From an optimization exercise on the open Yosys and OpenROAD flow, aimed at small area; shortcuts taken in it are not production practice.
RTL that was checked went through simulation tests only; none was proved equivalent to the original.
Some runs may be left out. An edit can pass the tests and still lose a function that they never use.
The RTL of runs 4 and 5 was laid out without a check of its function.
No driver is modelled on the clock port, so clocking that relies on it looks cheaper here than on a real chip.

==> run_1/io_placement.png <==
Pins as bars across the die edge, other pins in gray.
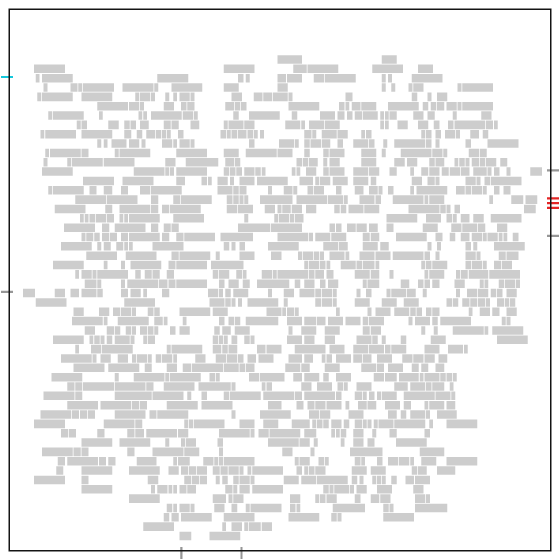
==> run_1/wires.png <==
Bar = 50 µm. Only two layers are drawn.
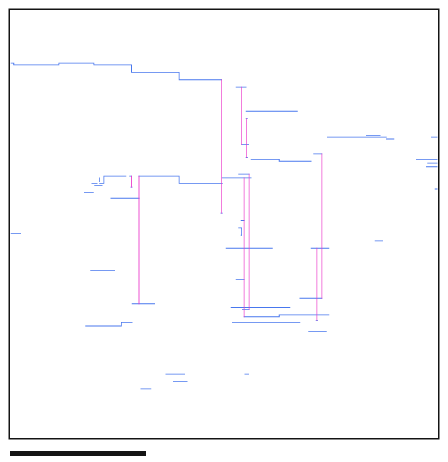
==> run_1/layer_met3.png <==
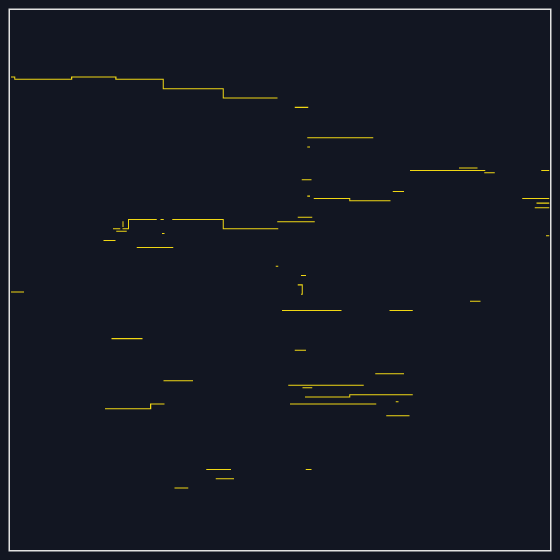
==> run_1/by_instance.png <==
Bar = 50 µm. Other cells in gray.
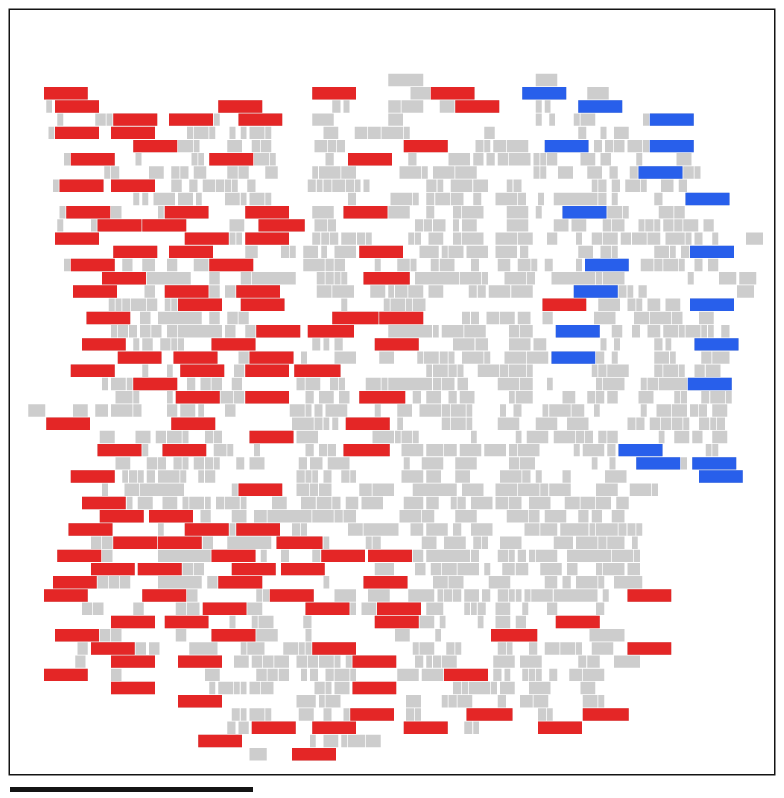
[design/flow/design.v]
module debounce(
    input clk, rst,
    input in,
	output reg out
    );
parameter delay_max = 20'd5000;
reg [31:0] delay_cnt;
reg        key_reg;
always @(posedge clk,posedge rst) begin 
    if (rst) begin 
        key_reg   <= 1'b0;
        delay_cnt <= 20'd0;
    end
    else begin
        key_reg <= in;
        if(key_reg != in)
            delay_cnt <= 20'd0; 
        else if(key_reg == in) begin
                 if(delay_cnt < delay_max)
                     delay_cnt <= delay_cnt + 1'b1;
                 else
                     delay_cnt <= delay_cnt;
             end           
    end   
end
always @(posedge clk, posedge rst) begin 
    if (rst) begin 
        out <= 1'b0;          
    end
    else begin
        if(delay_cnt == delay_max - 1'b1) begin
            out <= in;
        end
        else begin
            out <= out; 
        end  
    end   
end
endmodule 
module vga_drive(
    input vga_clk, rst,
    input [2:0] rgb_data,
    output hsync, vsync,
    output [2:0] vga_rgb,
    output [9:0] posx,
    output [9:0] posy
);                             
wire in_disp_area;
reg  [9:0] h_cnt;
reg  [9:0] v_cnt;
always @(posedge vga_clk, posedge rst) begin         
    if (rst)
        h_cnt <= 10'd0;                                  
    else begin
        if(h_cnt < 799)                                               
            h_cnt <= h_cnt + 1'b1;                               
        else 
            h_cnt <= 10'd0;  
    end
end
always @(posedge vga_clk, posedge rst) begin         
    if (rst)
        v_cnt <= 10'd0;                                  
    else if(h_cnt == 799) begin
        if(v_cnt < 524)                                               
            v_cnt <= v_cnt + 1'b1;                               
        else 
            v_cnt <= 10'd0;  
    end
end                                 
assign hsync  = (h_cnt <= 10'd95)? 1'b0 : 1'b1;
assign vsync  = (v_cnt <= 10'd1)? 1'b0 : 1'b1;
assign in_disp_area = (((h_cnt >= 10'd144) && (h_cnt < 10'd784)) && ((v_cnt >= 10'd35) && (v_cnt < 10'd525)))? 1'b1 : 1'b0;
assign vga_rgb = in_disp_area? rgb_data : 3'd0;
assign posx = in_disp_area? (h_cnt - 10'd143) : 10'd0;
assign posy = in_disp_area? (v_cnt -10'd34) : 10'd0;
endmodule 
module pong(
    input vga_clk, rst,
    input [9:0] posx, posy,
    input btn_up, btn_down,
    output reg [2:0] rgb_data
);    
parameter paddle_width  = 10'd20;
parameter paddle_length = 10'd120;
parameter ball_width = 10'd20;
reg [9:0] ball_x;
reg [9:0] ball_y;
reg [21:0] div_cnt;
reg x_direction;
reg y_direction;
reg [9:0] paddle_y;
reg [7:0] score;
wire [1:0] key_state;
debounce key_debounce_up(   .clk(vga_clk),
                                .rst(rst),
                                .in(btn_up),
                                .out(key_state[0]));
debounce key_debounce_down( .clk(vga_clk),
                                .rst(rst),
                                .in(btn_down),
                                .out(key_state[1]));
wire updatable;
assign updatable = (div_cnt == 22'd2500 - 1'b1) ? 1'b1: 1'b0;
always @(posedge vga_clk ,posedge rst) begin         
    if (rst)
        div_cnt <= 22'd0;
    else begin
        if(div_cnt < 22'd2500 - 1'b1) 
            div_cnt <= div_cnt + 1'b1;
        else
            div_cnt <= 22'd0;
    end
end
always @(posedge vga_clk ,posedge rst) begin         
    if (rst) begin
        x_direction <= 1'b1;
        y_direction <= 1'b1;
        score <= 8'd0;
    end
    else begin
        if (((ball_x == paddle_width) || (ball_x == 10'd640 - paddle_width - ball_width)) &&
            ((ball_y > paddle_y + paddle_length) || (ball_y + ball_width < paddle_y)))
            score <= 8'd0;
        else if (ball_x == paddle_width)begin
            x_direction <= 1'b1;
            score <= score + 1'b1;
        end               
        else if (ball_x == 10'd640 - paddle_width - ball_width) begin
            x_direction <= 1'b0;
            score <= score + 1'b1;
            end              
        else
            x_direction <= x_direction;
        if (ball_y == 1'b0)
            y_direction <= 1'b1;                
        else
        if (ball_y + ball_width == 10'd480)
            y_direction <= 1'b0;               
        else
            y_direction <= y_direction;
    end
end
always @(posedge vga_clk, posedge rst) begin         
    if (rst) begin
        ball_x <= 22'd320;
        ball_y <= 22'd240;
    end
    else if(updatable) begin
        if(x_direction) 
            ball_x <= ball_x + 1'b1;
        else
            ball_x <= ball_x - 1'b1;
        if(y_direction) 
            ball_y <= ball_y + 1'b1;
        else
            ball_y <= ball_y - 1'b1;
    end
    else begin
        ball_x <= ball_x;
        ball_y <= ball_y;
    end
end
always @(posedge vga_clk, posedge rst) begin         
    if (rst) begin
        paddle_y <= 10'd100;
    end
    else if(updatable) begin
        case (key_state)
            2'b00: paddle_y <= paddle_y;
            2'b01: begin
                if (paddle_y == 1'b0)
                    paddle_y <= paddle_y;
                else
                    paddle_y <= paddle_y - 1'b1;
            end
            2'b10: begin
                if (paddle_y + paddle_length == 10'd480)
                    paddle_y <= paddle_y;
                else
                    paddle_y <= paddle_y + 1'b1; 
            end
            2'b11: paddle_y <= paddle_y;
            default: paddle_y <= paddle_y;
        endcase
    end
    else begin
        paddle_y <= paddle_y;
    end
end
always @(posedge vga_clk, posedge rst) begin         
    if (rst) 
        rgb_data <= 3'b000;
    else begin
        if((posx >= ball_x) && (posx < ball_x + ball_width) &&
           (posy >= ball_y) && (posy < ball_y + ball_width))
            rgb_data <= 3'b111;
        else if (posx < paddle_width && posy >= paddle_y && posy <= paddle_y + paddle_length ||
                 posx >= 10'd640 - paddle_width && posy >= paddle_y && posy <= paddle_y + paddle_length) begin
            rgb_data <= 3'b111;
        end
        else
            rgb_data <= 3'b000;
    end
end
endmodule 
module pong_top(
    input clk, rst,
    input btn_up, btn_down,
    output hsync, vsync,
    output [2:0] vga_rgb
    );
wire [2:0] rgb_data_w;
wire [9:0] posx_w;
wire [9:0] posy_w;
vga_drive vga_driver_u( .vga_clk (clk),
                        .rst (rst),
                        .hsync (hsync),
                        .vsync (vsync),
                        .vga_rgb (vga_rgb),
                        .rgb_data (rgb_data_w),
                        .posx (posx_w),
                        .posy (posy_w));
pong pong_u(.vga_clk (clk),
            .rst (rst),
            .btn_up(btn_up),
            .btn_down(btn_down),
            .posx (posx_w),
            .posy (posy_w),
            .rgb_data (rgb_data_w));
endmodule
[design/flow/run.sh]
#!/bin/bash
# synth_recipe.tcl (not shown) runs the flow's synth.tcl, then flattens the netlist and writes it again
# the make line also repeats each setting of config.mk as NAME=value (left out here)
make -C /OpenROAD-flow-scripts/flow DESIGN_CONFIG=/design/flow/config.mk WORK_HOME=/design/flow/orfs CLKGATE_MAP_FILE= SYNTH_SCRIPT=/design/flow/synth_recipe.tcl finish
[design/flow/config.mk]
export PLATFORM = sky130hd
export DESIGN_NAME = pong_top
export DESIGN_NICKNAME = pong_top
export VERILOG_FILES = /design/flow/design.v
export SDC_FILE = /design/flow/constraint.sdc
export NUM_CORES = 4
export LEC_CHECK = 0
export CAP_MARGIN = 20
export CORE_MARGIN = 2
export CORE_UTILIZATION = 40
export PLACE_DENSITY = 0.6
export SLEW_MARGIN = 20
[design/flow/constraint.sdc]
create_clock -name core_clock -period 10.0 [get_ports {clk}]
set_input_delay 2.0000 -clock core_clock [delete_from_list [all_inputs] [get_ports {clk}]]
set_output_delay 2.0000 -clock core_clock [all_outputs]
set_load 0.01 [all_outputs]
==> impl_metrics.env, run 1 <==
export IMPL_outcome="complete, no violations"
export IMPL_yosysSeqAreaShare_pct=38.3
export IMPL_syn_area_um2=9390
export IMPL_clock_skew_ps=9.68
export IMPL_totalNegativeSetupSlack_ps=0
export IMPL_grt_antenna_before_repair=0
export IMPL_final_cell_mix="132 x dfrtp_1, 113 x nor2_1, 110 x ha_1"
export IMPL_first_pass_iters=7
export IMPL_num_fill_cells=2321
export IMPL_synthTopCellsByCount="132 x dfrtp_1, 113 x nor2_1, 110 x ha_1, 68 x nand2_1"
export IMPL_ios=9
export IMPL_powerSeq_mw=0.591
export IMPL_inv_count=60
export IMPL_ys_async_sr_fraction_pct=100
export IMPL_finalPower_mw=1.25
export IMPL_cts_tree="built"
export IMPL_switching_share_pct=24.5
export IMPL_rr_worst_depth=13
export IMPL_cts_buffers=17
export IMPL_core_um2=23300
export IMPL_multi_input_area_share_pct=52.8
export IMPL_grt_max_degree=84
export IMPL_final_cells=1353
export IMPL_synth_mux_area_fraction_pct=0.613
export IMPL_buffers=11
export IMPL_synthCells=1010
export IMPL_highest_layer="met4"
export IMPL_n_tap_cell=319
export IMPL_hp_start="pong_u.key_debounce_down.delay_cnt[13]"
export IMPL_drive_gt1_share_pct=6.00
export IMPL_start_util_pct=40.4
export IMPL_h_tree_depth=4
export IMPL_regArea_um2=3590
Back to the opening pictures, io_placement.png:
color	port	pins	direction	edge
cyan	`clk`	1	input	left
red	`vga_rgb`	3	output	right
Port Buffer Count: 8
Chip Height: 157 µm

Back to the opening pictures, wires.png:
color	layer	wire length
magenta	metal 4	316 µm
blue	metal 3	450 µm
gr usage total: 16.1%
final wirelength: 18800 µm
post-DR wirelength/cell: 13.9 µm

Back to the opening pictures, layer_met3.png:
nets with wire on the layer	33
wire length on this layer	450 µm
share of all routed wire	2.4%
met3 Use GR: 2.86%
via count: 6875

Back to the opening pictures, by_instance.png:
color	scope	placed flops
blue	`vga_driver_u`	20
red	`pong_u`	123

==> run_1/clock_tree.png <==
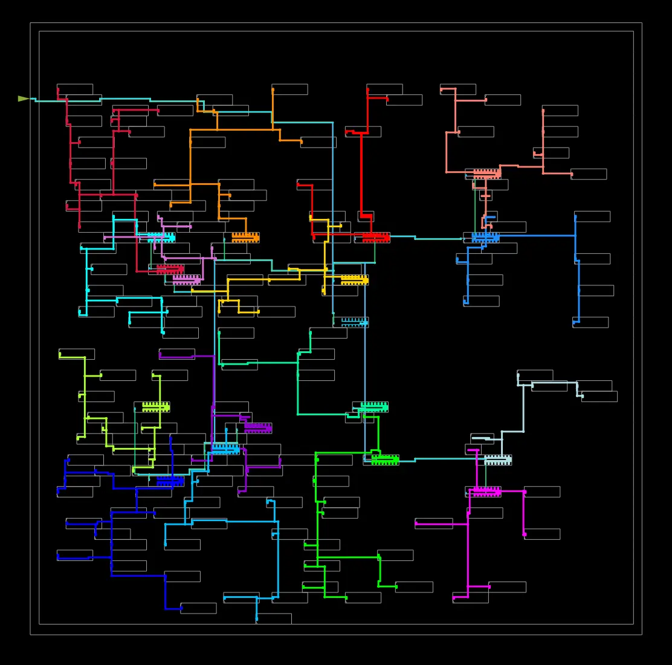

--- run 2 (changed files replaced; the others as in run 1) ---
==> design/flow/design.v <==
module debounce(
    input clk, rst,
    input in,
    output reg out
    );
localparam [12:0] CNT0 = 13'd3184;    
reg [12:0] cnt;
reg        key_reg;
wire low_zero = ~|cnt[11:0];
wire fb       = (cnt[12] ^ cnt[3] ^ cnt[2] ^ cnt[0]) & ~low_zero;
wire at_4999  = cnt[12] & low_zero;
always @(posedge clk, posedge rst) begin
    if (rst) begin
        key_reg <= 1'b0;
        cnt     <= CNT0;
    end else begin
        key_reg <= in;
        if (key_reg != in)
            cnt <= CNT0;
        else
            cnt <= {cnt[11:0], fb};
    end
end
always @(posedge clk, posedge rst) begin
    if (rst)
        out <= 1'b0;
    else if (at_4999)
        out <= in;
end
endmodule
module vga_drive(
    input clk, rst,
    input rgb_data,
    output hsync, vsync,
    output [2:0] vga_rgb,
    output [9:0] hpos,
    output [9:0] vpos,
    output line_end
);
reg [9:0] h;
reg [9:0] v;
reg [9:0] h_inc, v_inc;
reg       hc, vc;
integer   i;
always @* begin
    hc = 1'b1;
    vc = 1'b1;
    for (i = 0; i < 10; i = i + 1) begin
        h_inc[i] = h[i] ^ hc;
        hc       = hc & h[i];
        v_inc[i] = v[i] ^ vc;
        vc       = vc & v[i];
    end
end
assign line_end = hc;    
wire v_wrap = ~v[9] & (&v[8:5]) & v[3] & v[1];
always @(posedge clk, posedge rst) begin
    if (rst)
        h <= 10'd224;
    else
        h <= h_inc | {2'b00, {3{line_end}}, 5'b00000};
end
always @(posedge clk, posedge rst) begin
    if (rst)
        v <= 10'd990;
    else if (line_end)
        v <= v_wrap ? 10'd990 : v_inc;
end
assign hsync = h[9] | (h[8] & (h[7] | h[6]));
assign vsync = ~(&v[9:6] & ~v[5] & (&v[4:1]));
wire disp = (h[9] | (h[8] & (h[7] | (h[6] & h[5] & h[4])))) & ~(&h[9:4]) &
            ~v[9] & (|v[8:0]);
assign vga_rgb = {3{disp & rgb_data}};
assign hpos = h;
assign vpos = v;
endmodule
module pong(
    input clk, rst,
    input [9:0] hpos, vpos,
    input line_end,
    input btn_up, btn_down,
    output reg rgb_data
);
reg [9:0] bx;        
reg [8:0] by;        
reg [8:0] py;        
reg       x_dir, y_dir;
reg [1:0] lines;     
reg [2:0] tick_n;    
wire up, down;
debounce deb_up  (.clk(clk), .rst(rst), .in(btn_up),   .out(up));
debounce deb_down(.clk(clk), .rst(rst), .in(btn_down), .out(down));
function [10:0] sub10;
    input [9:0] a, b;
    integer k;
    reg c;
    begin
        c = 1'b1;
        for (k = 0; k < 10; k = k + 1) begin
            sub10[k] = a[k] ^ ~b[k] ^ c;
            c = (a[k] & ~b[k]) | (a[k] & c) | (~b[k] & c);
        end
        sub10[10] = ~c;
    end
endfunction
function ltc;
    input [9:0] a, c;
    integer k;
    begin
        ltc = 1'b0;
        for (k = 0; k < 10; k = k + 1)
            ltc = c[k] ? (~a[k] | ltc) : (~a[k] & ltc);
    end
endfunction
function [9:0] step10;
    input [9:0] a;
    input dn, en;
    integer k;
    reg t;
    begin
        t = en;
        for (k = 0; k < 10; k = k + 1) begin
            step10[k] = a[k] ^ t;
            t = t & (a[k] ^ dn);
        end
    end
endfunction
reg [9:0] tick_h;
always @* begin
    case (tick_n)
        3'd0: tick_h = 10'd323;
        3'd1: tick_h = 10'd423;
        3'd2: tick_h = 10'd523;
        3'd3: tick_h = 10'd623;
        3'd4: tick_h = 10'd723;
        3'd5: tick_h = 10'd823;
        3'd6: tick_h = 10'd923;
        default: tick_h = 10'd1023;
    endcase
end
wire tick = (&lines) && (hpos == tick_h);
always @(posedge clk, posedge rst) begin
    if (rst) begin
        lines  <= 2'd0;
        tick_n <= 3'd0;
    end else begin
        if (tick) begin
            tick_n <= step10({7'd0, tick_n}, 1'b0, 1'b1);
            lines  <= 2'd0;
        end else if (line_end && !(&lines))
            lines <= {lines[1] | lines[0], ~lines[0] | lines[1]};
    end
end
wire at_left  = (bx == 10'd387);
wire at_right = (bx == 10'd967);
wire [10:0] rel = sub10({1'b0, by}, {1'b0, py});
wire hit = (~rel[9] & ~rel[8] & ~rel[7] & ltc({3'd0, rel[6:0]}, 10'd121)) |
           (rel[9] & (&rel[8:5]) & ~ltc({5'd0, rel[4:0]}, 10'd12));
always @(posedge clk, posedge rst) begin
    if (rst) begin
        x_dir <= 1'b1;
        y_dir <= 1'b1;
    end else begin
        if (hit) begin
            if (at_left)
                x_dir <= 1'b1;
            else if (at_right)
                x_dir <= 1'b0;
        end
        if (~|by)
            y_dir <= 1'b1;
        else if (by[8] & by[7] & by[6] & by[3] & by[2])    
            y_dir <= 1'b0;
    end
end
wire py_top = ~|py;
wire py_bot = py[8] & py[6] & py[5] & py[3];
wire p_up = tick & up & ~down & ~py_top;
wire p_dn = tick & down & ~up & ~py_bot;
always @(posedge clk, posedge rst) begin
    if (rst) begin
        bx <= 10'd687;
        by <= 9'd240;
        py <= 9'd100;
    end else begin
        bx <= step10(bx, ~x_dir, tick);
        by <= step10({1'b0, by}, ~y_dir, tick);
        py <= step10({1'b0, py}, p_up, p_up | p_dn);
    end
end
wire x0 = (hpos == 10'd367);
wire [8:0] y = vpos[8:0] & {9{~x0}};
wire [10:0] dx = sub10(hpos, bx);
wire bx_wrap = ~ltc(bx, 10'd347) & ltc(bx, 10'd367);
wire in_ball_x = ~|dx[9:5] & ltc({5'd0, dx[4:0]}, 10'd20) & ~bx_wrap;
wire [10:0] dy = sub10({1'b0, y}, {1'b0, by});
wire in_ball_y = ~dy[10] & ~|dy[9:5] & ltc({5'd0, dy[4:0]}, 10'd20);
wire [10:0] dp = sub10({1'b0, y}, {1'b0, py});
wire in_pad_y = ~dp[10] & ~|dp[9:7] & ltc({3'd0, dp[6:0]}, 10'd121);
wire in_pad_x = ltc(hpos, 10'd387) | ~ltc(hpos, 10'd987);
always @(posedge clk)
    rgb_data <= (in_ball_x & in_ball_y) | (in_pad_x & in_pad_y);
endmodule
module pong_top(
    input clk, rst,
    input btn_up, btn_down,
    output hsync, vsync,
    output [2:0] vga_rgb
    );
wire       rgb_data_w;
wire [9:0] hpos_w;
wire [9:0] vpos_w;
wire       line_end_w;
vga_drive vga_driver_u(.clk (clk),
                       .rst (rst),
                       .rgb_data (rgb_data_w),
                       .hsync (hsync),
                       .vsync (vsync),
                       .vga_rgb (vga_rgb),
                       .hpos (hpos_w),
                       .vpos (vpos_w),
                       .line_end (line_end_w));
pong pong_u(.clk (clk),
            .rst (rst),
            .hpos (hpos_w),
            .vpos (vpos_w),
            .line_end (line_end_w),
            .btn_up (btn_up),
            .btn_down (btn_down),
            .rgb_data (rgb_data_w));
endmodule
==> design/flow/config.mk <==
export PLATFORM = sky130hd
export DESIGN_NAME = pong_top
export DESIGN_NICKNAME = pong_top
export VERILOG_FILES = /design/flow/design.v
export SDC_FILE = /design/flow/constraint.sdc
export NUM_CORES = 4
export LEC_CHECK = 0
export CAP_MARGIN = 20
export CORE_MARGIN = 2
export CORE_UTILIZATION = 60
export CTS_BUF_LIST = sky130_fd_sc_hd__clkbuf_8
export CTS_CLUSTER_SIZE = 50
export PLACE_DENSITY = 0.8
export SLEW_MARGIN = 20
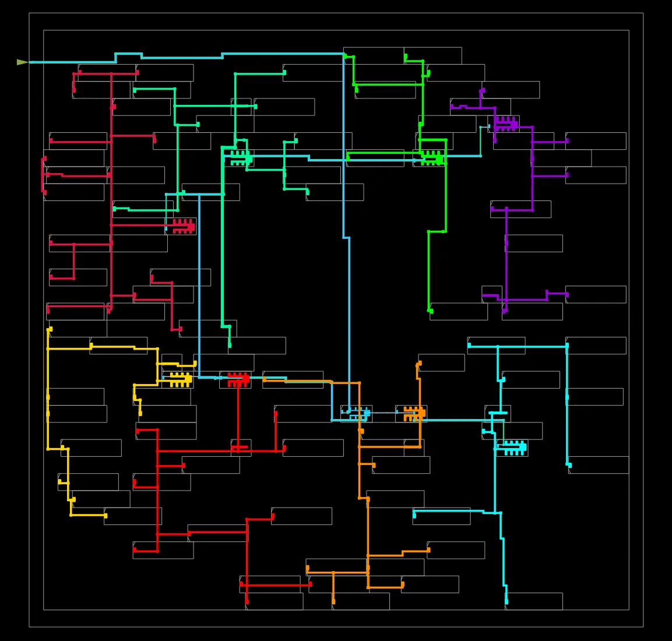
(run_2/clock_tree.png)
clock root cell: clkbuf_8
CTS buffer count: 9
Clock Sinks: 86
H-tree depth: 3
sequential cells: 86

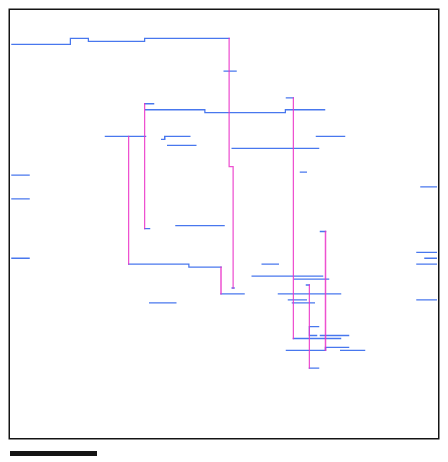
(run_2/wires.png)
Bar = 20 µm. Only two layers are drawn.
color	layer	wire length
blue	metal 3	327 µm
magenta	metal 4	223 µm

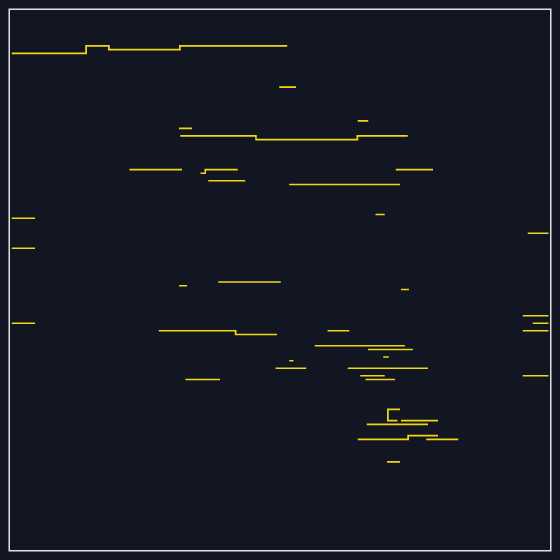
(run_2/layer_met3.png)
nets with wire on the layer	30
wire length on this layer	327 µm
main direction	horizontal
share of all routed wire	3.3%
longest straight run	19.8 µm

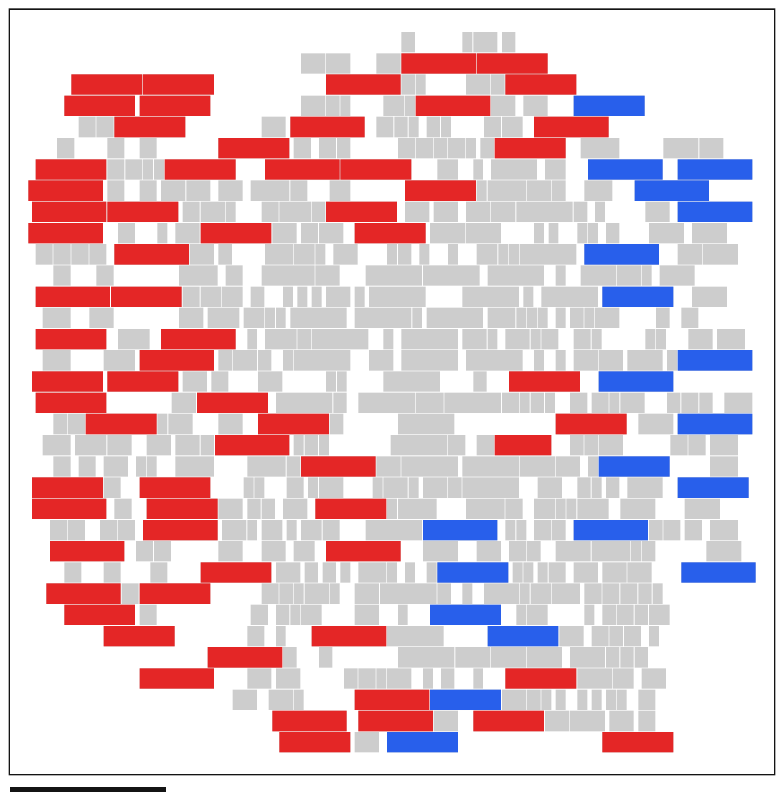
(run_2/by_instance.png)
Bar = 20 µm. Other cells in gray.
color	scope	placed flops
blue	`vga_driver_u`	20
red	`pong_u`	66

==> impl_metrics.env, run 2 <==
export IMPL_outcome="complete, no violations"
export IMPL_totalNegativeSetupSlack_ps=0
export IMPL_final_cell_mix="49 x xnor2_1, 48 x dfrtp_1, 42 x inv_1"
export IMPL_synthTopCellsByCount="49 x xnor2_1, 48 x dfrtp_1, 43 x inv_1, 40 x nand2_1, 37 x dfstp_2"
export IMPL_core_um2=8640
export IMPL_hp_start="vga_driver_u.h[0]"
export IMPL_num_fill_cells=677
export IMPL_switching_share_pct=27.0
export IMPL_grtUsageMet3_pct=4.94
export IMPL_regArea_um2=2190
export IMPL_n_tap_cell=108
export IMPL_cts_tree="built"
export IMPL_inv_count=43
export IMPL_final_cells=620
export IMPL_grt_total_usage_pct=22.9
export IMPL_rr_worst_depth=17
export IMPL_synth_mux_area_fraction_pct=1.02
export IMPL_clock_skew_ps=13.0
export IMPL_grt_antenna_before_repair=0
export IMPL_die_height_um=98.0
export IMPL_buffers=9
export IMPL_synthCells=505
export IMPL_yosysSeqAreaShare_pct=41.4
export IMPL_io_buffers=8
export IMPL_first_pass_iters=4
export IMPL_finalPower_mw=0.661
==> run_2/io_placement.png <==
Pins as bars across the die edge, other pins in gray.
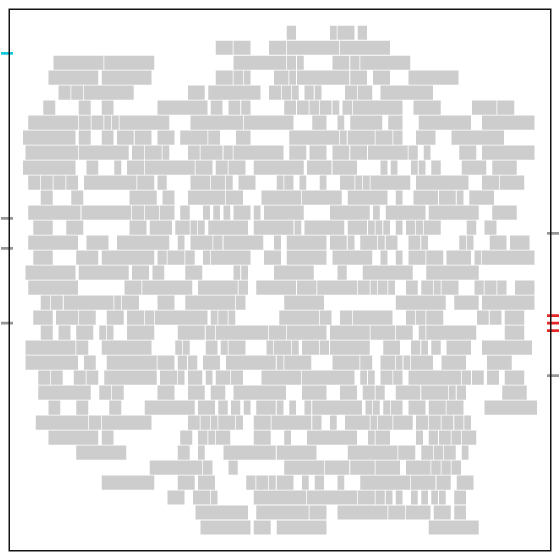

==> run 3: changes to the inputs <==
==> design/flow/config.mk (replaced) <==
export PLATFORM = sky130hd
export DESIGN_NAME = pong_top
export DESIGN_NICKNAME = pong_top
export VERILOG_FILES = /design/flow/design.v
export SDC_FILE = /design/flow/constraint.sdc
export NUM_CORES = 4
export LEC_CHECK = 0
export CAP_MARGIN = 20
export CORE_MARGIN = 2
export CORE_UTILIZATION = 40
export PLACE_DENSITY = 0.6
export SLEW_MARGIN = 20
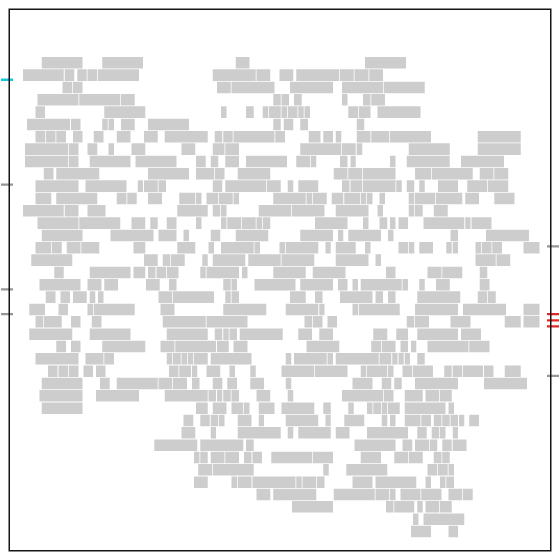
(run_3/io_placement.png)
Pins as bars across the die edge, other pins in gray.
color	port	pins	direction	edge
cyan	`clk`	1	input	left
red	`vga_rgb`	3	output	right
all pins by edge	5 right, 4 left

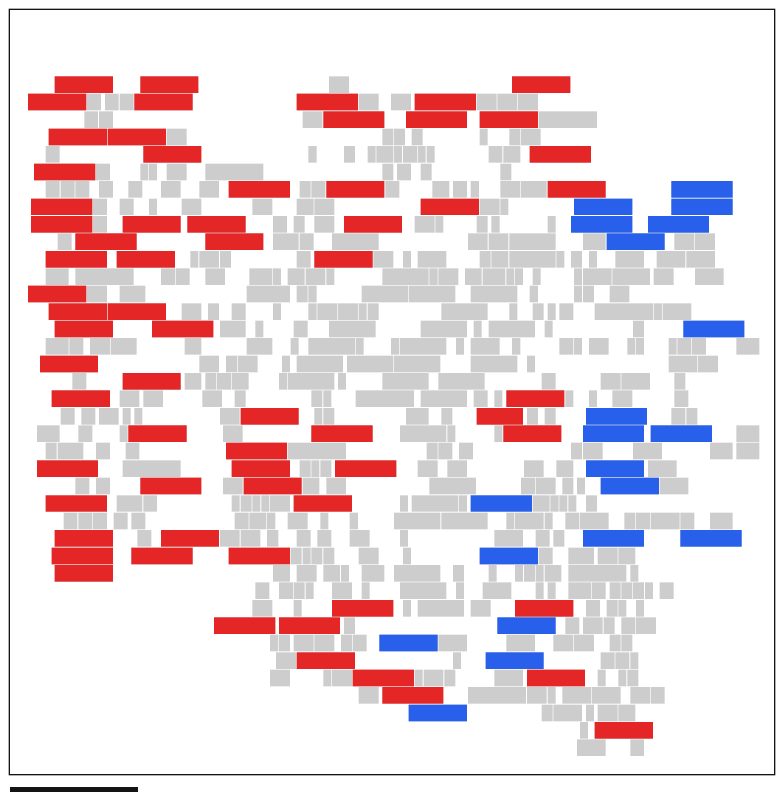
(run_3/by_instance.png)
Bar = 20 µm. Other cells in gray.
color	scope	placed flops
red	`pong_u`	66
blue	`vga_driver_u`	20
Final Util: 44.4%
full die area: 14200 µm²
Finished Layout Cells: 688

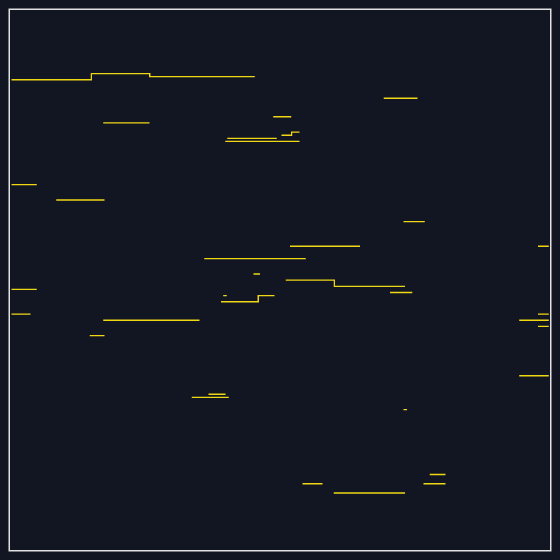
(run_3/layer_met3.png)
nets with wire on the layer	22
wire length on this layer	301 µm

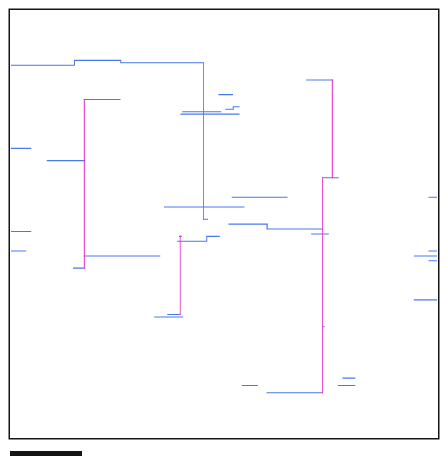
(run_3/wires.png)
Bar = 20 µm. Only two layers are drawn.
color	layer	wire length
magenta	metal 4	199 µm
blue	metal 3	301 µm

==> impl_metrics.env, run 3 <==
export IMPL_core_um2=13100
export IMPL_worstSetupEndpoint="pong_u.rgb_data"
export IMPL_route_met3_wl_um=301
export IMPL_synthTopCellsByCount="49 x xnor2_1, 48 x dfrtp_1, 43 x inv_1, 40 x nand2_1, 37 x dfstp_2"
export IMPL_path_depth=17
export IMPL_multi_input_cells=358
export IMPL_final_common_cell="xnor2_1"
export IMPL_cp_common_cell="fa_1"
export IMPL_synth_mux_area_fraction_pct=1.02
export IMPL_synth_seq_cells=86
export IMPL_hp_start="vga_driver_u.h[0]"
export IMPL_h_tree_depth=3
export IMPL_switching_share_pct=25.2
export IMPL_yosys_top_cells_area="dfrtp_1 23%, dfstp_2 18%, fa_1 11%, xnor2_1 8.1%, ha_1 5.9%"
export IMPL_num_fill_cells=1212
export IMPL_grt_antenna_before_repair=0
export IMPL_inv_count=43
export IMPL_synthCells=505
export IMPL_reg2reg_slack_ps=4810
export IMPL_regArea_um2=2190
export IMPL_cts_tree="built"
export IMPL_clock_skew_ps=6.05
export IMPL_path_class="flip-flop to flip-flop"
export IMPL_fin_crit_ps=5190
export IMPL_worstHoldEndpoint="vga_driver_u.h[0]"
export IMPL_post_drt_wl_per_cell_um=14.6
export IMPL_top_regs="pong_u.deb_down.cnt (13), pong_u.deb_up.cnt (13)"
export IMPL_syn_area_um2=5300
export IMPL_root_buffer="clkbuf_16"
export IMPL_finalPower_mw=0.751
export IMPL_grtUsageMet3_pct=3.54
export IMPL_seq_cell_count=86
export IMPL_buffers=9
export IMPL_io_buffers=8
export IMPL_die_height_um=119
export IMPL_first_pass_iters=4
export IMPL_yosysMostFrequentCell="xnor2_1"
export IMPL_grt_total_usage_pct=16.1
export IMPL_cp_slowest_stage_delay_ps=680
export IMPL_yosysSeqAreaShare_pct=41.4
export IMPL_vias=3507
export IMPL_pg_clk_mw=0.337
export IMPL_cts_sinks=86
export IMPL_outcome="complete, no violations"
export IMPL_cts_buffers=9
export IMPL_wl_met2_um=4630
export IMPL_n_tap_cell=176
export IMPL_rr_worst_depth=17
export IMPL_totalNegativeSetupSlack_ps=0
export IMPL_final_cell_mix="49 x xnor2_1, 48 x dfrtp_1, 42 x inv_1"
export IMPL_highest_layer="met4"
export IMPL_largest_cell_class="multi-input combinational cells"
==> run_3/clock_tree.png <==
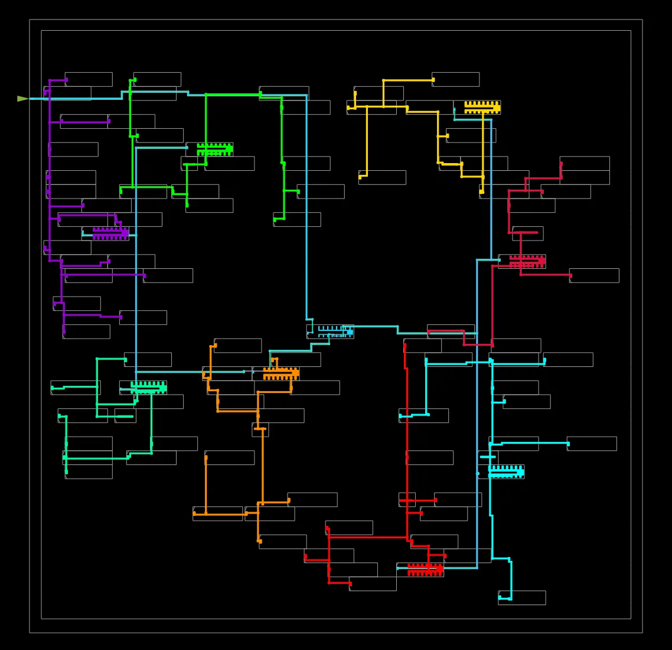

==> run 4: changes to the inputs <==
--- a/design/flow/design.v
+++ b/design/flow/design.v
@@ -4,21 +4,23 @@
     output reg out
     );
 localparam [12:0] CNT0 = 13'd3184;    
-reg [12:0] cnt;
+localparam [12:0] INV  = 13'b0101010101010;
+reg [12:0] cnt_q;
 reg        key_reg;
+wire [12:0] cnt = cnt_q ^ INV;
 wire low_zero = ~|cnt[11:0];
 wire fb       = (cnt[12] ^ cnt[3] ^ cnt[2] ^ cnt[0]) & ~low_zero;
 wire at_4999  = cnt[12] & low_zero;
 always @(posedge clk, posedge rst) begin
     if (rst) begin
         key_reg <= 1'b0;
-        cnt     <= CNT0;
+        cnt_q   <= CNT0 ^ INV;
     end else begin
         key_reg <= in;
         if (key_reg != in)
-            cnt <= CNT0;
+            cnt_q <= CNT0 ^ INV;
         else
-            cnt <= {cnt[11:0], fb};
+            cnt_q <= {cnt[11:0], fb} ^ INV;
     end
 end
 always @(posedge clk, posedge rst) begin
@@ -138,7 +140,7 @@
         default: tick_h = 10'd1023;
     endcase
 end
-wire tick = (&lines) && (hpos == tick_h);
+wire tick = (&lines) && (&(hpos | ~tick_h));
 always @(posedge clk, posedge rst) begin
     if (rst) begin
         lines  <= 2'd0;
@@ -189,14 +191,13 @@
     end
 end
 wire x0 = (hpos == 10'd367);
-wire [8:0] y = vpos[8:0] & {9{~x0}};
 wire [10:0] dx = sub10(hpos, bx);
 wire bx_wrap = ~ltc(bx, 10'd347) & ltc(bx, 10'd367);
 wire in_ball_x = ~|dx[9:5] & ltc({5'd0, dx[4:0]}, 10'd20) & ~bx_wrap;
-wire [10:0] dy = sub10({1'b0, y}, {1'b0, by});
-wire in_ball_y = ~dy[10] & ~|dy[9:5] & ltc({5'd0, dy[4:0]}, 10'd20);
-wire [10:0] dp = sub10({1'b0, y}, {1'b0, py});
-wire in_pad_y = ~dp[10] & ~|dp[9:7] & ltc({3'd0, dp[6:0]}, 10'd121);
+wire [10:0] dy = sub10({1'b0, vpos[8:0]}, {1'b0, by});
+wire in_ball_y = x0 ? ~|by : (~dy[10] & ~|dy[9:5] & ltc({5'd0, dy[4:0]}, 10'd20));
+wire [10:0] dp = sub10({1'b0, vpos[8:0]}, {1'b0, py});
+wire in_pad_y = x0 ? py_top : (~dp[10] & ~|dp[9:7] & ltc({3'd0, dp[6:0]}, 10'd121));
 wire in_pad_x = ltc(hpos, 10'd387) | ~ltc(hpos, 10'd987);
 always @(posedge clk)
     rgb_data <= (in_ball_x & in_ball_y) | (in_pad_x & in_pad_y);
--- a/design/flow/config.mk
+++ b/design/flow/config.mk
@@ -7,6 +7,8 @@
 export LEC_CHECK = 0
 export CAP_MARGIN = 20
 export CORE_MARGIN = 2
-export CORE_UTILIZATION = 40
-export PLACE_DENSITY = 0.6
+export CORE_UTILIZATION = 60
+export CTS_BUF_LIST = sky130_fd_sc_hd__clkbuf_8
+export CTS_CLUSTER_SIZE = 50
+export PLACE_DENSITY = 0.8
 export SLEW_MARGIN = 20
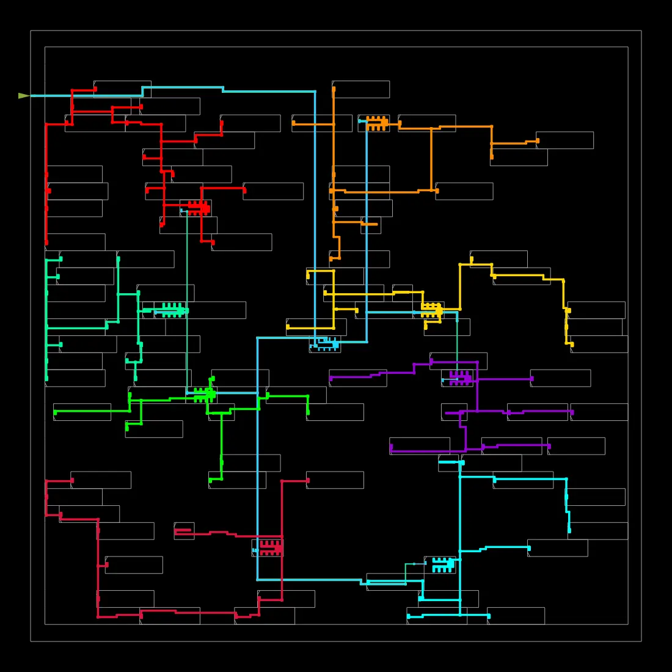
(run_4/clock_tree.png)

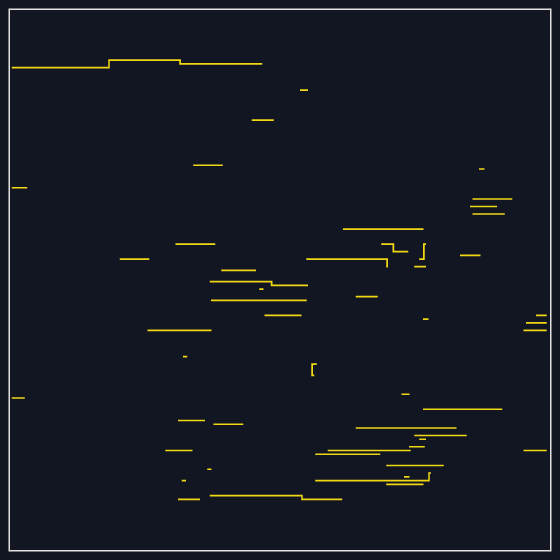
(run_4/layer_met3.png)
main direction	horizontal
wire length on this layer	370 µm
share of all routed wire	3.7%
nets with wire on the layer	37
longest straight run	20.5 µm

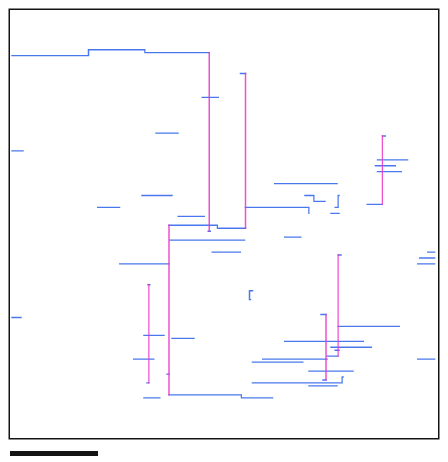
(run_4/wires.png)
Bar = 20 µm. Only two layers are drawn.
color	layer	wire length
blue	metal 3	370 µm
magenta	metal 4	191 µm

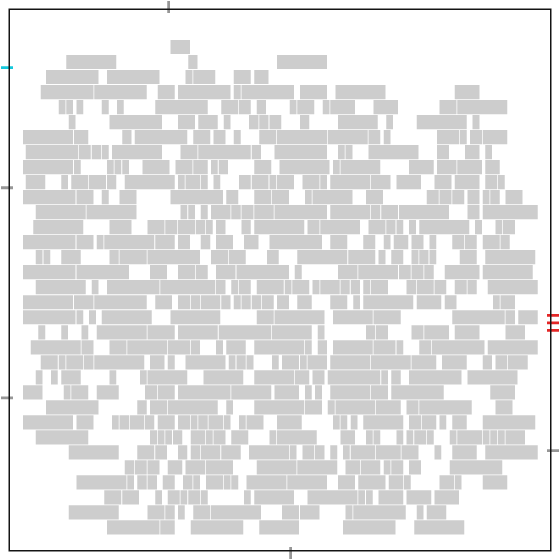
(run_4/io_placement.png)
Pins as bars across the die edge, other pins in gray.
color	port	pins	direction	edge
red	`vga_rgb`	3	output	right
cyan	`clk`	1	input	left

==> impl_metrics.env, run 4 <==
export IMPL_wl_met2_um=4770
export IMPL_rr_worst_depth=16
export IMPL_core_um2=8640
export IMPL_cts_sinks=86
export IMPL_seq_cell_count=86
export IMPL_yosys_top_cells_area="dfrtp_1 21%, dfstp_2 20%, fa_1 11%, ha_1 5.9%, xor2_1 4.3%"
export IMPL_worstSetupEndpoint="pong_u.x_dir"
export IMPL_worstHoldEndpoint="pong_u.deb_up.cnt_q[9]"
export IMPL_top_regs="pong_u.deb_down.cnt_q (13), pong_u.deb_up.cnt_q (13)"
export IMPL_crit_path_end_kind="flip-flop"
export IMPL_syn_area_um2=5280
export IMPL_synth_mux_area_fraction_pct=1.59
export IMPL_fin_crit_ps=5340
export IMPL_switching_share_pct=26.1
export IMPL_path_depth=16
export IMPL_h_tree_depth=3
export IMPL_n_tap_cell=108
export IMPL_final_cell_mix="48 x inv_1, 44 x dfrtp_1, 41 x dfstp_2"
export IMPL_cp_slowest_stage_delay_ps=570
export IMPL_yosysSeqAreaShare_pct=41.6
export IMPL_buffers=9
export IMPL_pg_clk_mw=0.236
export IMPL_die_height_um=97.8
export IMPL_yosysMostFrequentCell="inv_1"
export IMPL_hp_start="pong_u.deb_up.cnt_q[8]"
export IMPL_grt_total_usage_pct=22.8
export IMPL_path_class="flip-flop to flip-flop"
export IMPL_totalNegativeSetupSlack_ps=0
export IMPL_cts_tree="built"
export IMPL_highest_layer="met4"
export IMPL_cp_common_cell="fa_1"
export IMPL_dieArea_um2=9570
export IMPL_synthTopCellsByCount="49 x inv_1, 44 x dfrtp_1, 41 x dfstp_2, 40 x nand2_1, 40 x nor2_1"
export IMPL_outcome="complete, no violations"
export IMPL_inv_count=49
export IMPL_clock_skew_ps=10.4
export IMPL_final_common_cell="inv_1"
export IMPL_hold_ws_ps=402
export IMPL_io_buffers=8
export IMPL_final_core_util_pct=65.2
export IMPL_vias=3654
export IMPL_post_drt_wl_per_cell_um=16.1
export IMPL_regArea_um2=2200
export IMPL_grt_overflow=0
export IMPL_first_pass_iters=4
==> run_4/by_instance.png <==
Bar = 20 µm. Other cells in gray.
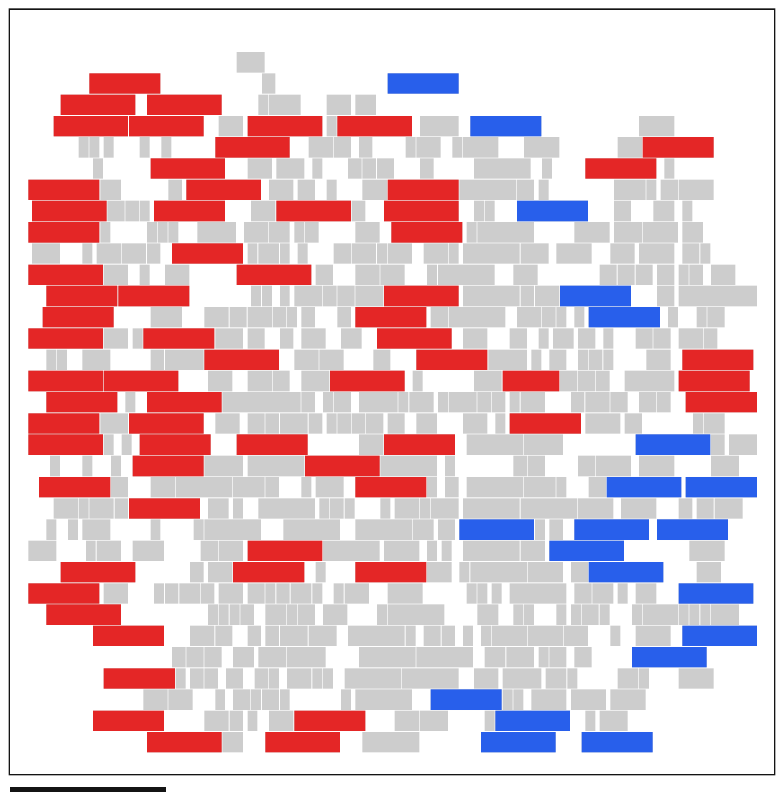

==> run 5: changes to the inputs <==
==> design/flow/flow/run.sh (new file) <==
#!/bin/bash
# Layout: the standard flow, with a smaller clock tree (no dummy loads)
# and single-strength port buffers. Each tool's output goes to flow.log.
set -euo pipefail
export CTS_ARGS="-sink_clustering_enable -repair_clock_nets -dont_use_dummy_load -buf_list sky130_fd_sc_hd__clkbuf_8 -sink_clustering_size 30 -sink_clustering_max_diameter 100"
export BUFFER_PORTS_ARGS="-buffer_cell sky130_fd_sc_hd__buf_1"
bash standard.sh > flow.log 2>&1
==> design/flow/standard.sh (new file) <==
#!/bin/bash
# synth_recipe.tcl (not shown) runs the flow's synth.tcl, then flattens the netlist and writes it again
# the make line also repeats each setting of config.mk as NAME=value (left out here)
make -C /OpenROAD-flow-scripts/flow DESIGN_CONFIG=/design/flow/config.mk WORK_HOME=/design/flow/orfs CLKGATE_MAP_FILE= SYNTH_SCRIPT=/design/flow/synth_recipe.tcl "${@:-finish}"
--- a/design/flow/config.mk
+++ b/design/flow/config.mk
@@ -8,7 +8,5 @@
 export CAP_MARGIN = 20
 export CORE_MARGIN = 2
 export CORE_UTILIZATION = 60
-export CTS_BUF_LIST = sky130_fd_sc_hd__clkbuf_8
-export CTS_CLUSTER_SIZE = 50
 export PLACE_DENSITY = 0.8
 export SLEW_MARGIN = 20
removed: design/flow/run.sh
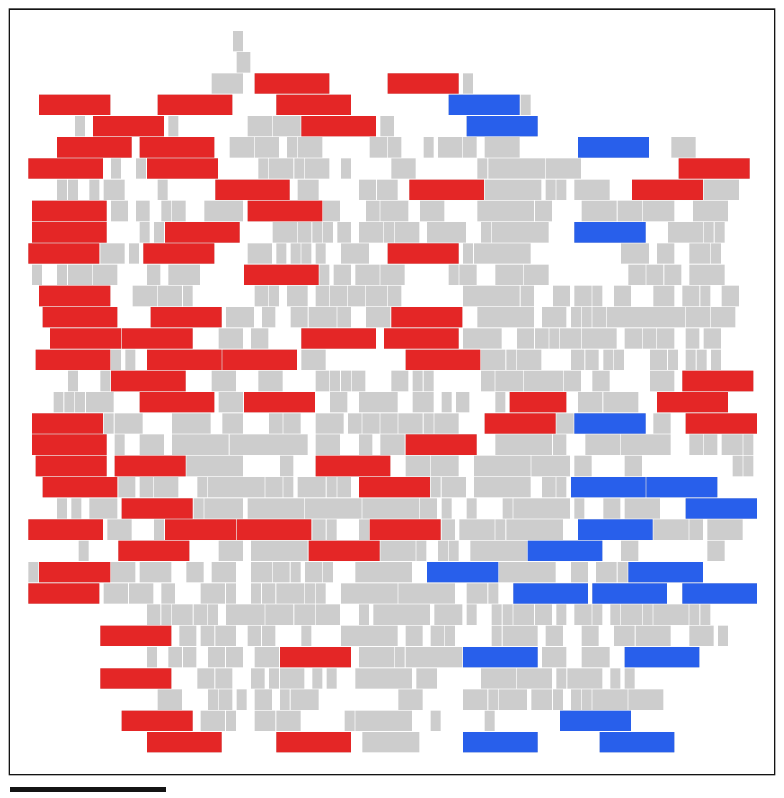
(run_5/by_instance.png)
Bar = 20 µm. Other cells in gray.
color	scope	placed flops
red	`pong_u`	66
blue	`vga_driver_u`	20
full die area: 9570 µm²
Finished Layout Cells: 613
Final Util: 63.9%

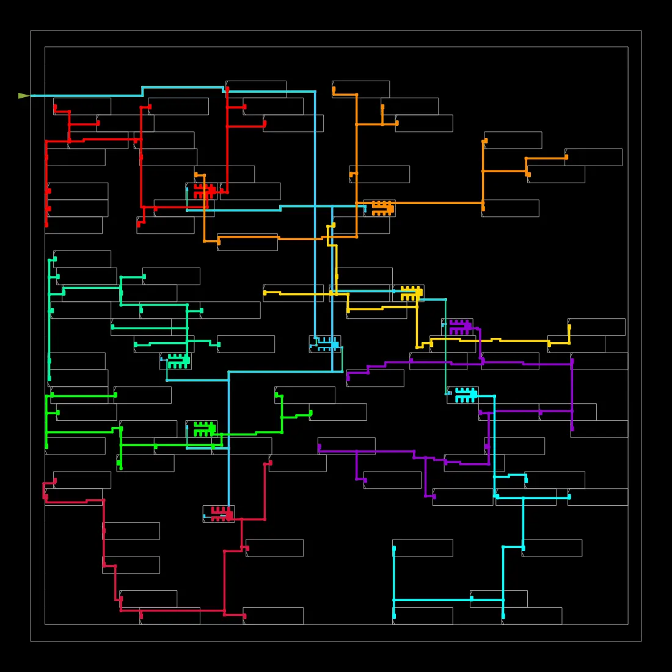
(run_5/clock_tree.png)

==> impl_metrics.env, run 5 <==
export IMPL_cts_sinks=86
export IMPL_switching_share_pct=23.2
export IMPL_pg_clk_mw=0.190
export IMPL_wl_met2_um=4820
export IMPL_worstHoldEndpoint="pong_u.deb_up.cnt_q[6]"
export IMPL_core_um2=8640
export IMPL_path_class="flip-flop to flip-flop"
export IMPL_cts_tree="built"
export IMPL_clock_skew_ps=21.2
export IMPL_power_frac_comb_pct=5.9
export IMPL_post_drt_wl_per_cell_um=16.5
export IMPL_grt_pass1_wl_um=17300
export IMPL_h_tree_depth=3
export IMPL_die_w_um=97.8
export IMPL_buffers=9
export IMPL_crit_path_end_kind="flip-flop"
export IMPL_yosys_top_cells_area="dfrtp_1 21%, dfstp_2 20%, fa_1 11%, ha_1 5.9%, xor2_1 4.3%"
export IMPL_place_ws_ps=4600
export IMPL_hold_ws_ps=391
export IMPL_outcome="complete, no violations"
export IMPL_hp_start="pong_u.deb_up.cnt_q[5]"
export IMPL_top_regs="pong_u.deb_down.cnt_q (13), pong_u.deb_up.cnt_q (13)"
export IMPL_io_buffers=8
export IMPL_final_common_cell="inv_1"
export IMPL_cp_slowest_stage_delay_ps=570
export IMPL_yosysSeqAreaShare_pct=41.6
export IMPL_n_tap_cell=108
export IMPL_synthTopCellsByCount="49 x inv_1, 44 x dfrtp_1, 41 x dfstp_2, 40 x nand2_1, 40 x nor2_1"
export IMPL_totalNegativeSetupSlack_ps=0
export IMPL_grt_total_usage_pct=22.6
export IMPL_cp_common_cell="fa_1"
export IMPL_final_cell_mix="48 x inv_1, 44 x dfrtp_1, 41 x dfstp_2"
export IMPL_first_pass_iters=5
export IMPL_die_height_um=97.8
export IMPL_yosys_warnings=3
export IMPL_row_count=34
export IMPL_tightest_slew_ps=830
export IMPL_synth_mux_area_fraction_pct=1.59
export IMPL_worstSetupEndpoint="pong_u.x_dir"
export IMPL_fin_crit_ps=5340
export IMPL_seq_cell_count=86
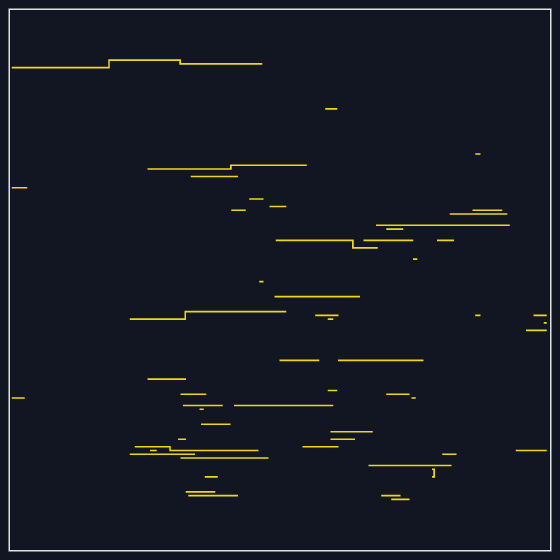
(run_5/layer_met3.png)
main direction	horizontal
nets with wire on the layer	42
wire length on this layer	413 µm
share of all routed wire	4.1%
longest straight run	23.9 µm

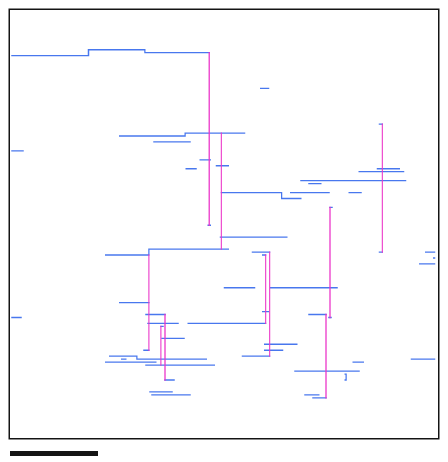
(run_5/wires.png)
Bar = 20 µm. Only two layers are drawn.
color	layer	wire length
magenta	metal 4	224 µm
blue	metal 3	413 µm

==> run_5/io_placement.png <==
Pins as bars across the die edge, other pins in gray.
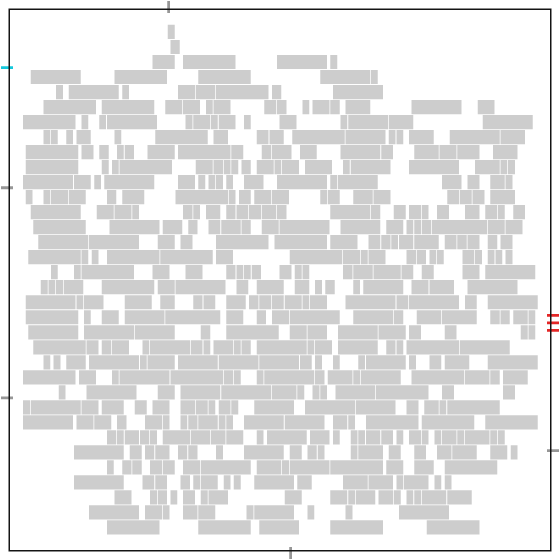

==> run 6: changes to the inputs <==
--- a/design/flow/design.v
+++ b/design/flow/design.v
@@ -83,8 +83,8 @@
     input btn_up, btn_down,
     output reg rgb_data
 );
-reg [9:0] bx;        
-reg [8:0] by;        
+reg [9:0] nbx;       
+reg [8:0] nby;       
 reg [8:0] py;        
 reg       x_dir, y_dir;
 reg [1:0] lines;     
@@ -103,6 +103,19 @@
             c = (a[k] & ~b[k]) | (a[k] & c) | (~b[k] & c);
         end
         sub10[10] = ~c;
+    end
+endfunction
+function [10:0] add10c;
+    input [9:0] a, b;
+    integer k;
+    reg c;
+    begin
+        c = 1'b1;
+        for (k = 0; k < 10; k = k + 1) begin
+            add10c[k] = a[k] ^ b[k] ^ c;
+            c = (a[k] & b[k]) | (a[k] & c) | (b[k] & c);
+        end
+        add10c[10] = c;
     end
 endfunction
 function ltc;
@@ -153,54 +166,57 @@
             lines <= {lines[1] | lines[0], ~lines[0] | lines[1]};
     end
 end
-wire at_left  = (bx == 10'd387);
-wire at_right = (bx == 10'd967);
-wire [10:0] rel = sub10({1'b0, by}, {1'b0, py});
-wire hit = (~rel[9] & ~rel[8] & ~rel[7] & ltc({3'd0, rel[6:0]}, 10'd121)) |
-           (rel[9] & (&rel[8:5]) & ~ltc({5'd0, rel[4:0]}, 10'd12));
+wire x0 = (hpos == 10'd367);
+wire by_zero = &nby;
+wire py_top  = ~|py;
+wire py_bot  = py[8] & py[6] & py[5] & py[3];           
+wire by_bot  = ~nby[8] & ~nby[7] & ~nby[6] & ~nby[3] & ~nby[2];    
+wire [10:0] dx = add10c(hpos, nbx);                     
+wire bx_wrap = ~ltc(nbx, 10'd657) & ltc(nbx, 10'd677);
+wire in_ball_x = ~|dx[9:5] & ltc({5'd0, dx[4:0]}, 10'd20) & ~bx_wrap;
+wire [8:0] y_op = x0 ? py : vpos[8:0];
+wire [10:0] dy = add10c({1'b0, y_op}, {1'b1, nby});     
+wire dy_lo = ~|dy[9:5];
+wire in_ball_y = x0 ? by_zero : (dy[10] & dy_lo & ltc({5'd0, dy[4:0]}, 10'd20));
+wire hit = (dy[10] & dy_lo & ltc({5'd0, dy[4:0]}, 10'd21)) |
+           (~dy[10] & (&dy[9:7]) & ~ltc({3'd0, dy[6:0]}, 10'd8));
+wire [10:0] dp = add10c({1'b0, vpos[8:0]}, {1'b1, ~py});    
+wire in_pad_y = x0 ? py_top : (dp[10] & ~|dp[9:7] & ltc({3'd0, dp[6:0]}, 10'd121));
+wire in_pad_x = ltc(hpos, 10'd387) | ~ltc(hpos, 10'd987);
+always @(posedge clk)
+    rgb_data <= (in_ball_x & in_ball_y) | (in_pad_x & in_pad_y);
+wire at_left  = (nbx == 10'd636);
+wire at_right = (nbx == 10'd56);
 always @(posedge clk, posedge rst) begin
     if (rst) begin
         x_dir <= 1'b1;
         y_dir <= 1'b1;
     end else begin
-        if (hit) begin
+        if (x0 & hit) begin
             if (at_left)
                 x_dir <= 1'b1;
             else if (at_right)
                 x_dir <= 1'b0;
         end
-        if (~|by)
+        if (by_zero)
             y_dir <= 1'b1;
-        else if (by[8] & by[7] & by[6] & by[3] & by[2])    
+        else if (by_bot)
             y_dir <= 1'b0;
     end
 end
-wire py_top = ~|py;
-wire py_bot = py[8] & py[6] & py[5] & py[3];
 wire p_up = tick & up & ~down & ~py_top;
 wire p_dn = tick & down & ~up & ~py_bot;
 always @(posedge clk, posedge rst) begin
     if (rst) begin
-        bx <= 10'd687;
-        by <= 9'd240;
-        py <= 9'd100;
-    end else begin
-        bx <= step10(bx, ~x_dir, tick);
-        by <= step10({1'b0, by}, ~y_dir, tick);
-        py <= step10({1'b0, py}, p_up, p_up | p_dn);
-    end
-end
-wire x0 = (hpos == 10'd367);
-wire [10:0] dx = sub10(hpos, bx);
-wire bx_wrap = ~ltc(bx, 10'd347) & ltc(bx, 10'd367);
-wire in_ball_x = ~|dx[9:5] & ltc({5'd0, dx[4:0]}, 10'd20) & ~bx_wrap;
-wire [10:0] dy = sub10({1'b0, vpos[8:0]}, {1'b0, by});
-wire in_ball_y = x0 ? ~|by : (~dy[10] & ~|dy[9:5] & ltc({5'd0, dy[4:0]}, 10'd20));
-wire [10:0] dp = sub10({1'b0, vpos[8:0]}, {1'b0, py});
-wire in_pad_y = x0 ? py_top : (~dp[10] & ~|dp[9:7] & ltc({3'd0, dp[6:0]}, 10'd121));
-wire in_pad_x = ltc(hpos, 10'd387) | ~ltc(hpos, 10'd987);
-always @(posedge clk)
-    rgb_data <= (in_ball_x & in_ball_y) | (in_pad_x & in_pad_y);
+        nbx <= ~10'd687;
+        nby <= ~9'd240;
+        py  <= 9'd100;
+    end else begin
+        nbx <= step10(nbx, x_dir, tick);
+        nby <= step10({1'b0, nby}, y_dir, tick);
+        py  <= step10({1'b0, py}, p_up, p_up | p_dn);
+    end
+end
 endmodule
 module pong_top(
     input clk, rst,
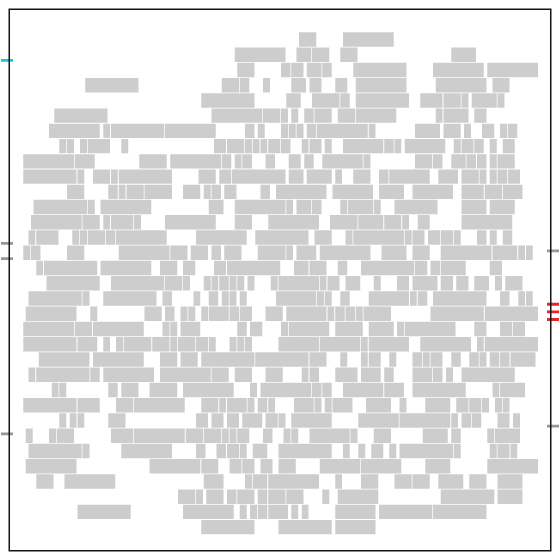
(run_6/io_placement.png)
Pins as bars across the die edge, other pins in gray.
color	port	pins	direction	edge
cyan	`clk`	1	input	left
red	`vga_rgb`	3	output	right
all pins by edge	5 right, 4 left

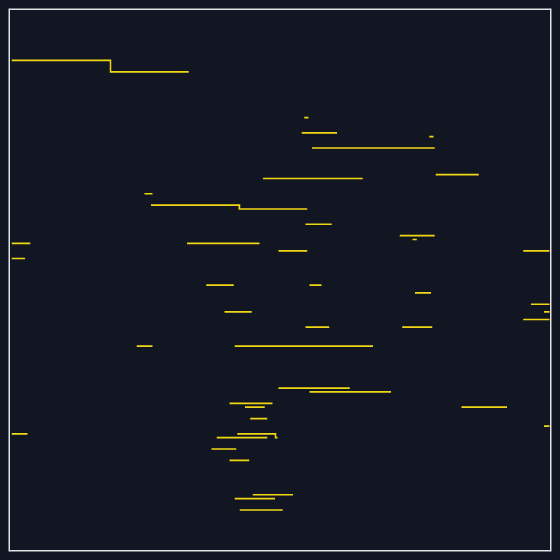
(run_6/layer_met3.png)
longest straight run	24.4 µm
main direction	horizontal
share of all routed wire	3.2%

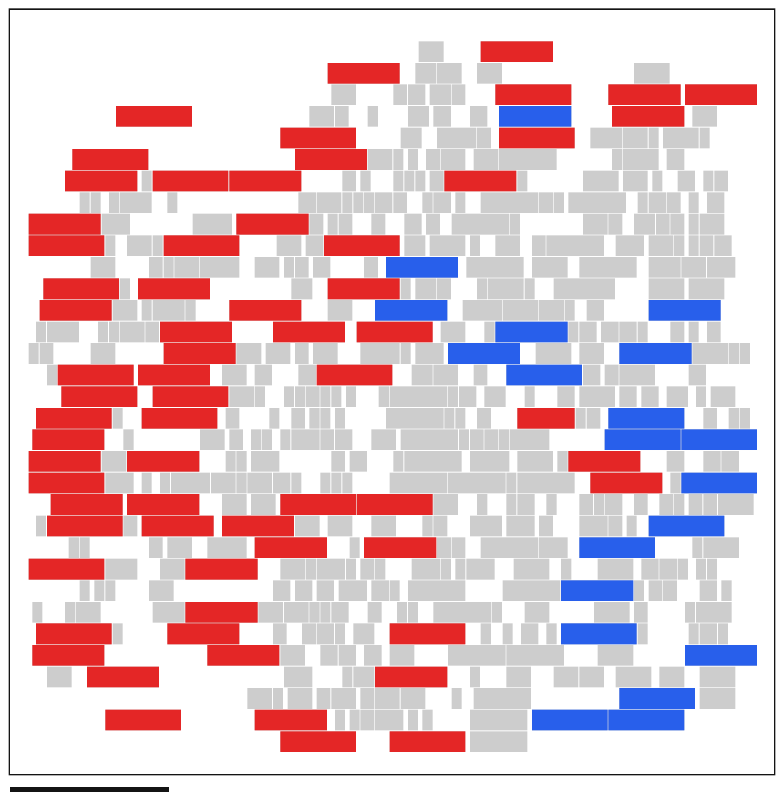
(run_6/by_instance.png)
Bar = 20 µm. Other cells in gray.
color	scope	placed flops
blue	`vga_driver_u`	20
red	`pong_u`	66
full die area: 9290 µm²
Final Util: 64.7%
Finished Layout Cells: 610

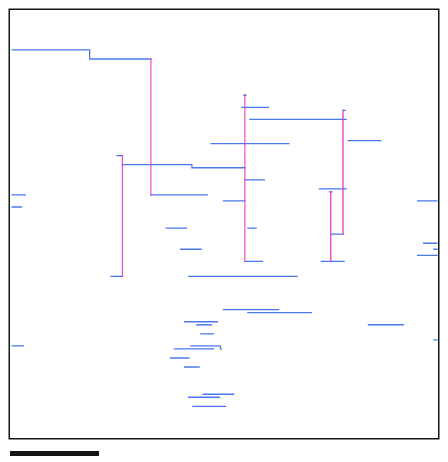
(run_6/wires.png)
Bar = 20 µm. Only two layers are drawn.
color	layer	wire length
magenta	metal 4	139 µm
blue	metal 3	307 µm
post-DR wirelength/cell: 15.9 µm
gr usage total: 23.1%

==> impl_metrics.env, run 6 <==
export IMPL_outcome="complete, no violations"
export IMPL_grt_antenna_before_repair=0
export IMPL_power_frac_comb_pct=5.8
export IMPL_cts_sinks=86
export IMPL_yosys_warnings=3
export IMPL_post_cts_buffers=0
export IMPL_slew_violations=0
export IMPL_placed_cell_area_um2=5220
export IMPL_switching_share_pct=22.7
export IMPL_met1_length_um=4550
export IMPL_ys_async_sr_fraction_pct=98.8
export IMPL_place_ws_ps=3800
export IMPL_wl_met2_um=4690
export IMPL_fin_crit_ps=6220
export IMPL_synth_mux_area_fraction_pct=2.25
export IMPL_grt_use_met1_pct=32.1
export IMPL_grt_pass1_wl_um=16300
export IMPL_first_pass_iters=4
export IMPL_clock_skew_ps=17.6
export IMPL_drc=0
export IMPL_reg2reg_slack_ps=3780
export IMPL_top_regs="pong_u.deb_down.cnt_q (13), pong_u.deb_up.cnt_q (13)"
export IMPL_yosysSeqAreaShare_pct=42.9
export IMPL_p_sw_mw=0.136
export IMPL_worstHoldEndpoint="pong_u.deb_down.cnt_q[6]"
export IMPL_largest_cell_class="multi-input combinational cells"
export IMPL_cp_common_cell="fa_1"
export IMPL_h_tree_depth=3
export IMPL_hold_ws_ps=383
export IMPL_die_height_um=96.4
export IMPL_synthTopCellsByCount="56 x nand2_1, 47 x dfrtp_1, 43 x inv_1, 39 x nor2_1, 38 x dfstp_2"
export IMPL_cts_tree="built"
export IMPL_sh_seq_area_pct=41.1
export IMPL_crit_path_end_kind="flip-flop"
export IMPL_cp_slowest_stage_delay_ps=740
export IMPL_n_tap_cell=105
export IMPL_core_um2=8260
export IMPL_yosys_top_cells_area="dfrtp_1 23%, dfstp_2 20%, fa_1 9.0%, ha_1 6.1%, xnor2_1 5.3%"
export IMPL_grt_pass1_vias=3479
export IMPL_io_buffers=8
export IMPL_ios=9
export IMPL_buffers=9
export IMPL_final_cell_mix="56 x nand2_1, 47 x dfrtp_1, 42 x inv_1"
export IMPL_tightest_slew_ps=1010
export IMPL_pwr_share_clk_pct=30.9
export IMPL_row_count=33
export IMPL_die_w_um=96.4
export IMPL_final_common_cell="nand2_1"
export IMPL_relSlewSlack_pct=32.6
export IMPL_worstSetupEndpoint="pong_u.x_dir"
export IMPL_pg_clk_mw=0.186
export IMPL_multi_input_area_um2=2690
export IMPL_totalNegativeSetupSlack_ps=0
export IMPL_hp_start="pong_u.deb_down.cnt_q[5]"
export IMPL_seq_cell_count=86
export IMPL_worstPathCellList="or3b_1 > nor4_4 > mux2i_1 > ha_1 > inv_1 > fa_1 > inv_1 > fa_1 > inv_1 > fa_1 > inv_1 > fa_1 > fa_1 > inv_1 > fa_1 > fa_1 > fa_1 > nor4b_1 > nand2_1 > a21oi_1 > o2111ai_1 > mux2i_1 > nand2_1"
==> run 7: changes to the inputs <==
--- a/design/flow/design.v
+++ b/design/flow/design.v
@@ -3,13 +3,13 @@
     input in,
     output reg out
     );
-localparam [12:0] CNT0 = 13'd3184;    
-localparam [12:0] INV  = 13'b0101010101010;
+localparam [12:0] CNT0 = 13'd7232;    
+localparam [12:0] INV  = 13'b1010101010101;
 reg [12:0] cnt_q;
 reg        key_reg;
 wire [12:0] cnt = cnt_q ^ INV;
 wire low_zero = ~|cnt[11:0];
-wire fb       = (cnt[12] ^ cnt[3] ^ cnt[2] ^ cnt[0]) & ~low_zero;
+wire fb       = (cnt[12] ^ cnt[2]) & ~low_zero;
 wire at_4999  = cnt[12] & low_zero;
 always @(posedge clk, posedge rst) begin
     if (rst) begin
@@ -43,15 +43,19 @@
 reg [9:0] v;
 reg [9:0] h_inc, v_inc;
 reg       hc, vc;
-integer   i;
+integer   i, j;
 always @* begin
     hc = 1'b1;
-    vc = 1'b1;
     for (i = 0; i < 10; i = i + 1) begin
         h_inc[i] = h[i] ^ hc;
         hc       = hc & h[i];
-        v_inc[i] = v[i] ^ vc;
-        vc       = vc & v[i];
+    end
+end
+always @* begin
+    vc = &h;
+    for (j = 0; j < 10; j = j + 1) begin
+        v_inc[j] = v[j] ^ vc;
+        vc       = vc & v[j];
     end
 end
 assign line_end = hc;    
@@ -62,11 +66,14 @@
     else
         h <= h_inc | {2'b00, {3{line_end}}, 5'b00000};
 end
+wire v_load = line_end & v_wrap;
+wire [9:0] v_next = (v_inc | {v_load, 4'b0000, v_load, 1'b0, v_load, 2'b00}) &
+                    ~{4'b0000, v_load, 4'b0000, v_load};
 always @(posedge clk, posedge rst) begin
     if (rst)
         v <= 10'd990;
-    else if (line_end)
-        v <= v_wrap ? 10'd990 : v_inc;
+    else
+        v <= v_next;
 end
 assign hsync = h[9] | (h[8] & (h[7] | h[6]));
 assign vsync = ~(&v[9:6] & ~v[5] & (&v[4:1]));
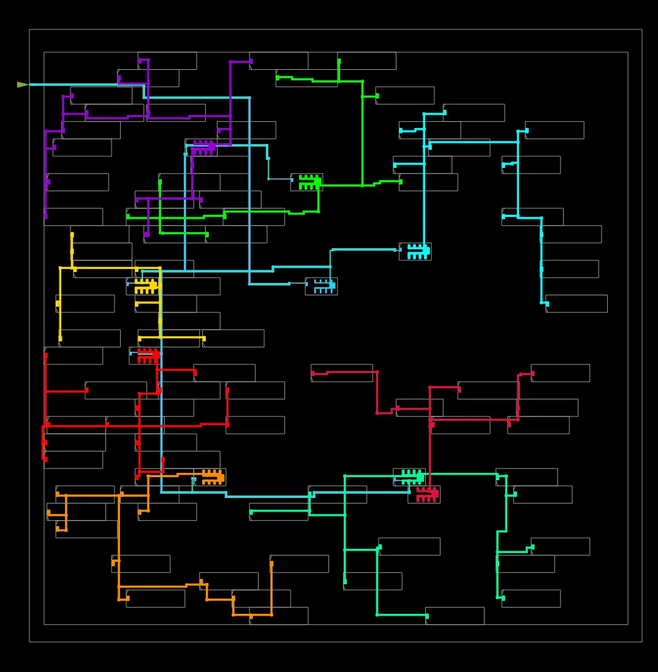
(run_7/clock_tree.png)

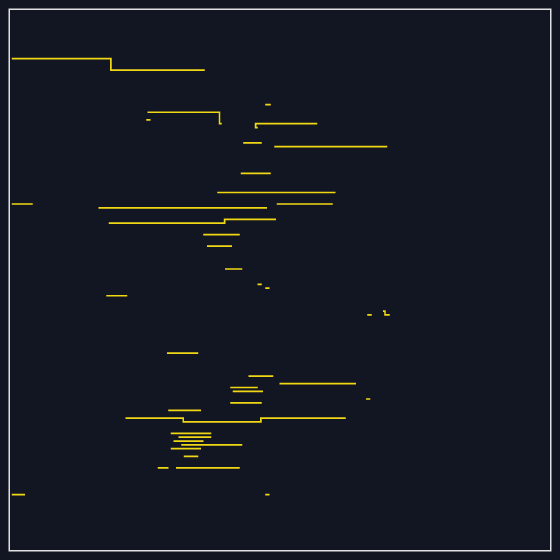
(run_7/layer_met3.png)
longest straight run	29.7 µm
main direction	horizontal

==> impl_metrics.env, run 7 <==
export IMPL_top_regs="pong_u.deb_down.cnt_q (13), pong_u.deb_up.cnt_q (13)"
export IMPL_switching_share_pct=22.8
export IMPL_cp_slowest_stage_delay_ps=610
export IMPL_first_pass_iters=4
export IMPL_grt_total_usage_pct=22.0
export IMPL_yosys_warnings=3
export IMPL_reg2reg_slack_ps=3990
export IMPL_worstSetupEndpoint="pong_u.x_dir"
export IMPL_power_frac_comb_pct=5.5
export IMPL_final_cells=593
export IMPL_yosys_top_cells_area="dfrtp_1 25%, dfstp_2 18%, fa_1 9.1%, ha_1 6.2%, xnor2_1 5.9%"
export IMPL_multi_input_area_um2=2630
export IMPL_grt_use_met1_pct=29.2
export IMPL_final_core_util_pct=64.1
export IMPL_totalNegativeSetupSlack_ps=0
export IMPL_io_buffers=8
export IMPL_synthTopCellsByCount="54 x nand2_1, 51 x dfrtp_1, 40 x nor2_1, 39 x inv_1"
export IMPL_worstHoldEndpoint="pong_u.deb_down.cnt_q[11]"
export IMPL_placed_cell_area_um2=5140
export IMPL_post_cts_buffers=0
export IMPL_hold_ws_ps=392
export IMPL_yosysSeqAreaShare_pct=43.1
export IMPL_cp_common_cell="fa_1"
export IMPL_fin_crit_ps=6010
export IMPL_met1_length_um=4020
export IMPL_largest_cell_class="multi-input combinational cells"
export IMPL_grt_pass1_wl_um=15700
export IMPL_relSlewSlack_pct=51.2
export IMPL_wl_met2_um=4290
export IMPL_hp_start="pong_u.deb_down.cnt_q[10]"
export IMPL_dieArea_um2=9220
export IMPL_h_tree_depth=3
export IMPL_buffers=10
export IMPL_outcome="complete, no violations"
export IMPL_slew_violations=0
export IMPL_sh_seq_area_pct=41.6
export IMPL_tightest_slew_ps=731
export IMPL_pg_clk_mw=0.186
export IMPL_clock_skew_ps=23.1
export IMPL_synth_mux_area_fraction_pct=2.04
export IMPL_worstPathCellList="or4b_1 > nor3_4 > mux2i_1 > ha_1 > inv_1 > fa_1 > inv_1 > fa_1 > inv_1 > fa_1 > inv_1 > fa_1 > fa_1 > inv_1 > fa_1 > fa_1 > fa_1 > nor2_1 > nand3_1 > o22a_1 > o41ai_1 > nand2b_1"
export IMPL_seq_cell_count=86
export IMPL_die_height_um=96.0
export IMPL_grt_pass1_vias=3404
export IMPL_final_common_cell="nand2_1"
export IMPL_drc=0
export IMPL_cts_sinks=86
export IMPL_cts_tree="built"
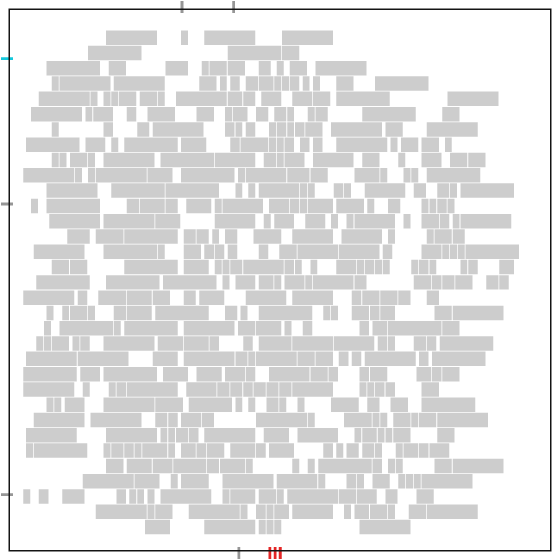
(run_7/io_placement.png)
Pins as bars across the die edge, other pins in gray.
color	port	pins	direction	edge
cyan	`clk`	1	input	left
red	`vga_rgb`	3	output	bottom
all pins by edge	4 bottom, 3 left, 2 top

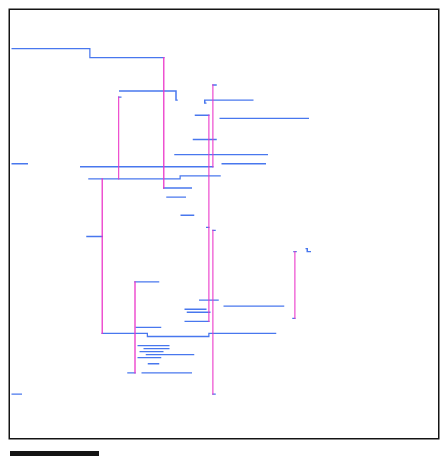
(run_7/wires.png)
Bar = 20 µm. Only two layers are drawn.
color	layer	wire length
blue	metal 3	338 µm
magenta	metal 4	219 µm

==> run_7/by_instance.png <==
Bar = 20 µm. Other cells in gray.
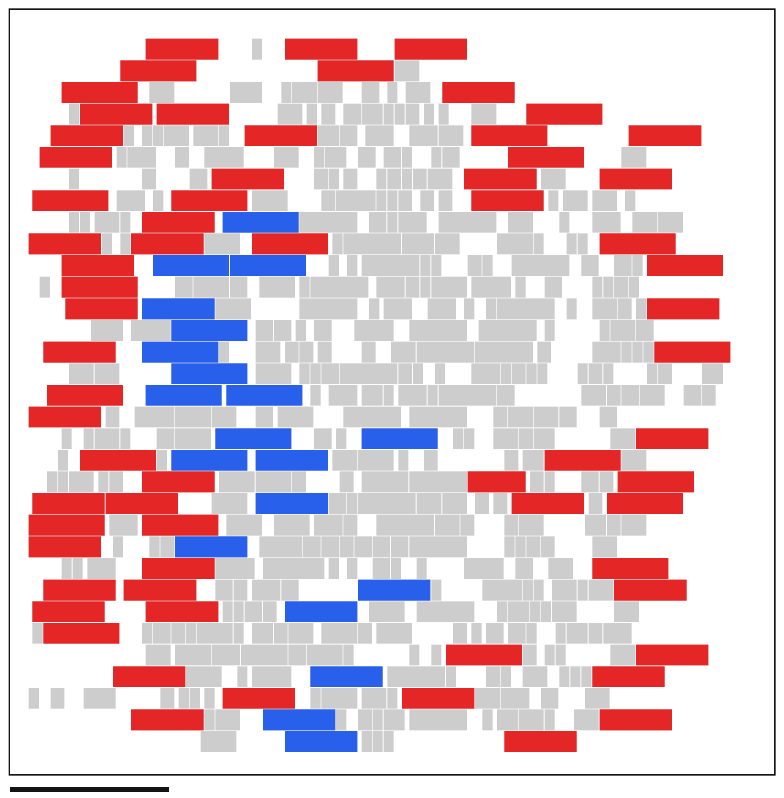

==> run 8: changes to the inputs <==
--- a/design/flow/design.v
+++ b/design/flow/design.v
@@ -76,7 +76,7 @@
         v <= v_next;
 end
 assign hsync = h[9] | (h[8] & (h[7] | h[6]));
-assign vsync = ~(&v[9:6] & ~v[5] & (&v[4:1]));
+assign vsync = ~v[9] | v[5];
 wire disp = (h[9] | (h[8] & (h[7] | (h[6] & h[5] & h[4])))) & ~(&h[9:4]) &
             ~v[9] & (|v[8:0]);
 assign vga_rgb = {3{disp & rgb_data}};
@@ -93,7 +93,7 @@
 reg [9:0] nbx;       
 reg [8:0] nby;       
 reg [8:0] py;        
-reg       x_dir, y_dir;
+reg       nx_dir, ny_dir;    
 reg [1:0] lines;     
 reg [2:0] tick_n;    
 wire up, down;
@@ -179,7 +179,7 @@
 wire py_bot  = py[8] & py[6] & py[5] & py[3];           
 wire by_bot  = ~nby[8] & ~nby[7] & ~nby[6] & ~nby[3] & ~nby[2];    
 wire [10:0] dx = add10c(hpos, nbx);                     
-wire bx_wrap = ~ltc(nbx, 10'd657) & ltc(nbx, 10'd677);
+wire bx_wrap = ~ltc(nbx, 10'd657);
 wire in_ball_x = ~|dx[9:5] & ltc({5'd0, dx[4:0]}, 10'd20) & ~bx_wrap;
 wire [8:0] y_op = x0 ? py : vpos[8:0];
 wire [10:0] dy = add10c({1'b0, y_op}, {1'b1, nby});     
@@ -196,19 +196,19 @@
 wire at_right = (nbx == 10'd56);
 always @(posedge clk, posedge rst) begin
     if (rst) begin
-        x_dir <= 1'b1;
-        y_dir <= 1'b1;
+        nx_dir <= 1'b0;
+        ny_dir <= 1'b0;
     end else begin
         if (x0 & hit) begin
             if (at_left)
-                x_dir <= 1'b1;
+                nx_dir <= 1'b0;
             else if (at_right)
-                x_dir <= 1'b0;
+                nx_dir <= 1'b1;
         end
         if (by_zero)
-            y_dir <= 1'b1;
+            ny_dir <= 1'b0;
         else if (by_bot)
-            y_dir <= 1'b0;
+            ny_dir <= 1'b1;
     end
 end
 wire p_up = tick & up & ~down & ~py_top;
@@ -219,8 +219,8 @@
         nby <= ~9'd240;
         py  <= 9'd100;
     end else begin
-        nbx <= step10(nbx, x_dir, tick);
-        nby <= step10({1'b0, nby}, y_dir, tick);
+        nbx <= step10(nbx, ~nx_dir, tick);
+        nby <= step10({1'b0, nby}, ~ny_dir, tick);
         py  <= step10({1'b0, py}, p_up, p_up | p_dn);
     end
 end
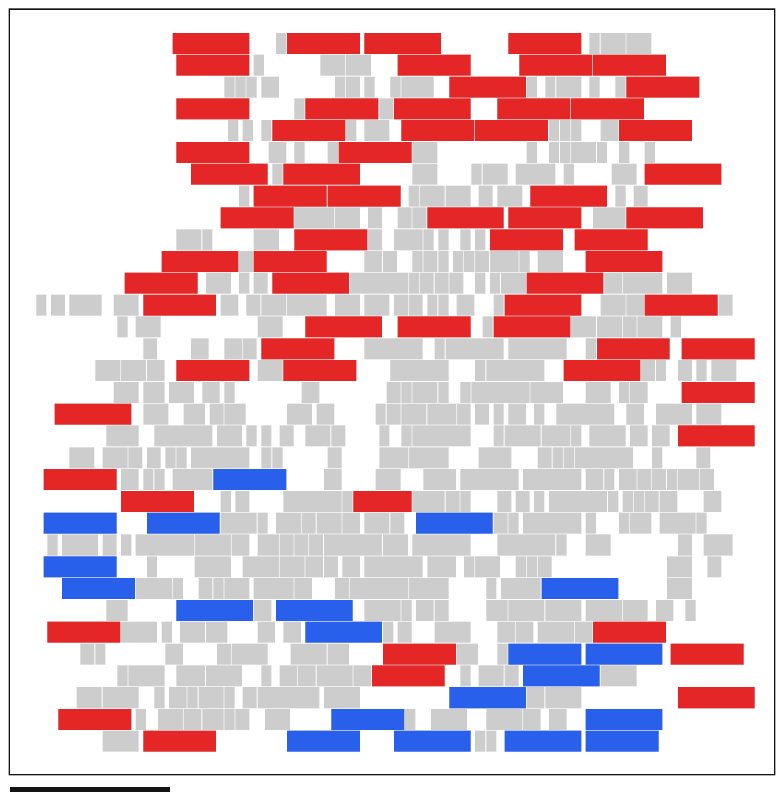
(run_8/by_instance.png)
Bar = 20 µm. Other cells in gray.
color	scope	placed flops
red	`pong_u`	66
blue	`vga_driver_u`	20

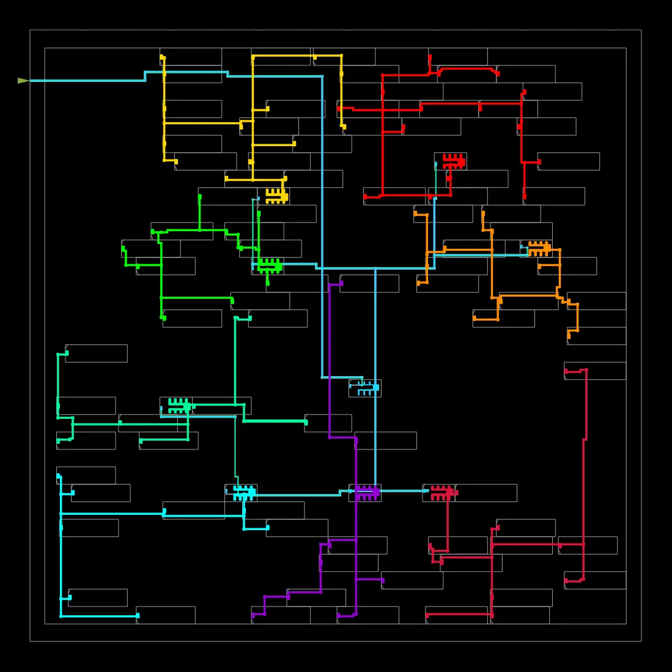
(run_8/clock_tree.png)

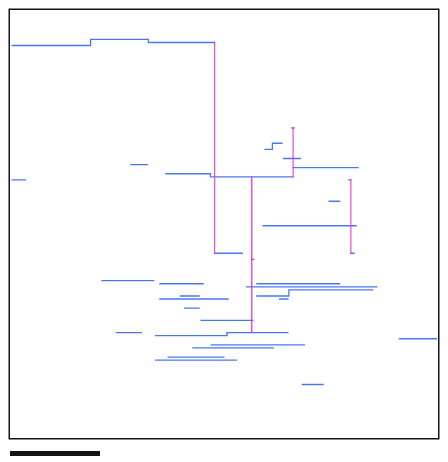
(run_8/wires.png)
Bar = 20 µm. Only two layers are drawn.
color	layer	wire length
blue	metal 3	386 µm
magenta	metal 4	109 µm

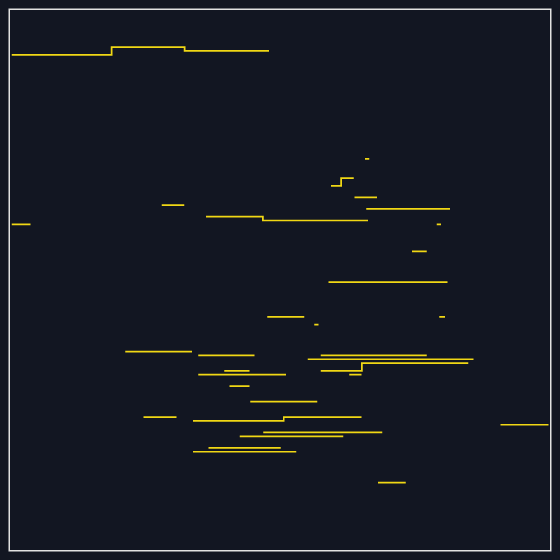
(run_8/layer_met3.png)
wire length on this layer	386 µm
longest straight run	29.0 µm
main direction	horizontal

==> impl_metrics.env, run 8 <==
export IMPL_grt_use_met1_pct=28.8
export IMPL_yosys_top_cells_area="dfrtp_1 27%, dfstp_2 17%, fa_1 9.2%, xnor2_1 6.5%, ha_1 6.3%"
export IMPL_synthToLayoutAreaGrowth_pct=4.20
export IMPL_final_common_cell="dfrtp_1"
export IMPL_grt_overflow=0
export IMPL_first_pass_iters=5
export IMPL_worst_path_buf_inv=5
export IMPL_pg_clk_mw=0.185
export IMPL_tightest_slew_ps=740
export IMPL_yosysSeqAreaShare_pct=43.7
export IMPL_power_frac_comb_pct=5.2
export IMPL_yosys_warnings=3
export IMPL_final_nets=533
export IMPL_routed_wl_um=9030
export IMPL_grt_total_usage_pct=22.3
export IMPL_reg2reg_slack_ps=4110
export IMPL_cts_tree="built"
export IMPL_worstPathCellList="ha_1 > and3_1 > nand3_1 > mux2i_1 > ha_1 > inv_1 > fa_1 > inv_1 > fa_1 > inv_1 > fa_1 > inv_1 > fa_1 > fa_1 > inv_1 > fa_1 > fa_1 > fa_1 > nor4b_1 > nand2_1 > a21oi_1 > o2111ai_1 > a211o_1"
export IMPL_fin_crit_ps=5890
export IMPL_synthTopCellsByCount="53 x dfrtp_1, 41 x inv_1, 40 x nor2_1, 37 x nand2_1, 37 x xnor2_1"
export IMPL_cts_sinks=86
export IMPL_path_depth=23
export IMPL_inv_count=41
export IMPL_fin_ws_ps=4110
export IMPL_final_cells=584
export IMPL_cp_common_cell="fa_1"
export IMPL_buffers=10
export IMPL_largest_cell_class="multi-input combinational cells"
export IMPL_cp_slowest_stage_delay_ps=500
export IMPL_multi_input_area_share_pct=49.2
export IMPL_totalNegativeSetupSlack_ps=0
export IMPL_sh_seq_area_pct=42.0
export IMPL_dieArea_um2=9080
export IMPL_wl_met2_um=4510
export IMPL_post_cts_buffers=0
export IMPL_top_regs="pong_u.deb_down.cnt_q (13), pong_u.deb_up.cnt_q (13)"
export IMPL_die_height_um=95.3
export IMPL_synth_distinct_cells=56
export IMPL_worstHoldEndpoint="pong_u.deb_up.cnt_q[11]"
export IMPL_grt_pass1_vias=3376
export IMPL_multi_input_area_um2=2560
export IMPL_clock_skew_ps=25.1
export IMPL_seq_cell_count=86
export IMPL_h_tree_depth=3
export IMPL_worstSetupEndpoint="pong_u.nx_dir"
export IMPL_switching_share_pct=22.7
export IMPL_drc=0
export IMPL_final_core_util_pct=64.1
export IMPL_placed_cell_area_um2=5080
export IMPL_slew_violations=0
export IMPL_grt_pass1_wl_um=15600
export IMPL_outcome="complete, no violations"
export IMPL_nClkBuffers=9
export IMPL_relSlewSlack_pct=50.3
==> run_8/io_placement.png <==
Pins as bars across the die edge, other pins in gray.
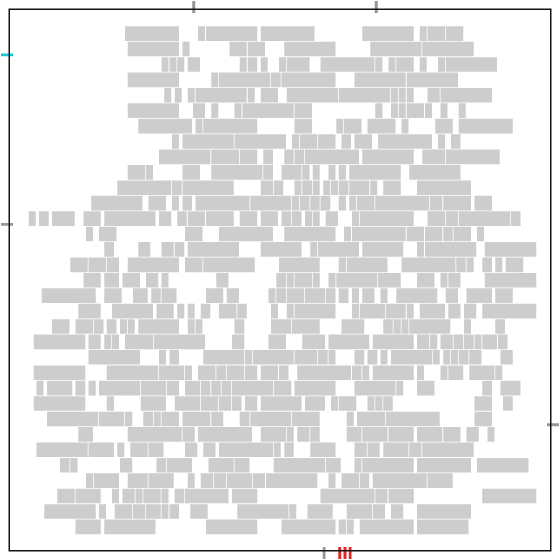

==> run 9: changes to the inputs <==
==> design/flow/flow/run.sh (replaced) <==
#!/bin/bash
# Layout: the standard flow, with a smaller clock tree (no dummy loads),
# single-strength port buffers, and gates downsized where timing allows
# after clock tree synthesis. Each tool's output goes to flow.log.
set -euo pipefail
export CTS_ARGS="-sink_clustering_enable -repair_clock_nets -dont_use_dummy_load -buf_list sky130_fd_sc_hd__clkbuf_8 -sink_clustering_size 30 -sink_clustering_max_diameter 100"
export BUFFER_PORTS_ARGS="-buffer_cell sky130_fd_sc_hd__buf_1"
export POST_CTS_TCL="$PWD/flow/post_cts.tcl"
bash standard.sh > flow.log 2>&1
==> design/flow/flow/post_cts.tcl (new file) <==
# After clock tree synthesis and its timing repair: give back the drive
# strength that synthesis added on paths with timing slack to spare.
repair_timing -recover_power 100
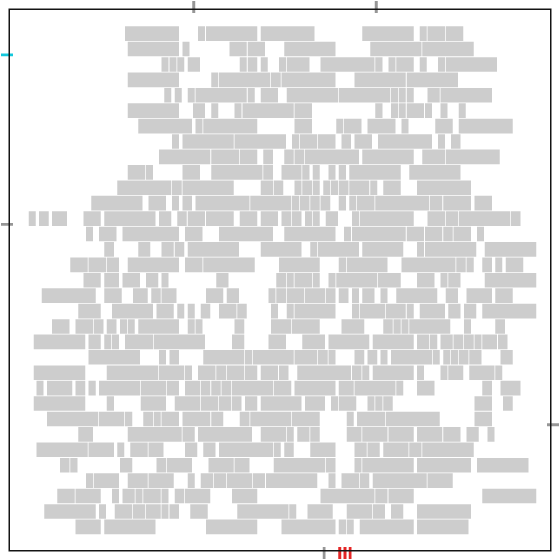
(run_9/io_placement.png)
Pins as bars across the die edge, other pins in gray.
color	port	pins	direction	edge
red	`vga_rgb`	3	output	bottom
cyan	`clk`	1	input	left

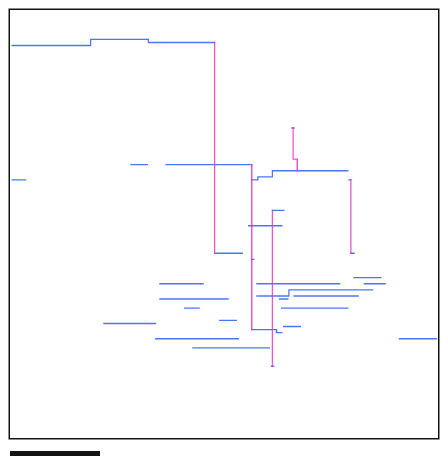
(run_9/wires.png)
Bar = 20 µm. Only two layers are drawn.
color	layer	wire length
blue	metal 3	299 µm
magenta	metal 4	145 µm
gr usage total: 22.2%
via count: 3386

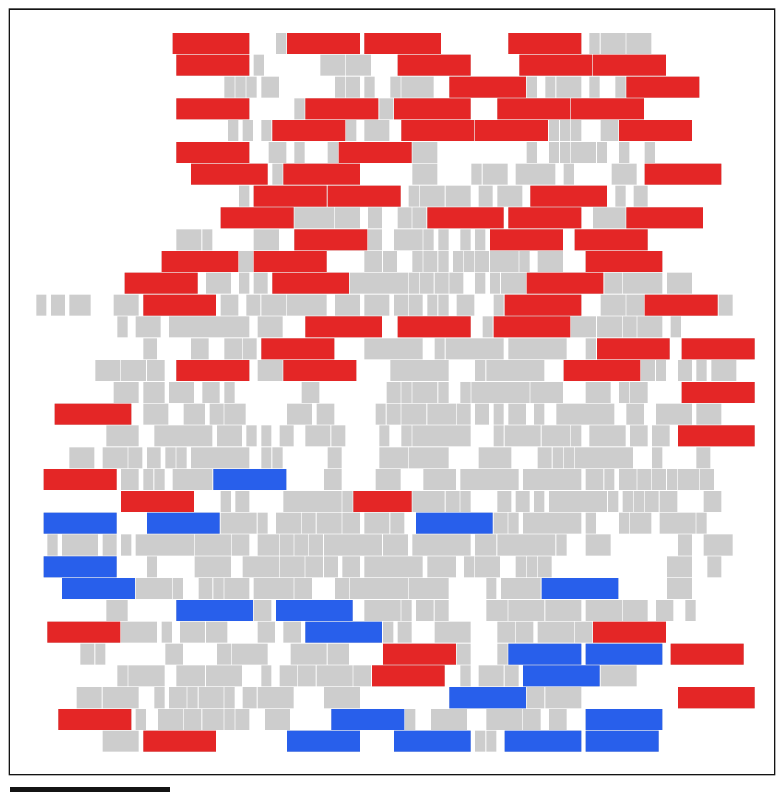
(run_9/by_instance.png)
Bar = 20 µm. Other cells in gray.
color	scope	placed flops
blue	`vga_driver_u`	20
red	`pong_u`	66

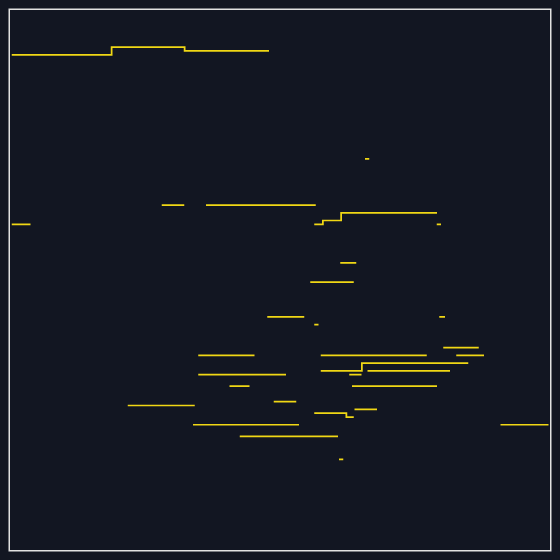
(run_9/layer_met3.png)
main direction	horizontal
longest straight run	19.1 µm
met3 Use GR: 7.04%
final wirelength: 9010 µm

==> impl_metrics.env, run 9 <==
export IMPL_top_regs="pong_u.deb_down.cnt_q (13), pong_u.deb_up.cnt_q (13)"
export IMPL_outcome="complete, no violations"
export IMPL_relSlewSlack_pct=57.4
export IMPL_reg2reg_slack_ps=4050
export IMPL_yosys_top_cells_area="dfrtp_1 27%, dfstp_2 17%, fa_1 9.2%, xnor2_1 6.5%, ha_1 6.3%"
export IMPL_cp_slowest_stage_delay_ps=660
export IMPL_final_common_cell="dfrtp_1"
export IMPL_switching_share_pct=22.7
export IMPL_worst_path_buf_inv=5
export IMPL_final_nets=535
export IMPL_pg_clk_mw=0.186
export IMPL_synthTopCellsByCount="53 x dfrtp_1, 41 x inv_1, 40 x nor2_1, 37 x nand2_1, 37 x xnor2_1"
export IMPL_cp_common_cell="fa_1"
export IMPL_clock_skew_ps=23.9
export IMPL_synth_distinct_cells=56
export IMPL_largest_cell_class="multi-input combinational cells"
export IMPL_multi_input_area_um2=2550
export IMPL_first_pass_iters=5
export IMPL_yosysSeqAreaShare_pct=43.7
export IMPL_inv_count=41
export IMPL_fin_ws_ps=4050
export IMPL_drc=0
export IMPL_grt_overflow=0
export IMPL_slew_violations=0
export IMPL_cts_sinks=86
export IMPL_synthToLayoutAreaGrowth_pct=4.60
export IMPL_totalNegativeSetupSlack_ps=0
export IMPL_worstHoldEndpoint="pong_u.deb_down.cnt_q[4]"
export IMPL_yosys_warnings=3
export IMPL_fin_crit_ps=5950
export IMPL_placed_cell_area_um2=5080
export IMPL_grt_pass1_vias=3371
export IMPL_multi_input_area_share_pct=48.9
==> run 10: changes to the inputs <==
==> design/flow/flow/run.sh (replaced) <==
#!/bin/bash
# Layout: the standard flow, with a smaller clock tree (no dummy loads,
# and clkbuf_4 in place of clkbuf_8 where the clock slews stay low; see
# post_cts.tcl) and single-strength port buffers. Each tool's output goes
# to flow.log.
set -euo pipefail
export CTS_ARGS="-sink_clustering_enable -repair_clock_nets -dont_use_dummy_load -buf_list sky130_fd_sc_hd__clkbuf_8 -sink_clustering_size 30 -sink_clustering_max_diameter 100"
export BUFFER_PORTS_ARGS="-buffer_cell sky130_fd_sc_hd__buf_1"
export POST_CTS_TCL="$PWD/flow/post_cts.tcl"
bash standard.sh > flow.log 2>&1
==> design/flow/flow/post_cts.tcl (replaced) <==
proc clk_pin_slew_worst {} {
  set w 0
  foreach pin [get_pins -hierarchical */CLK] {
    set s [get_property $pin slew_max]
    if {$s > $w} { set w $s }
  }
  return $w
}
estimate_parasitics -placement
set small sky130_fd_sc_hd__clkbuf_4
foreach inst [[ord::get_db_block] getInsts] {
  set master [[$inst getMaster] getName]
  if {$master ne "sky130_fd_sc_hd__clkbuf_8"} { continue }
  set name [$inst getName]
  replace_cell [get_cells $name] $small
  estimate_parasitics -placement
  set w [clk_pin_slew_worst]
  set h [sta::worst_slack_cmd min]
  if {$w > 0.105 || $h < 0.2e-9} {
    replace_cell [get_cells $name] $master
    estimate_parasitics -placement
    puts "clock buffer $name: kept $master (slew $w, hold slack $h)"
  } else {
    puts "clock buffer $name: now $small (slew $w, hold slack $h)"
  }
}
--- a/design/flow/config.mk
+++ b/design/flow/config.mk
@@ -7,6 +7,6 @@
 export LEC_CHECK = 0
 export CAP_MARGIN = 20
 export CORE_MARGIN = 2
-export CORE_UTILIZATION = 60
-export PLACE_DENSITY = 0.8
+export CORE_UTILIZATION = 75
+export PLACE_DENSITY = 0.9
 export SLEW_MARGIN = 20
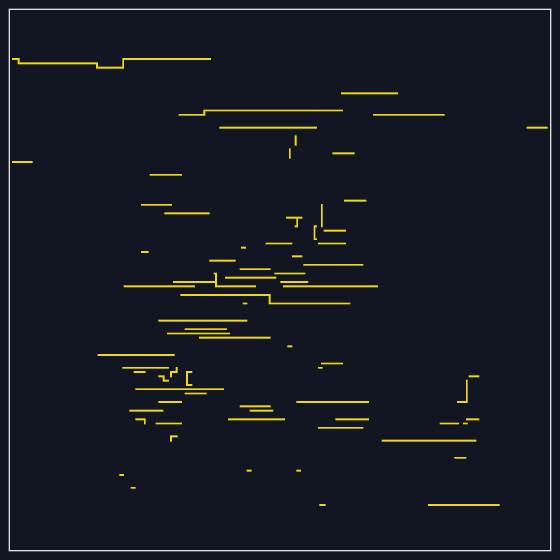
(run_10/layer_met3.png)
nets with wire on the layer	52
longest straight run	21.8 µm
met3 Use GR: 6.45%
final wirelength: 9810 µm
via count: 3542

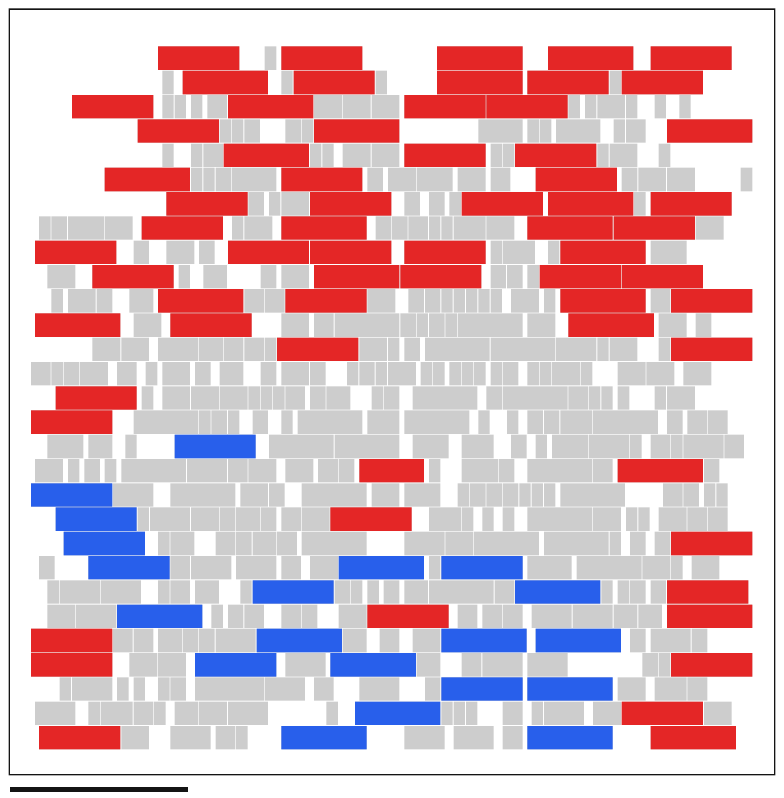
(run_10/by_instance.png)
Bar = 20 µm. Other cells in gray.
color	scope	placed flops
red	`pong_u`	66
blue	`vga_driver_u`	20

==> impl_metrics.env, run 10 <==
export IMPL_first_pass_iters=5
export IMPL_final_common_cell="dfrtp_1"
export IMPL_slew_violations=0
export IMPL_yosys_warnings=3
export IMPL_drc=0
export IMPL_worstHoldEndpoint="pong_u.deb_up.cnt_q[2]"
export IMPL_totalNegativeSetupSlack_ps=0
export IMPL_relSlewSlack_pct=44.7
export IMPL_top_regs="pong_u.deb_down.cnt_q (13), pong_u.deb_up.cnt_q (13)"
export IMPL_grt_total_usage_pct=30.1
export IMPL_grt_pass1_vias=3661
export IMPL_synthToLayoutAreaGrowth_pct=2.88
export IMPL_multi_input_area_share_pct=49.8
export IMPL_outcome="complete, no violations"
export IMPL_placed_cell_area_um2=5050
export IMPL_pg_clk_mw=0.164
export IMPL_cp_common_cell="fa_1"
export IMPL_clock_skew_ps=23.8
export IMPL_final_nets=533
export IMPL_synthTopCellsByCount="53 x dfrtp_1, 41 x inv_1, 40 x nor2_1, 37 x nand2_1, 37 x xnor2_1"
export IMPL_synth_distinct_cells=56
export IMPL_multi_input_area_um2=2560
export IMPL_yosys_top_cells_area="dfrtp_1 27%, dfstp_2 17%, fa_1 9.2%, xnor2_1 6.5%, ha_1 6.3%"
export IMPL_grt_overflow=0
export IMPL_cts_sinks=86
export IMPL_fin_ws_ps=3930
export IMPL_yosysSeqAreaShare_pct=43.7
export IMPL_peakVddDrop_uv=127
export IMPL_switching_share_pct=23.7
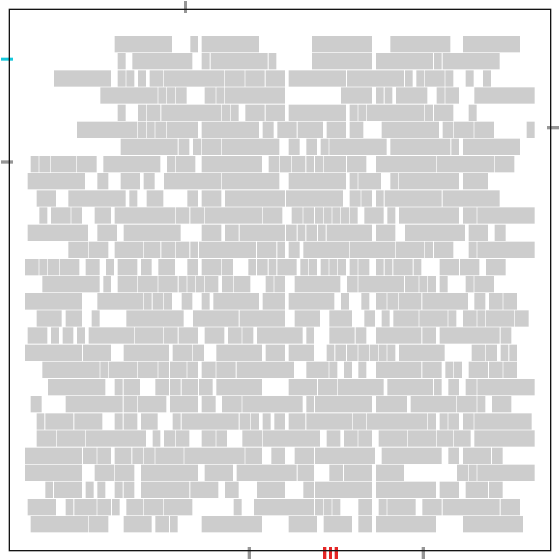
(run_10/io_placement.png)
Pins as bars across the die edge, other pins in gray.
color	port	pins	direction	edge
cyan	`clk`	1	input	left
red	`vga_rgb`	3	output	bottom
all pins by edge	5 bottom, 2 left, 1 right, 1 top
width of the die: 85.6 µm
Chip Height: 85.6 µm

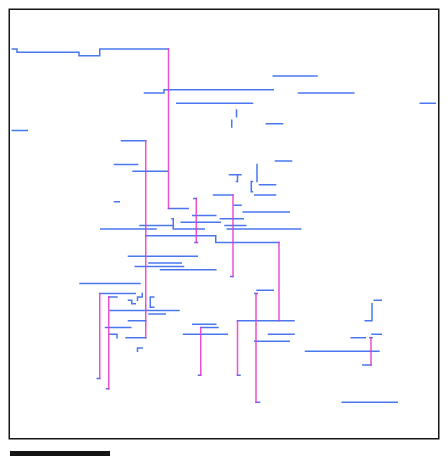
(run_10/wires.png)
Bar = 20 µm. Only two layers are drawn.
color	layer	wire length
blue	metal 3	440 µm
magenta	metal 4	195 µm

==> run 11: changes to the inputs <==
--- a/design/flow/config.mk
+++ b/design/flow/config.mk
@@ -7,6 +7,6 @@
 export LEC_CHECK = 0
 export CAP_MARGIN = 20
 export CORE_MARGIN = 2
-export CORE_UTILIZATION = 75
-export PLACE_DENSITY = 0.9
+export CORE_UTILIZATION = 60
+export PLACE_DENSITY = 0.8
 export SLEW_MARGIN = 20
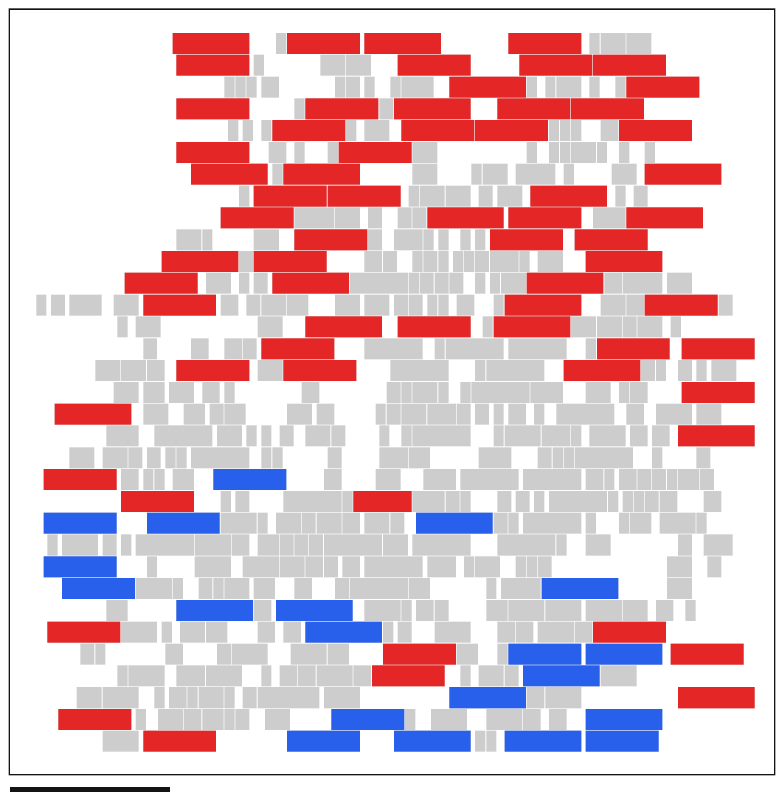
(run_11/by_instance.png)
Bar = 20 µm. Other cells in gray.
color	scope	placed flops
blue	`vga_driver_u`	20
red	`pong_u`	66
Finished Layout Cells: 584
Final Util: 63.7%

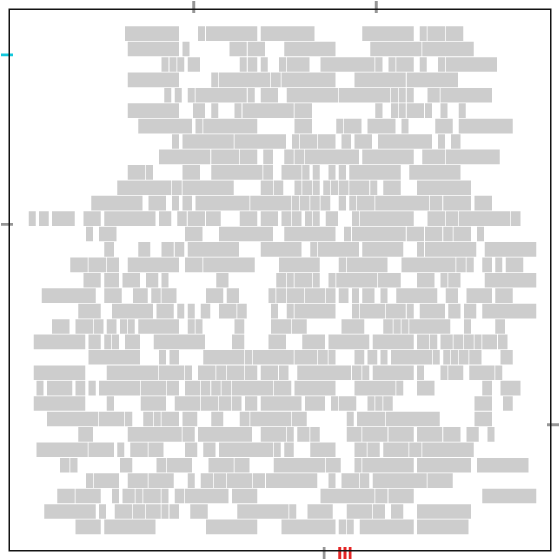
(run_11/io_placement.png)
Pins as bars across the die edge, other pins in gray.
color	port	pins	direction	edge
cyan	`clk`	1	input	left
red	`vga_rgb`	3	output	bottom
width of the die: 95.3 µm
Chip Height: 95.3 µm

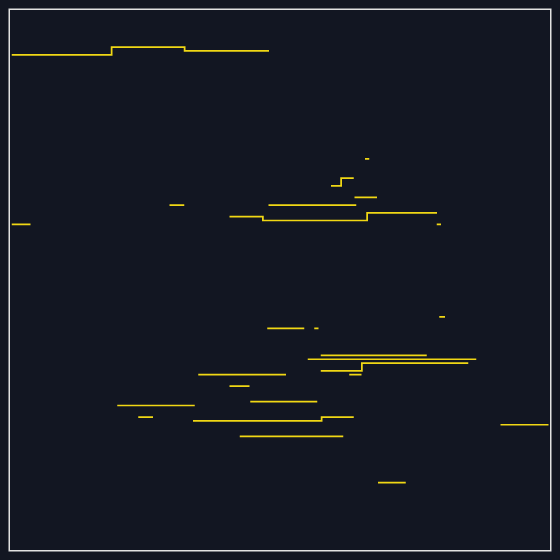
(run_11/layer_met3.png)
wire length on this layer	304 µm
nets with wire on the layer	18
main direction	horizontal
longest straight run	29.4 µm

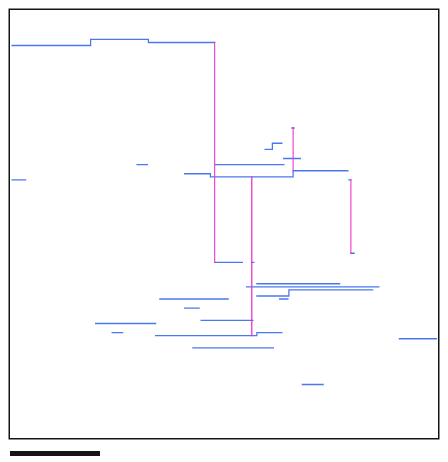
(run_11/wires.png)
Bar = 20 µm. Only two layers are drawn.
color	layer	wire length
magenta	metal 4	110 µm
blue	metal 3	304 µm

==> impl_metrics.env, run 11 <==
export IMPL_required_ps=10310
export IMPL_final_common_cell="dfrtp_1"
export IMPL_cp_max_fo=15
export IMPL_switching_share_pct=23.2
export IMPL_routed_wl_um=9040
export IMPL_sh_seq_area_pct=42.2
export IMPL_intPower_mw=0.433
export IMPL_top_regs="pong_u.deb_down.cnt_q (13), pong_u.deb_up.cnt_q (13)"
export IMPL_met2_usage_pct=35.6
export IMPL_cts_sinks=86
export IMPL_placed_cell_area_um2=5080
export IMPL_yosysSeqAreaShare_pct=43.7
export IMPL_yosysMostFrequentCell="dfrtp_1"
export IMPL_cp_common_cell="fa_1"
export IMPL_place_inst=575
export IMPL_multi_input_area_share_pct=49.5
export IMPL_pg_clk_mw=0.160
export IMPL_relSlewSlack_pct=49.5
export IMPL_worstHoldEndpoint="pong_u.deb_down.cnt_q[4]"
export IMPL_nClkBuffers=9
export IMPL_grt_pass1_wl_um=15600
export IMPL_grt_overflow=0
export IMPL_final_nets=533
export IMPL_outcome="complete, no violations"
export IMPL_synthToLayoutAreaGrowth_pct=3.58
export IMPL_yosysTopAreaCell="dfrtp_1"
export IMPL_critPathArrivalTime_ps=6220
export IMPL_cts_tree="built"
export IMPL_p_seq_share_pct=66.1
export IMPL_peakVddDrop_uv=58.4
export IMPL_totalNegativeSetupSlack_ps=0
export IMPL_synth_edf_count=0
export IMPL_first_pass_iters=4
export IMPL_yosys_top_cells_area="dfrtp_1 27%, dfstp_2 17%, fa_1 9.2%, xnor2_1 6.5%, ha_1 6.3%"
export IMPL_dp_hpwl_um=6670
export IMPL_met1_length_um=4150
export IMPL_tightest_slew_ps=752
export IMPL_synth_distinct_cells=56
export IMPL_r2r_start="vga_driver_u.h[0]"
export IMPL_dieArea_um2=9080
export IMPL_fin_ws_ps=4090
export IMPL_fin_area_um2=5180
export IMPL_place_ws_ps=4090
export IMPL_synthCells=476
export IMPL_rsz0062_at_grt="false"
export IMPL_grt_pass1_vias=3376
export IMPL_drc=0
export IMPL_clock_skew_ps=26.6
export IMPL_grt_total_usage_pct=22.2
export IMPL_worstPathCellList="ha_1 > and3_1 > nand3_1 > mux2i_1 > ha_1 > inv_1 > fa_1 > inv_1 > fa_1 > inv_1 > fa_1 > inv_1 > fa_1 > fa_1 > inv_1 > fa_1 > fa_1 > fa_1 > nor4b_1 > nand2_1 > a21oi_1 > o2111ai_1 > a211o_1"
export IMPL_grtUsageMet3_pct=6.80
export IMPL_yosys_warnings=3
export IMPL_slew_violations=0
export IMPL_multi_input_area_um2=2560
export IMPL_crit_family="adder cells"
export IMPL_rr_worst_depth=23
export IMPL_synthTopCellsByCount="53 x dfrtp_1, 41 x inv_1, 40 x nor2_1, 37 x nand2_1, 37 x xnor2_1"
export IMPL_r2r_end="pong_u.nx_dir"
export IMPL_vias=3376
==> run 12: changes to the inputs <==
--- a/design/flow/config.mk
+++ b/design/flow/config.mk
@@ -10,3 +10,4 @@
 export CORE_UTILIZATION = 60
 export PLACE_DENSITY = 0.8
 export SLEW_MARGIN = 20
+export SYNTH_HIERARCHICAL = 1
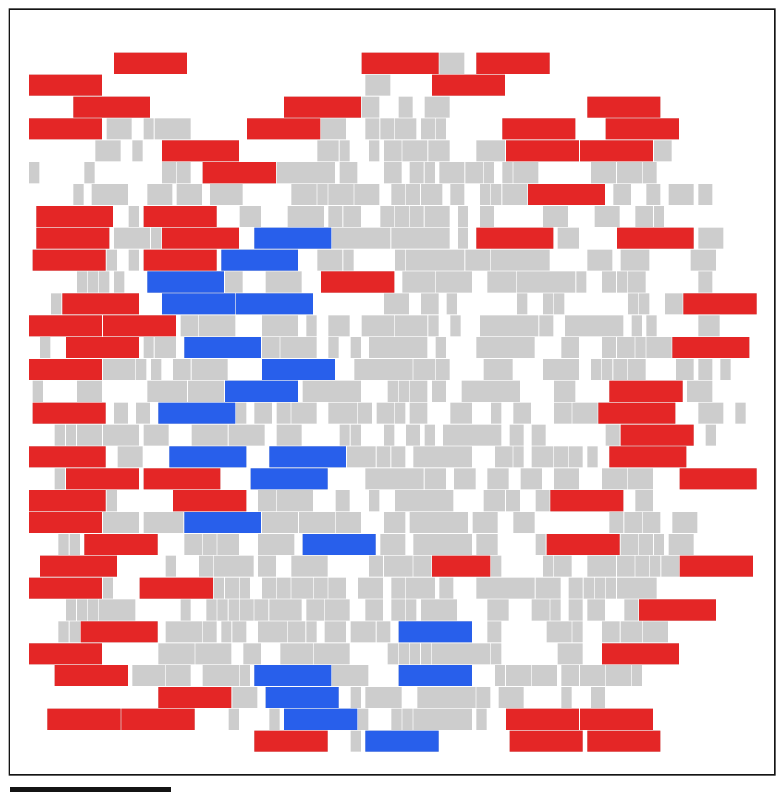
(run_12/by_instance.png)
Bar = 20 µm. Other cells in gray.
color	scope	placed flops
red	`pong_u`	66
blue	`vga_driver_u`	20
full die area: 9030 µm²
Finished Layout Cells: 580
Final Util: 63.5%

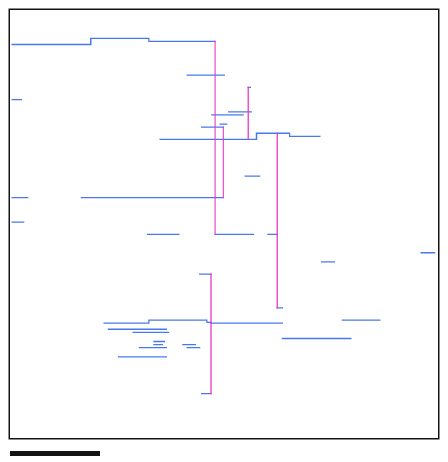
(run_12/wires.png)
Bar = 20 µm. Only two layers are drawn.
color	layer	wire length
blue	metal 3	294 µm
magenta	metal 4	135 µm

==> impl_metrics.env, run 12 <==
export IMPL_grtUsageMet3_pct=5.53
export IMPL_final_nets=527
export IMPL_hold_viol_final=0
export IMPL_grt_pass1_wl_um=15600
export IMPL_required_ps=10390
export IMPL_top_regs="pong_u.deb_down.cnt_q (13), pong_u.deb_up.cnt_q (13)"
export IMPL_route_met3_wl_um=294
export IMPL_pg_clk_mw=0.164
export IMPL_cts_tree="built"
export IMPL_first_pass_iters=4
export IMPL_cp_max_fo=12
export IMPL_cp_common_cell="fa_1"
export IMPL_multi_input_area_um2=2570
export IMPL_worstPathCellList="or4b_2 > nor3_2 > buf_4 > mux2i_1 > ha_1 > inv_1 > fa_1 > inv_1 > fa_1 > inv_1 > fa_1 > fa_1 > fa_1 > fa_1 > fa_1 > fa_1 > nor4_1 > nand2_1 > a211oi_1 > a21oi_1 > a211oi_1 > a21o_1"
export IMPL_sh_seq_area_pct=42.3
export IMPL_relSlewSlack_pct=39.5
export IMPL_fin_area_um2=5170
export IMPL_synth_distinct_cells=55
export IMPL_cts_sinks=86
export IMPL_fin_ws_ps=3780
export IMPL_slew_violations=0
export IMPL_met2_usage_pct=36.3
export IMPL_synth_compound_area_share_pct=7.78
export IMPL_met1_length_um=4240
export IMPL_drc=0
export IMPL_synthCells=471
export IMPL_vias=3380
export IMPL_routed_wl_um=9090
export IMPL_yosys_warnings=9
export IMPL_outcome="complete, no violations"
export IMPL_rr_worst_depth=22
export IMPL_r2r_end="pong_u.rgb_data"
export IMPL_synth_seq_cells=86
export IMPL_yosysSeqAreaShare_pct=44.0
export IMPL_switching_share_pct=23.9
export IMPL_dp_hpwl_um=6710
export IMPL_yosys_top_cells_area="dfrtp_1 27%, dfstp_2 17%, fa_1 9.3%, ha_1 6.0%, xor2_1 5.1%"
export IMPL_grt_total_usage_pct=22.8
export IMPL_clock_skew_ps=31.8
export IMPL_final_common_cell="dfrtp_1"
export IMPL_peakVddDrop_uv=106
export IMPL_hold_path_class="flip-flop to flip-flop"
export IMPL_place_inst=569
export IMPL_r2r_start="vga_driver_u.h[4]"
export IMPL_nClkBuffers=9
export IMPL_grt_pass1_vias=3276
export IMPL_yosysMostFrequentCell="dfrtp_1"
export IMPL_rsz0062_at_grt="false"
export IMPL_synthTopCellsByCount="53 x dfrtp_1, 48 x nor2_1, 36 x inv_1, 32 x dfstp_2, 29 x xor2_1"
export IMPL_worstHoldEndpoint="pong_u.deb_up.cnt_q[4]"
export IMPL_intPower_mw=0.436
export IMPL_grt_overflow=0
export IMPL_wl_met2_um=4420
export IMPL_crit_family="adder cells"
export IMPL_yosysTopAreaCell="dfrtp_1"
export IMPL_cp_slowest_stage_delay_ps=710
export IMPL_totalNegativeSetupSlack_ps=0
export IMPL_synth_edf_count=0
export IMPL_critPathArrivalTime_ps=6620
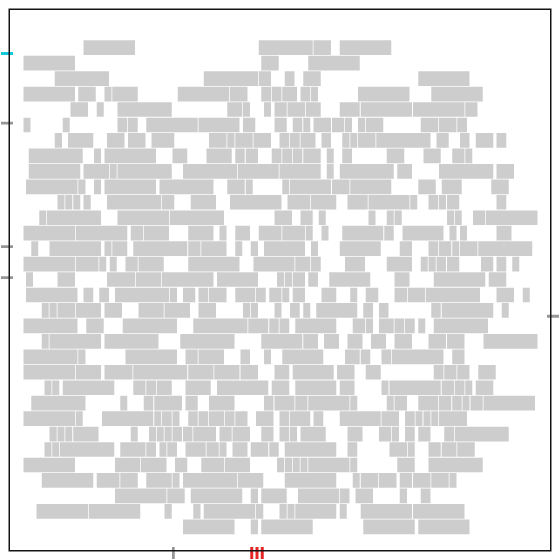
(run_12/io_placement.png)
Pins as bars across the die edge, other pins in gray.
color	port	pins	direction	edge
red	`vga_rgb`	3	output	bottom
cyan	`clk`	1	input	left
all pins by edge	4 left, 4 bottom, 1 right
Chip Height: 95.0 µm
width of the die: 95.0 µm

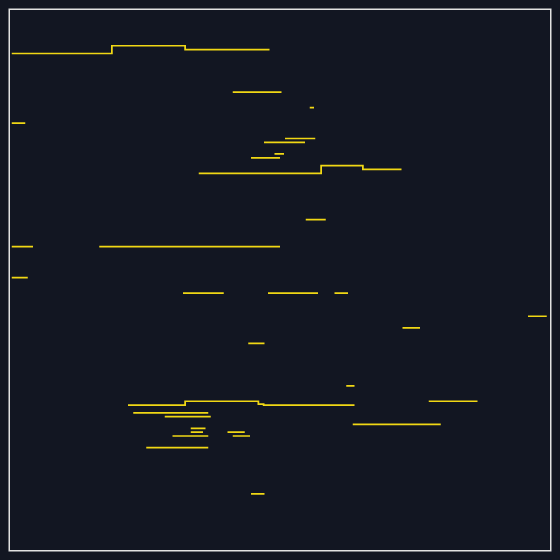
(run_12/layer_met3.png)
wire length on this layer	294 µm
nets with wire on the layer	24
longest straight run	31.5 µm

-- separate check: timing with driven ports --
How much do the figures lean on ideal ports? The routed layouts below were timed once more, with nothing changed but the port constraints.
Step 1, drivers: a clkbuf_16 drives clk and a buf_2 each remaining input, both assumed.
Step 2, shift: input delay + t, output delay - t, t = (earliest + latest rising clock arrival at the registers) / 2. This alone moves slack from input paths to output paths.
a / b / c = ideal / step 1 / step 2; a / b = the first two.
run	shift t [ns]	setup WS [ns]	worst setup path at the end
run 1	0.466	5.211 / 5.168 / 5.633	register to output
run 2	0.398	4.848 / 4.848 / 4.848	register to register
run 3	0.391	4.808 / 4.808 / 4.808	register to register
run 4	0.393	4.660 / 4.660 / 4.660	register to register
run 5	0.374	4.657 / 4.657 / 4.657	register to register
run 6	0.359	3.779 / 3.779 / 3.779	register to register
run 7	0.374	3.991 / 3.991 / 3.991	register to register
run 8	0.379	4.111 / 4.111 / 4.111	register to register
run 9	0.383	4.049 / 4.049 / 4.049	register to register
run 10	0.455	3.932 / 3.932 / 3.932	register to register
run 11	0.443	4.089 / 4.089 / 4.089	register to register
run 12	0.457	3.777 / 3.777 / 3.777	register to register
After both steps setup and hold are still met in every run listed.
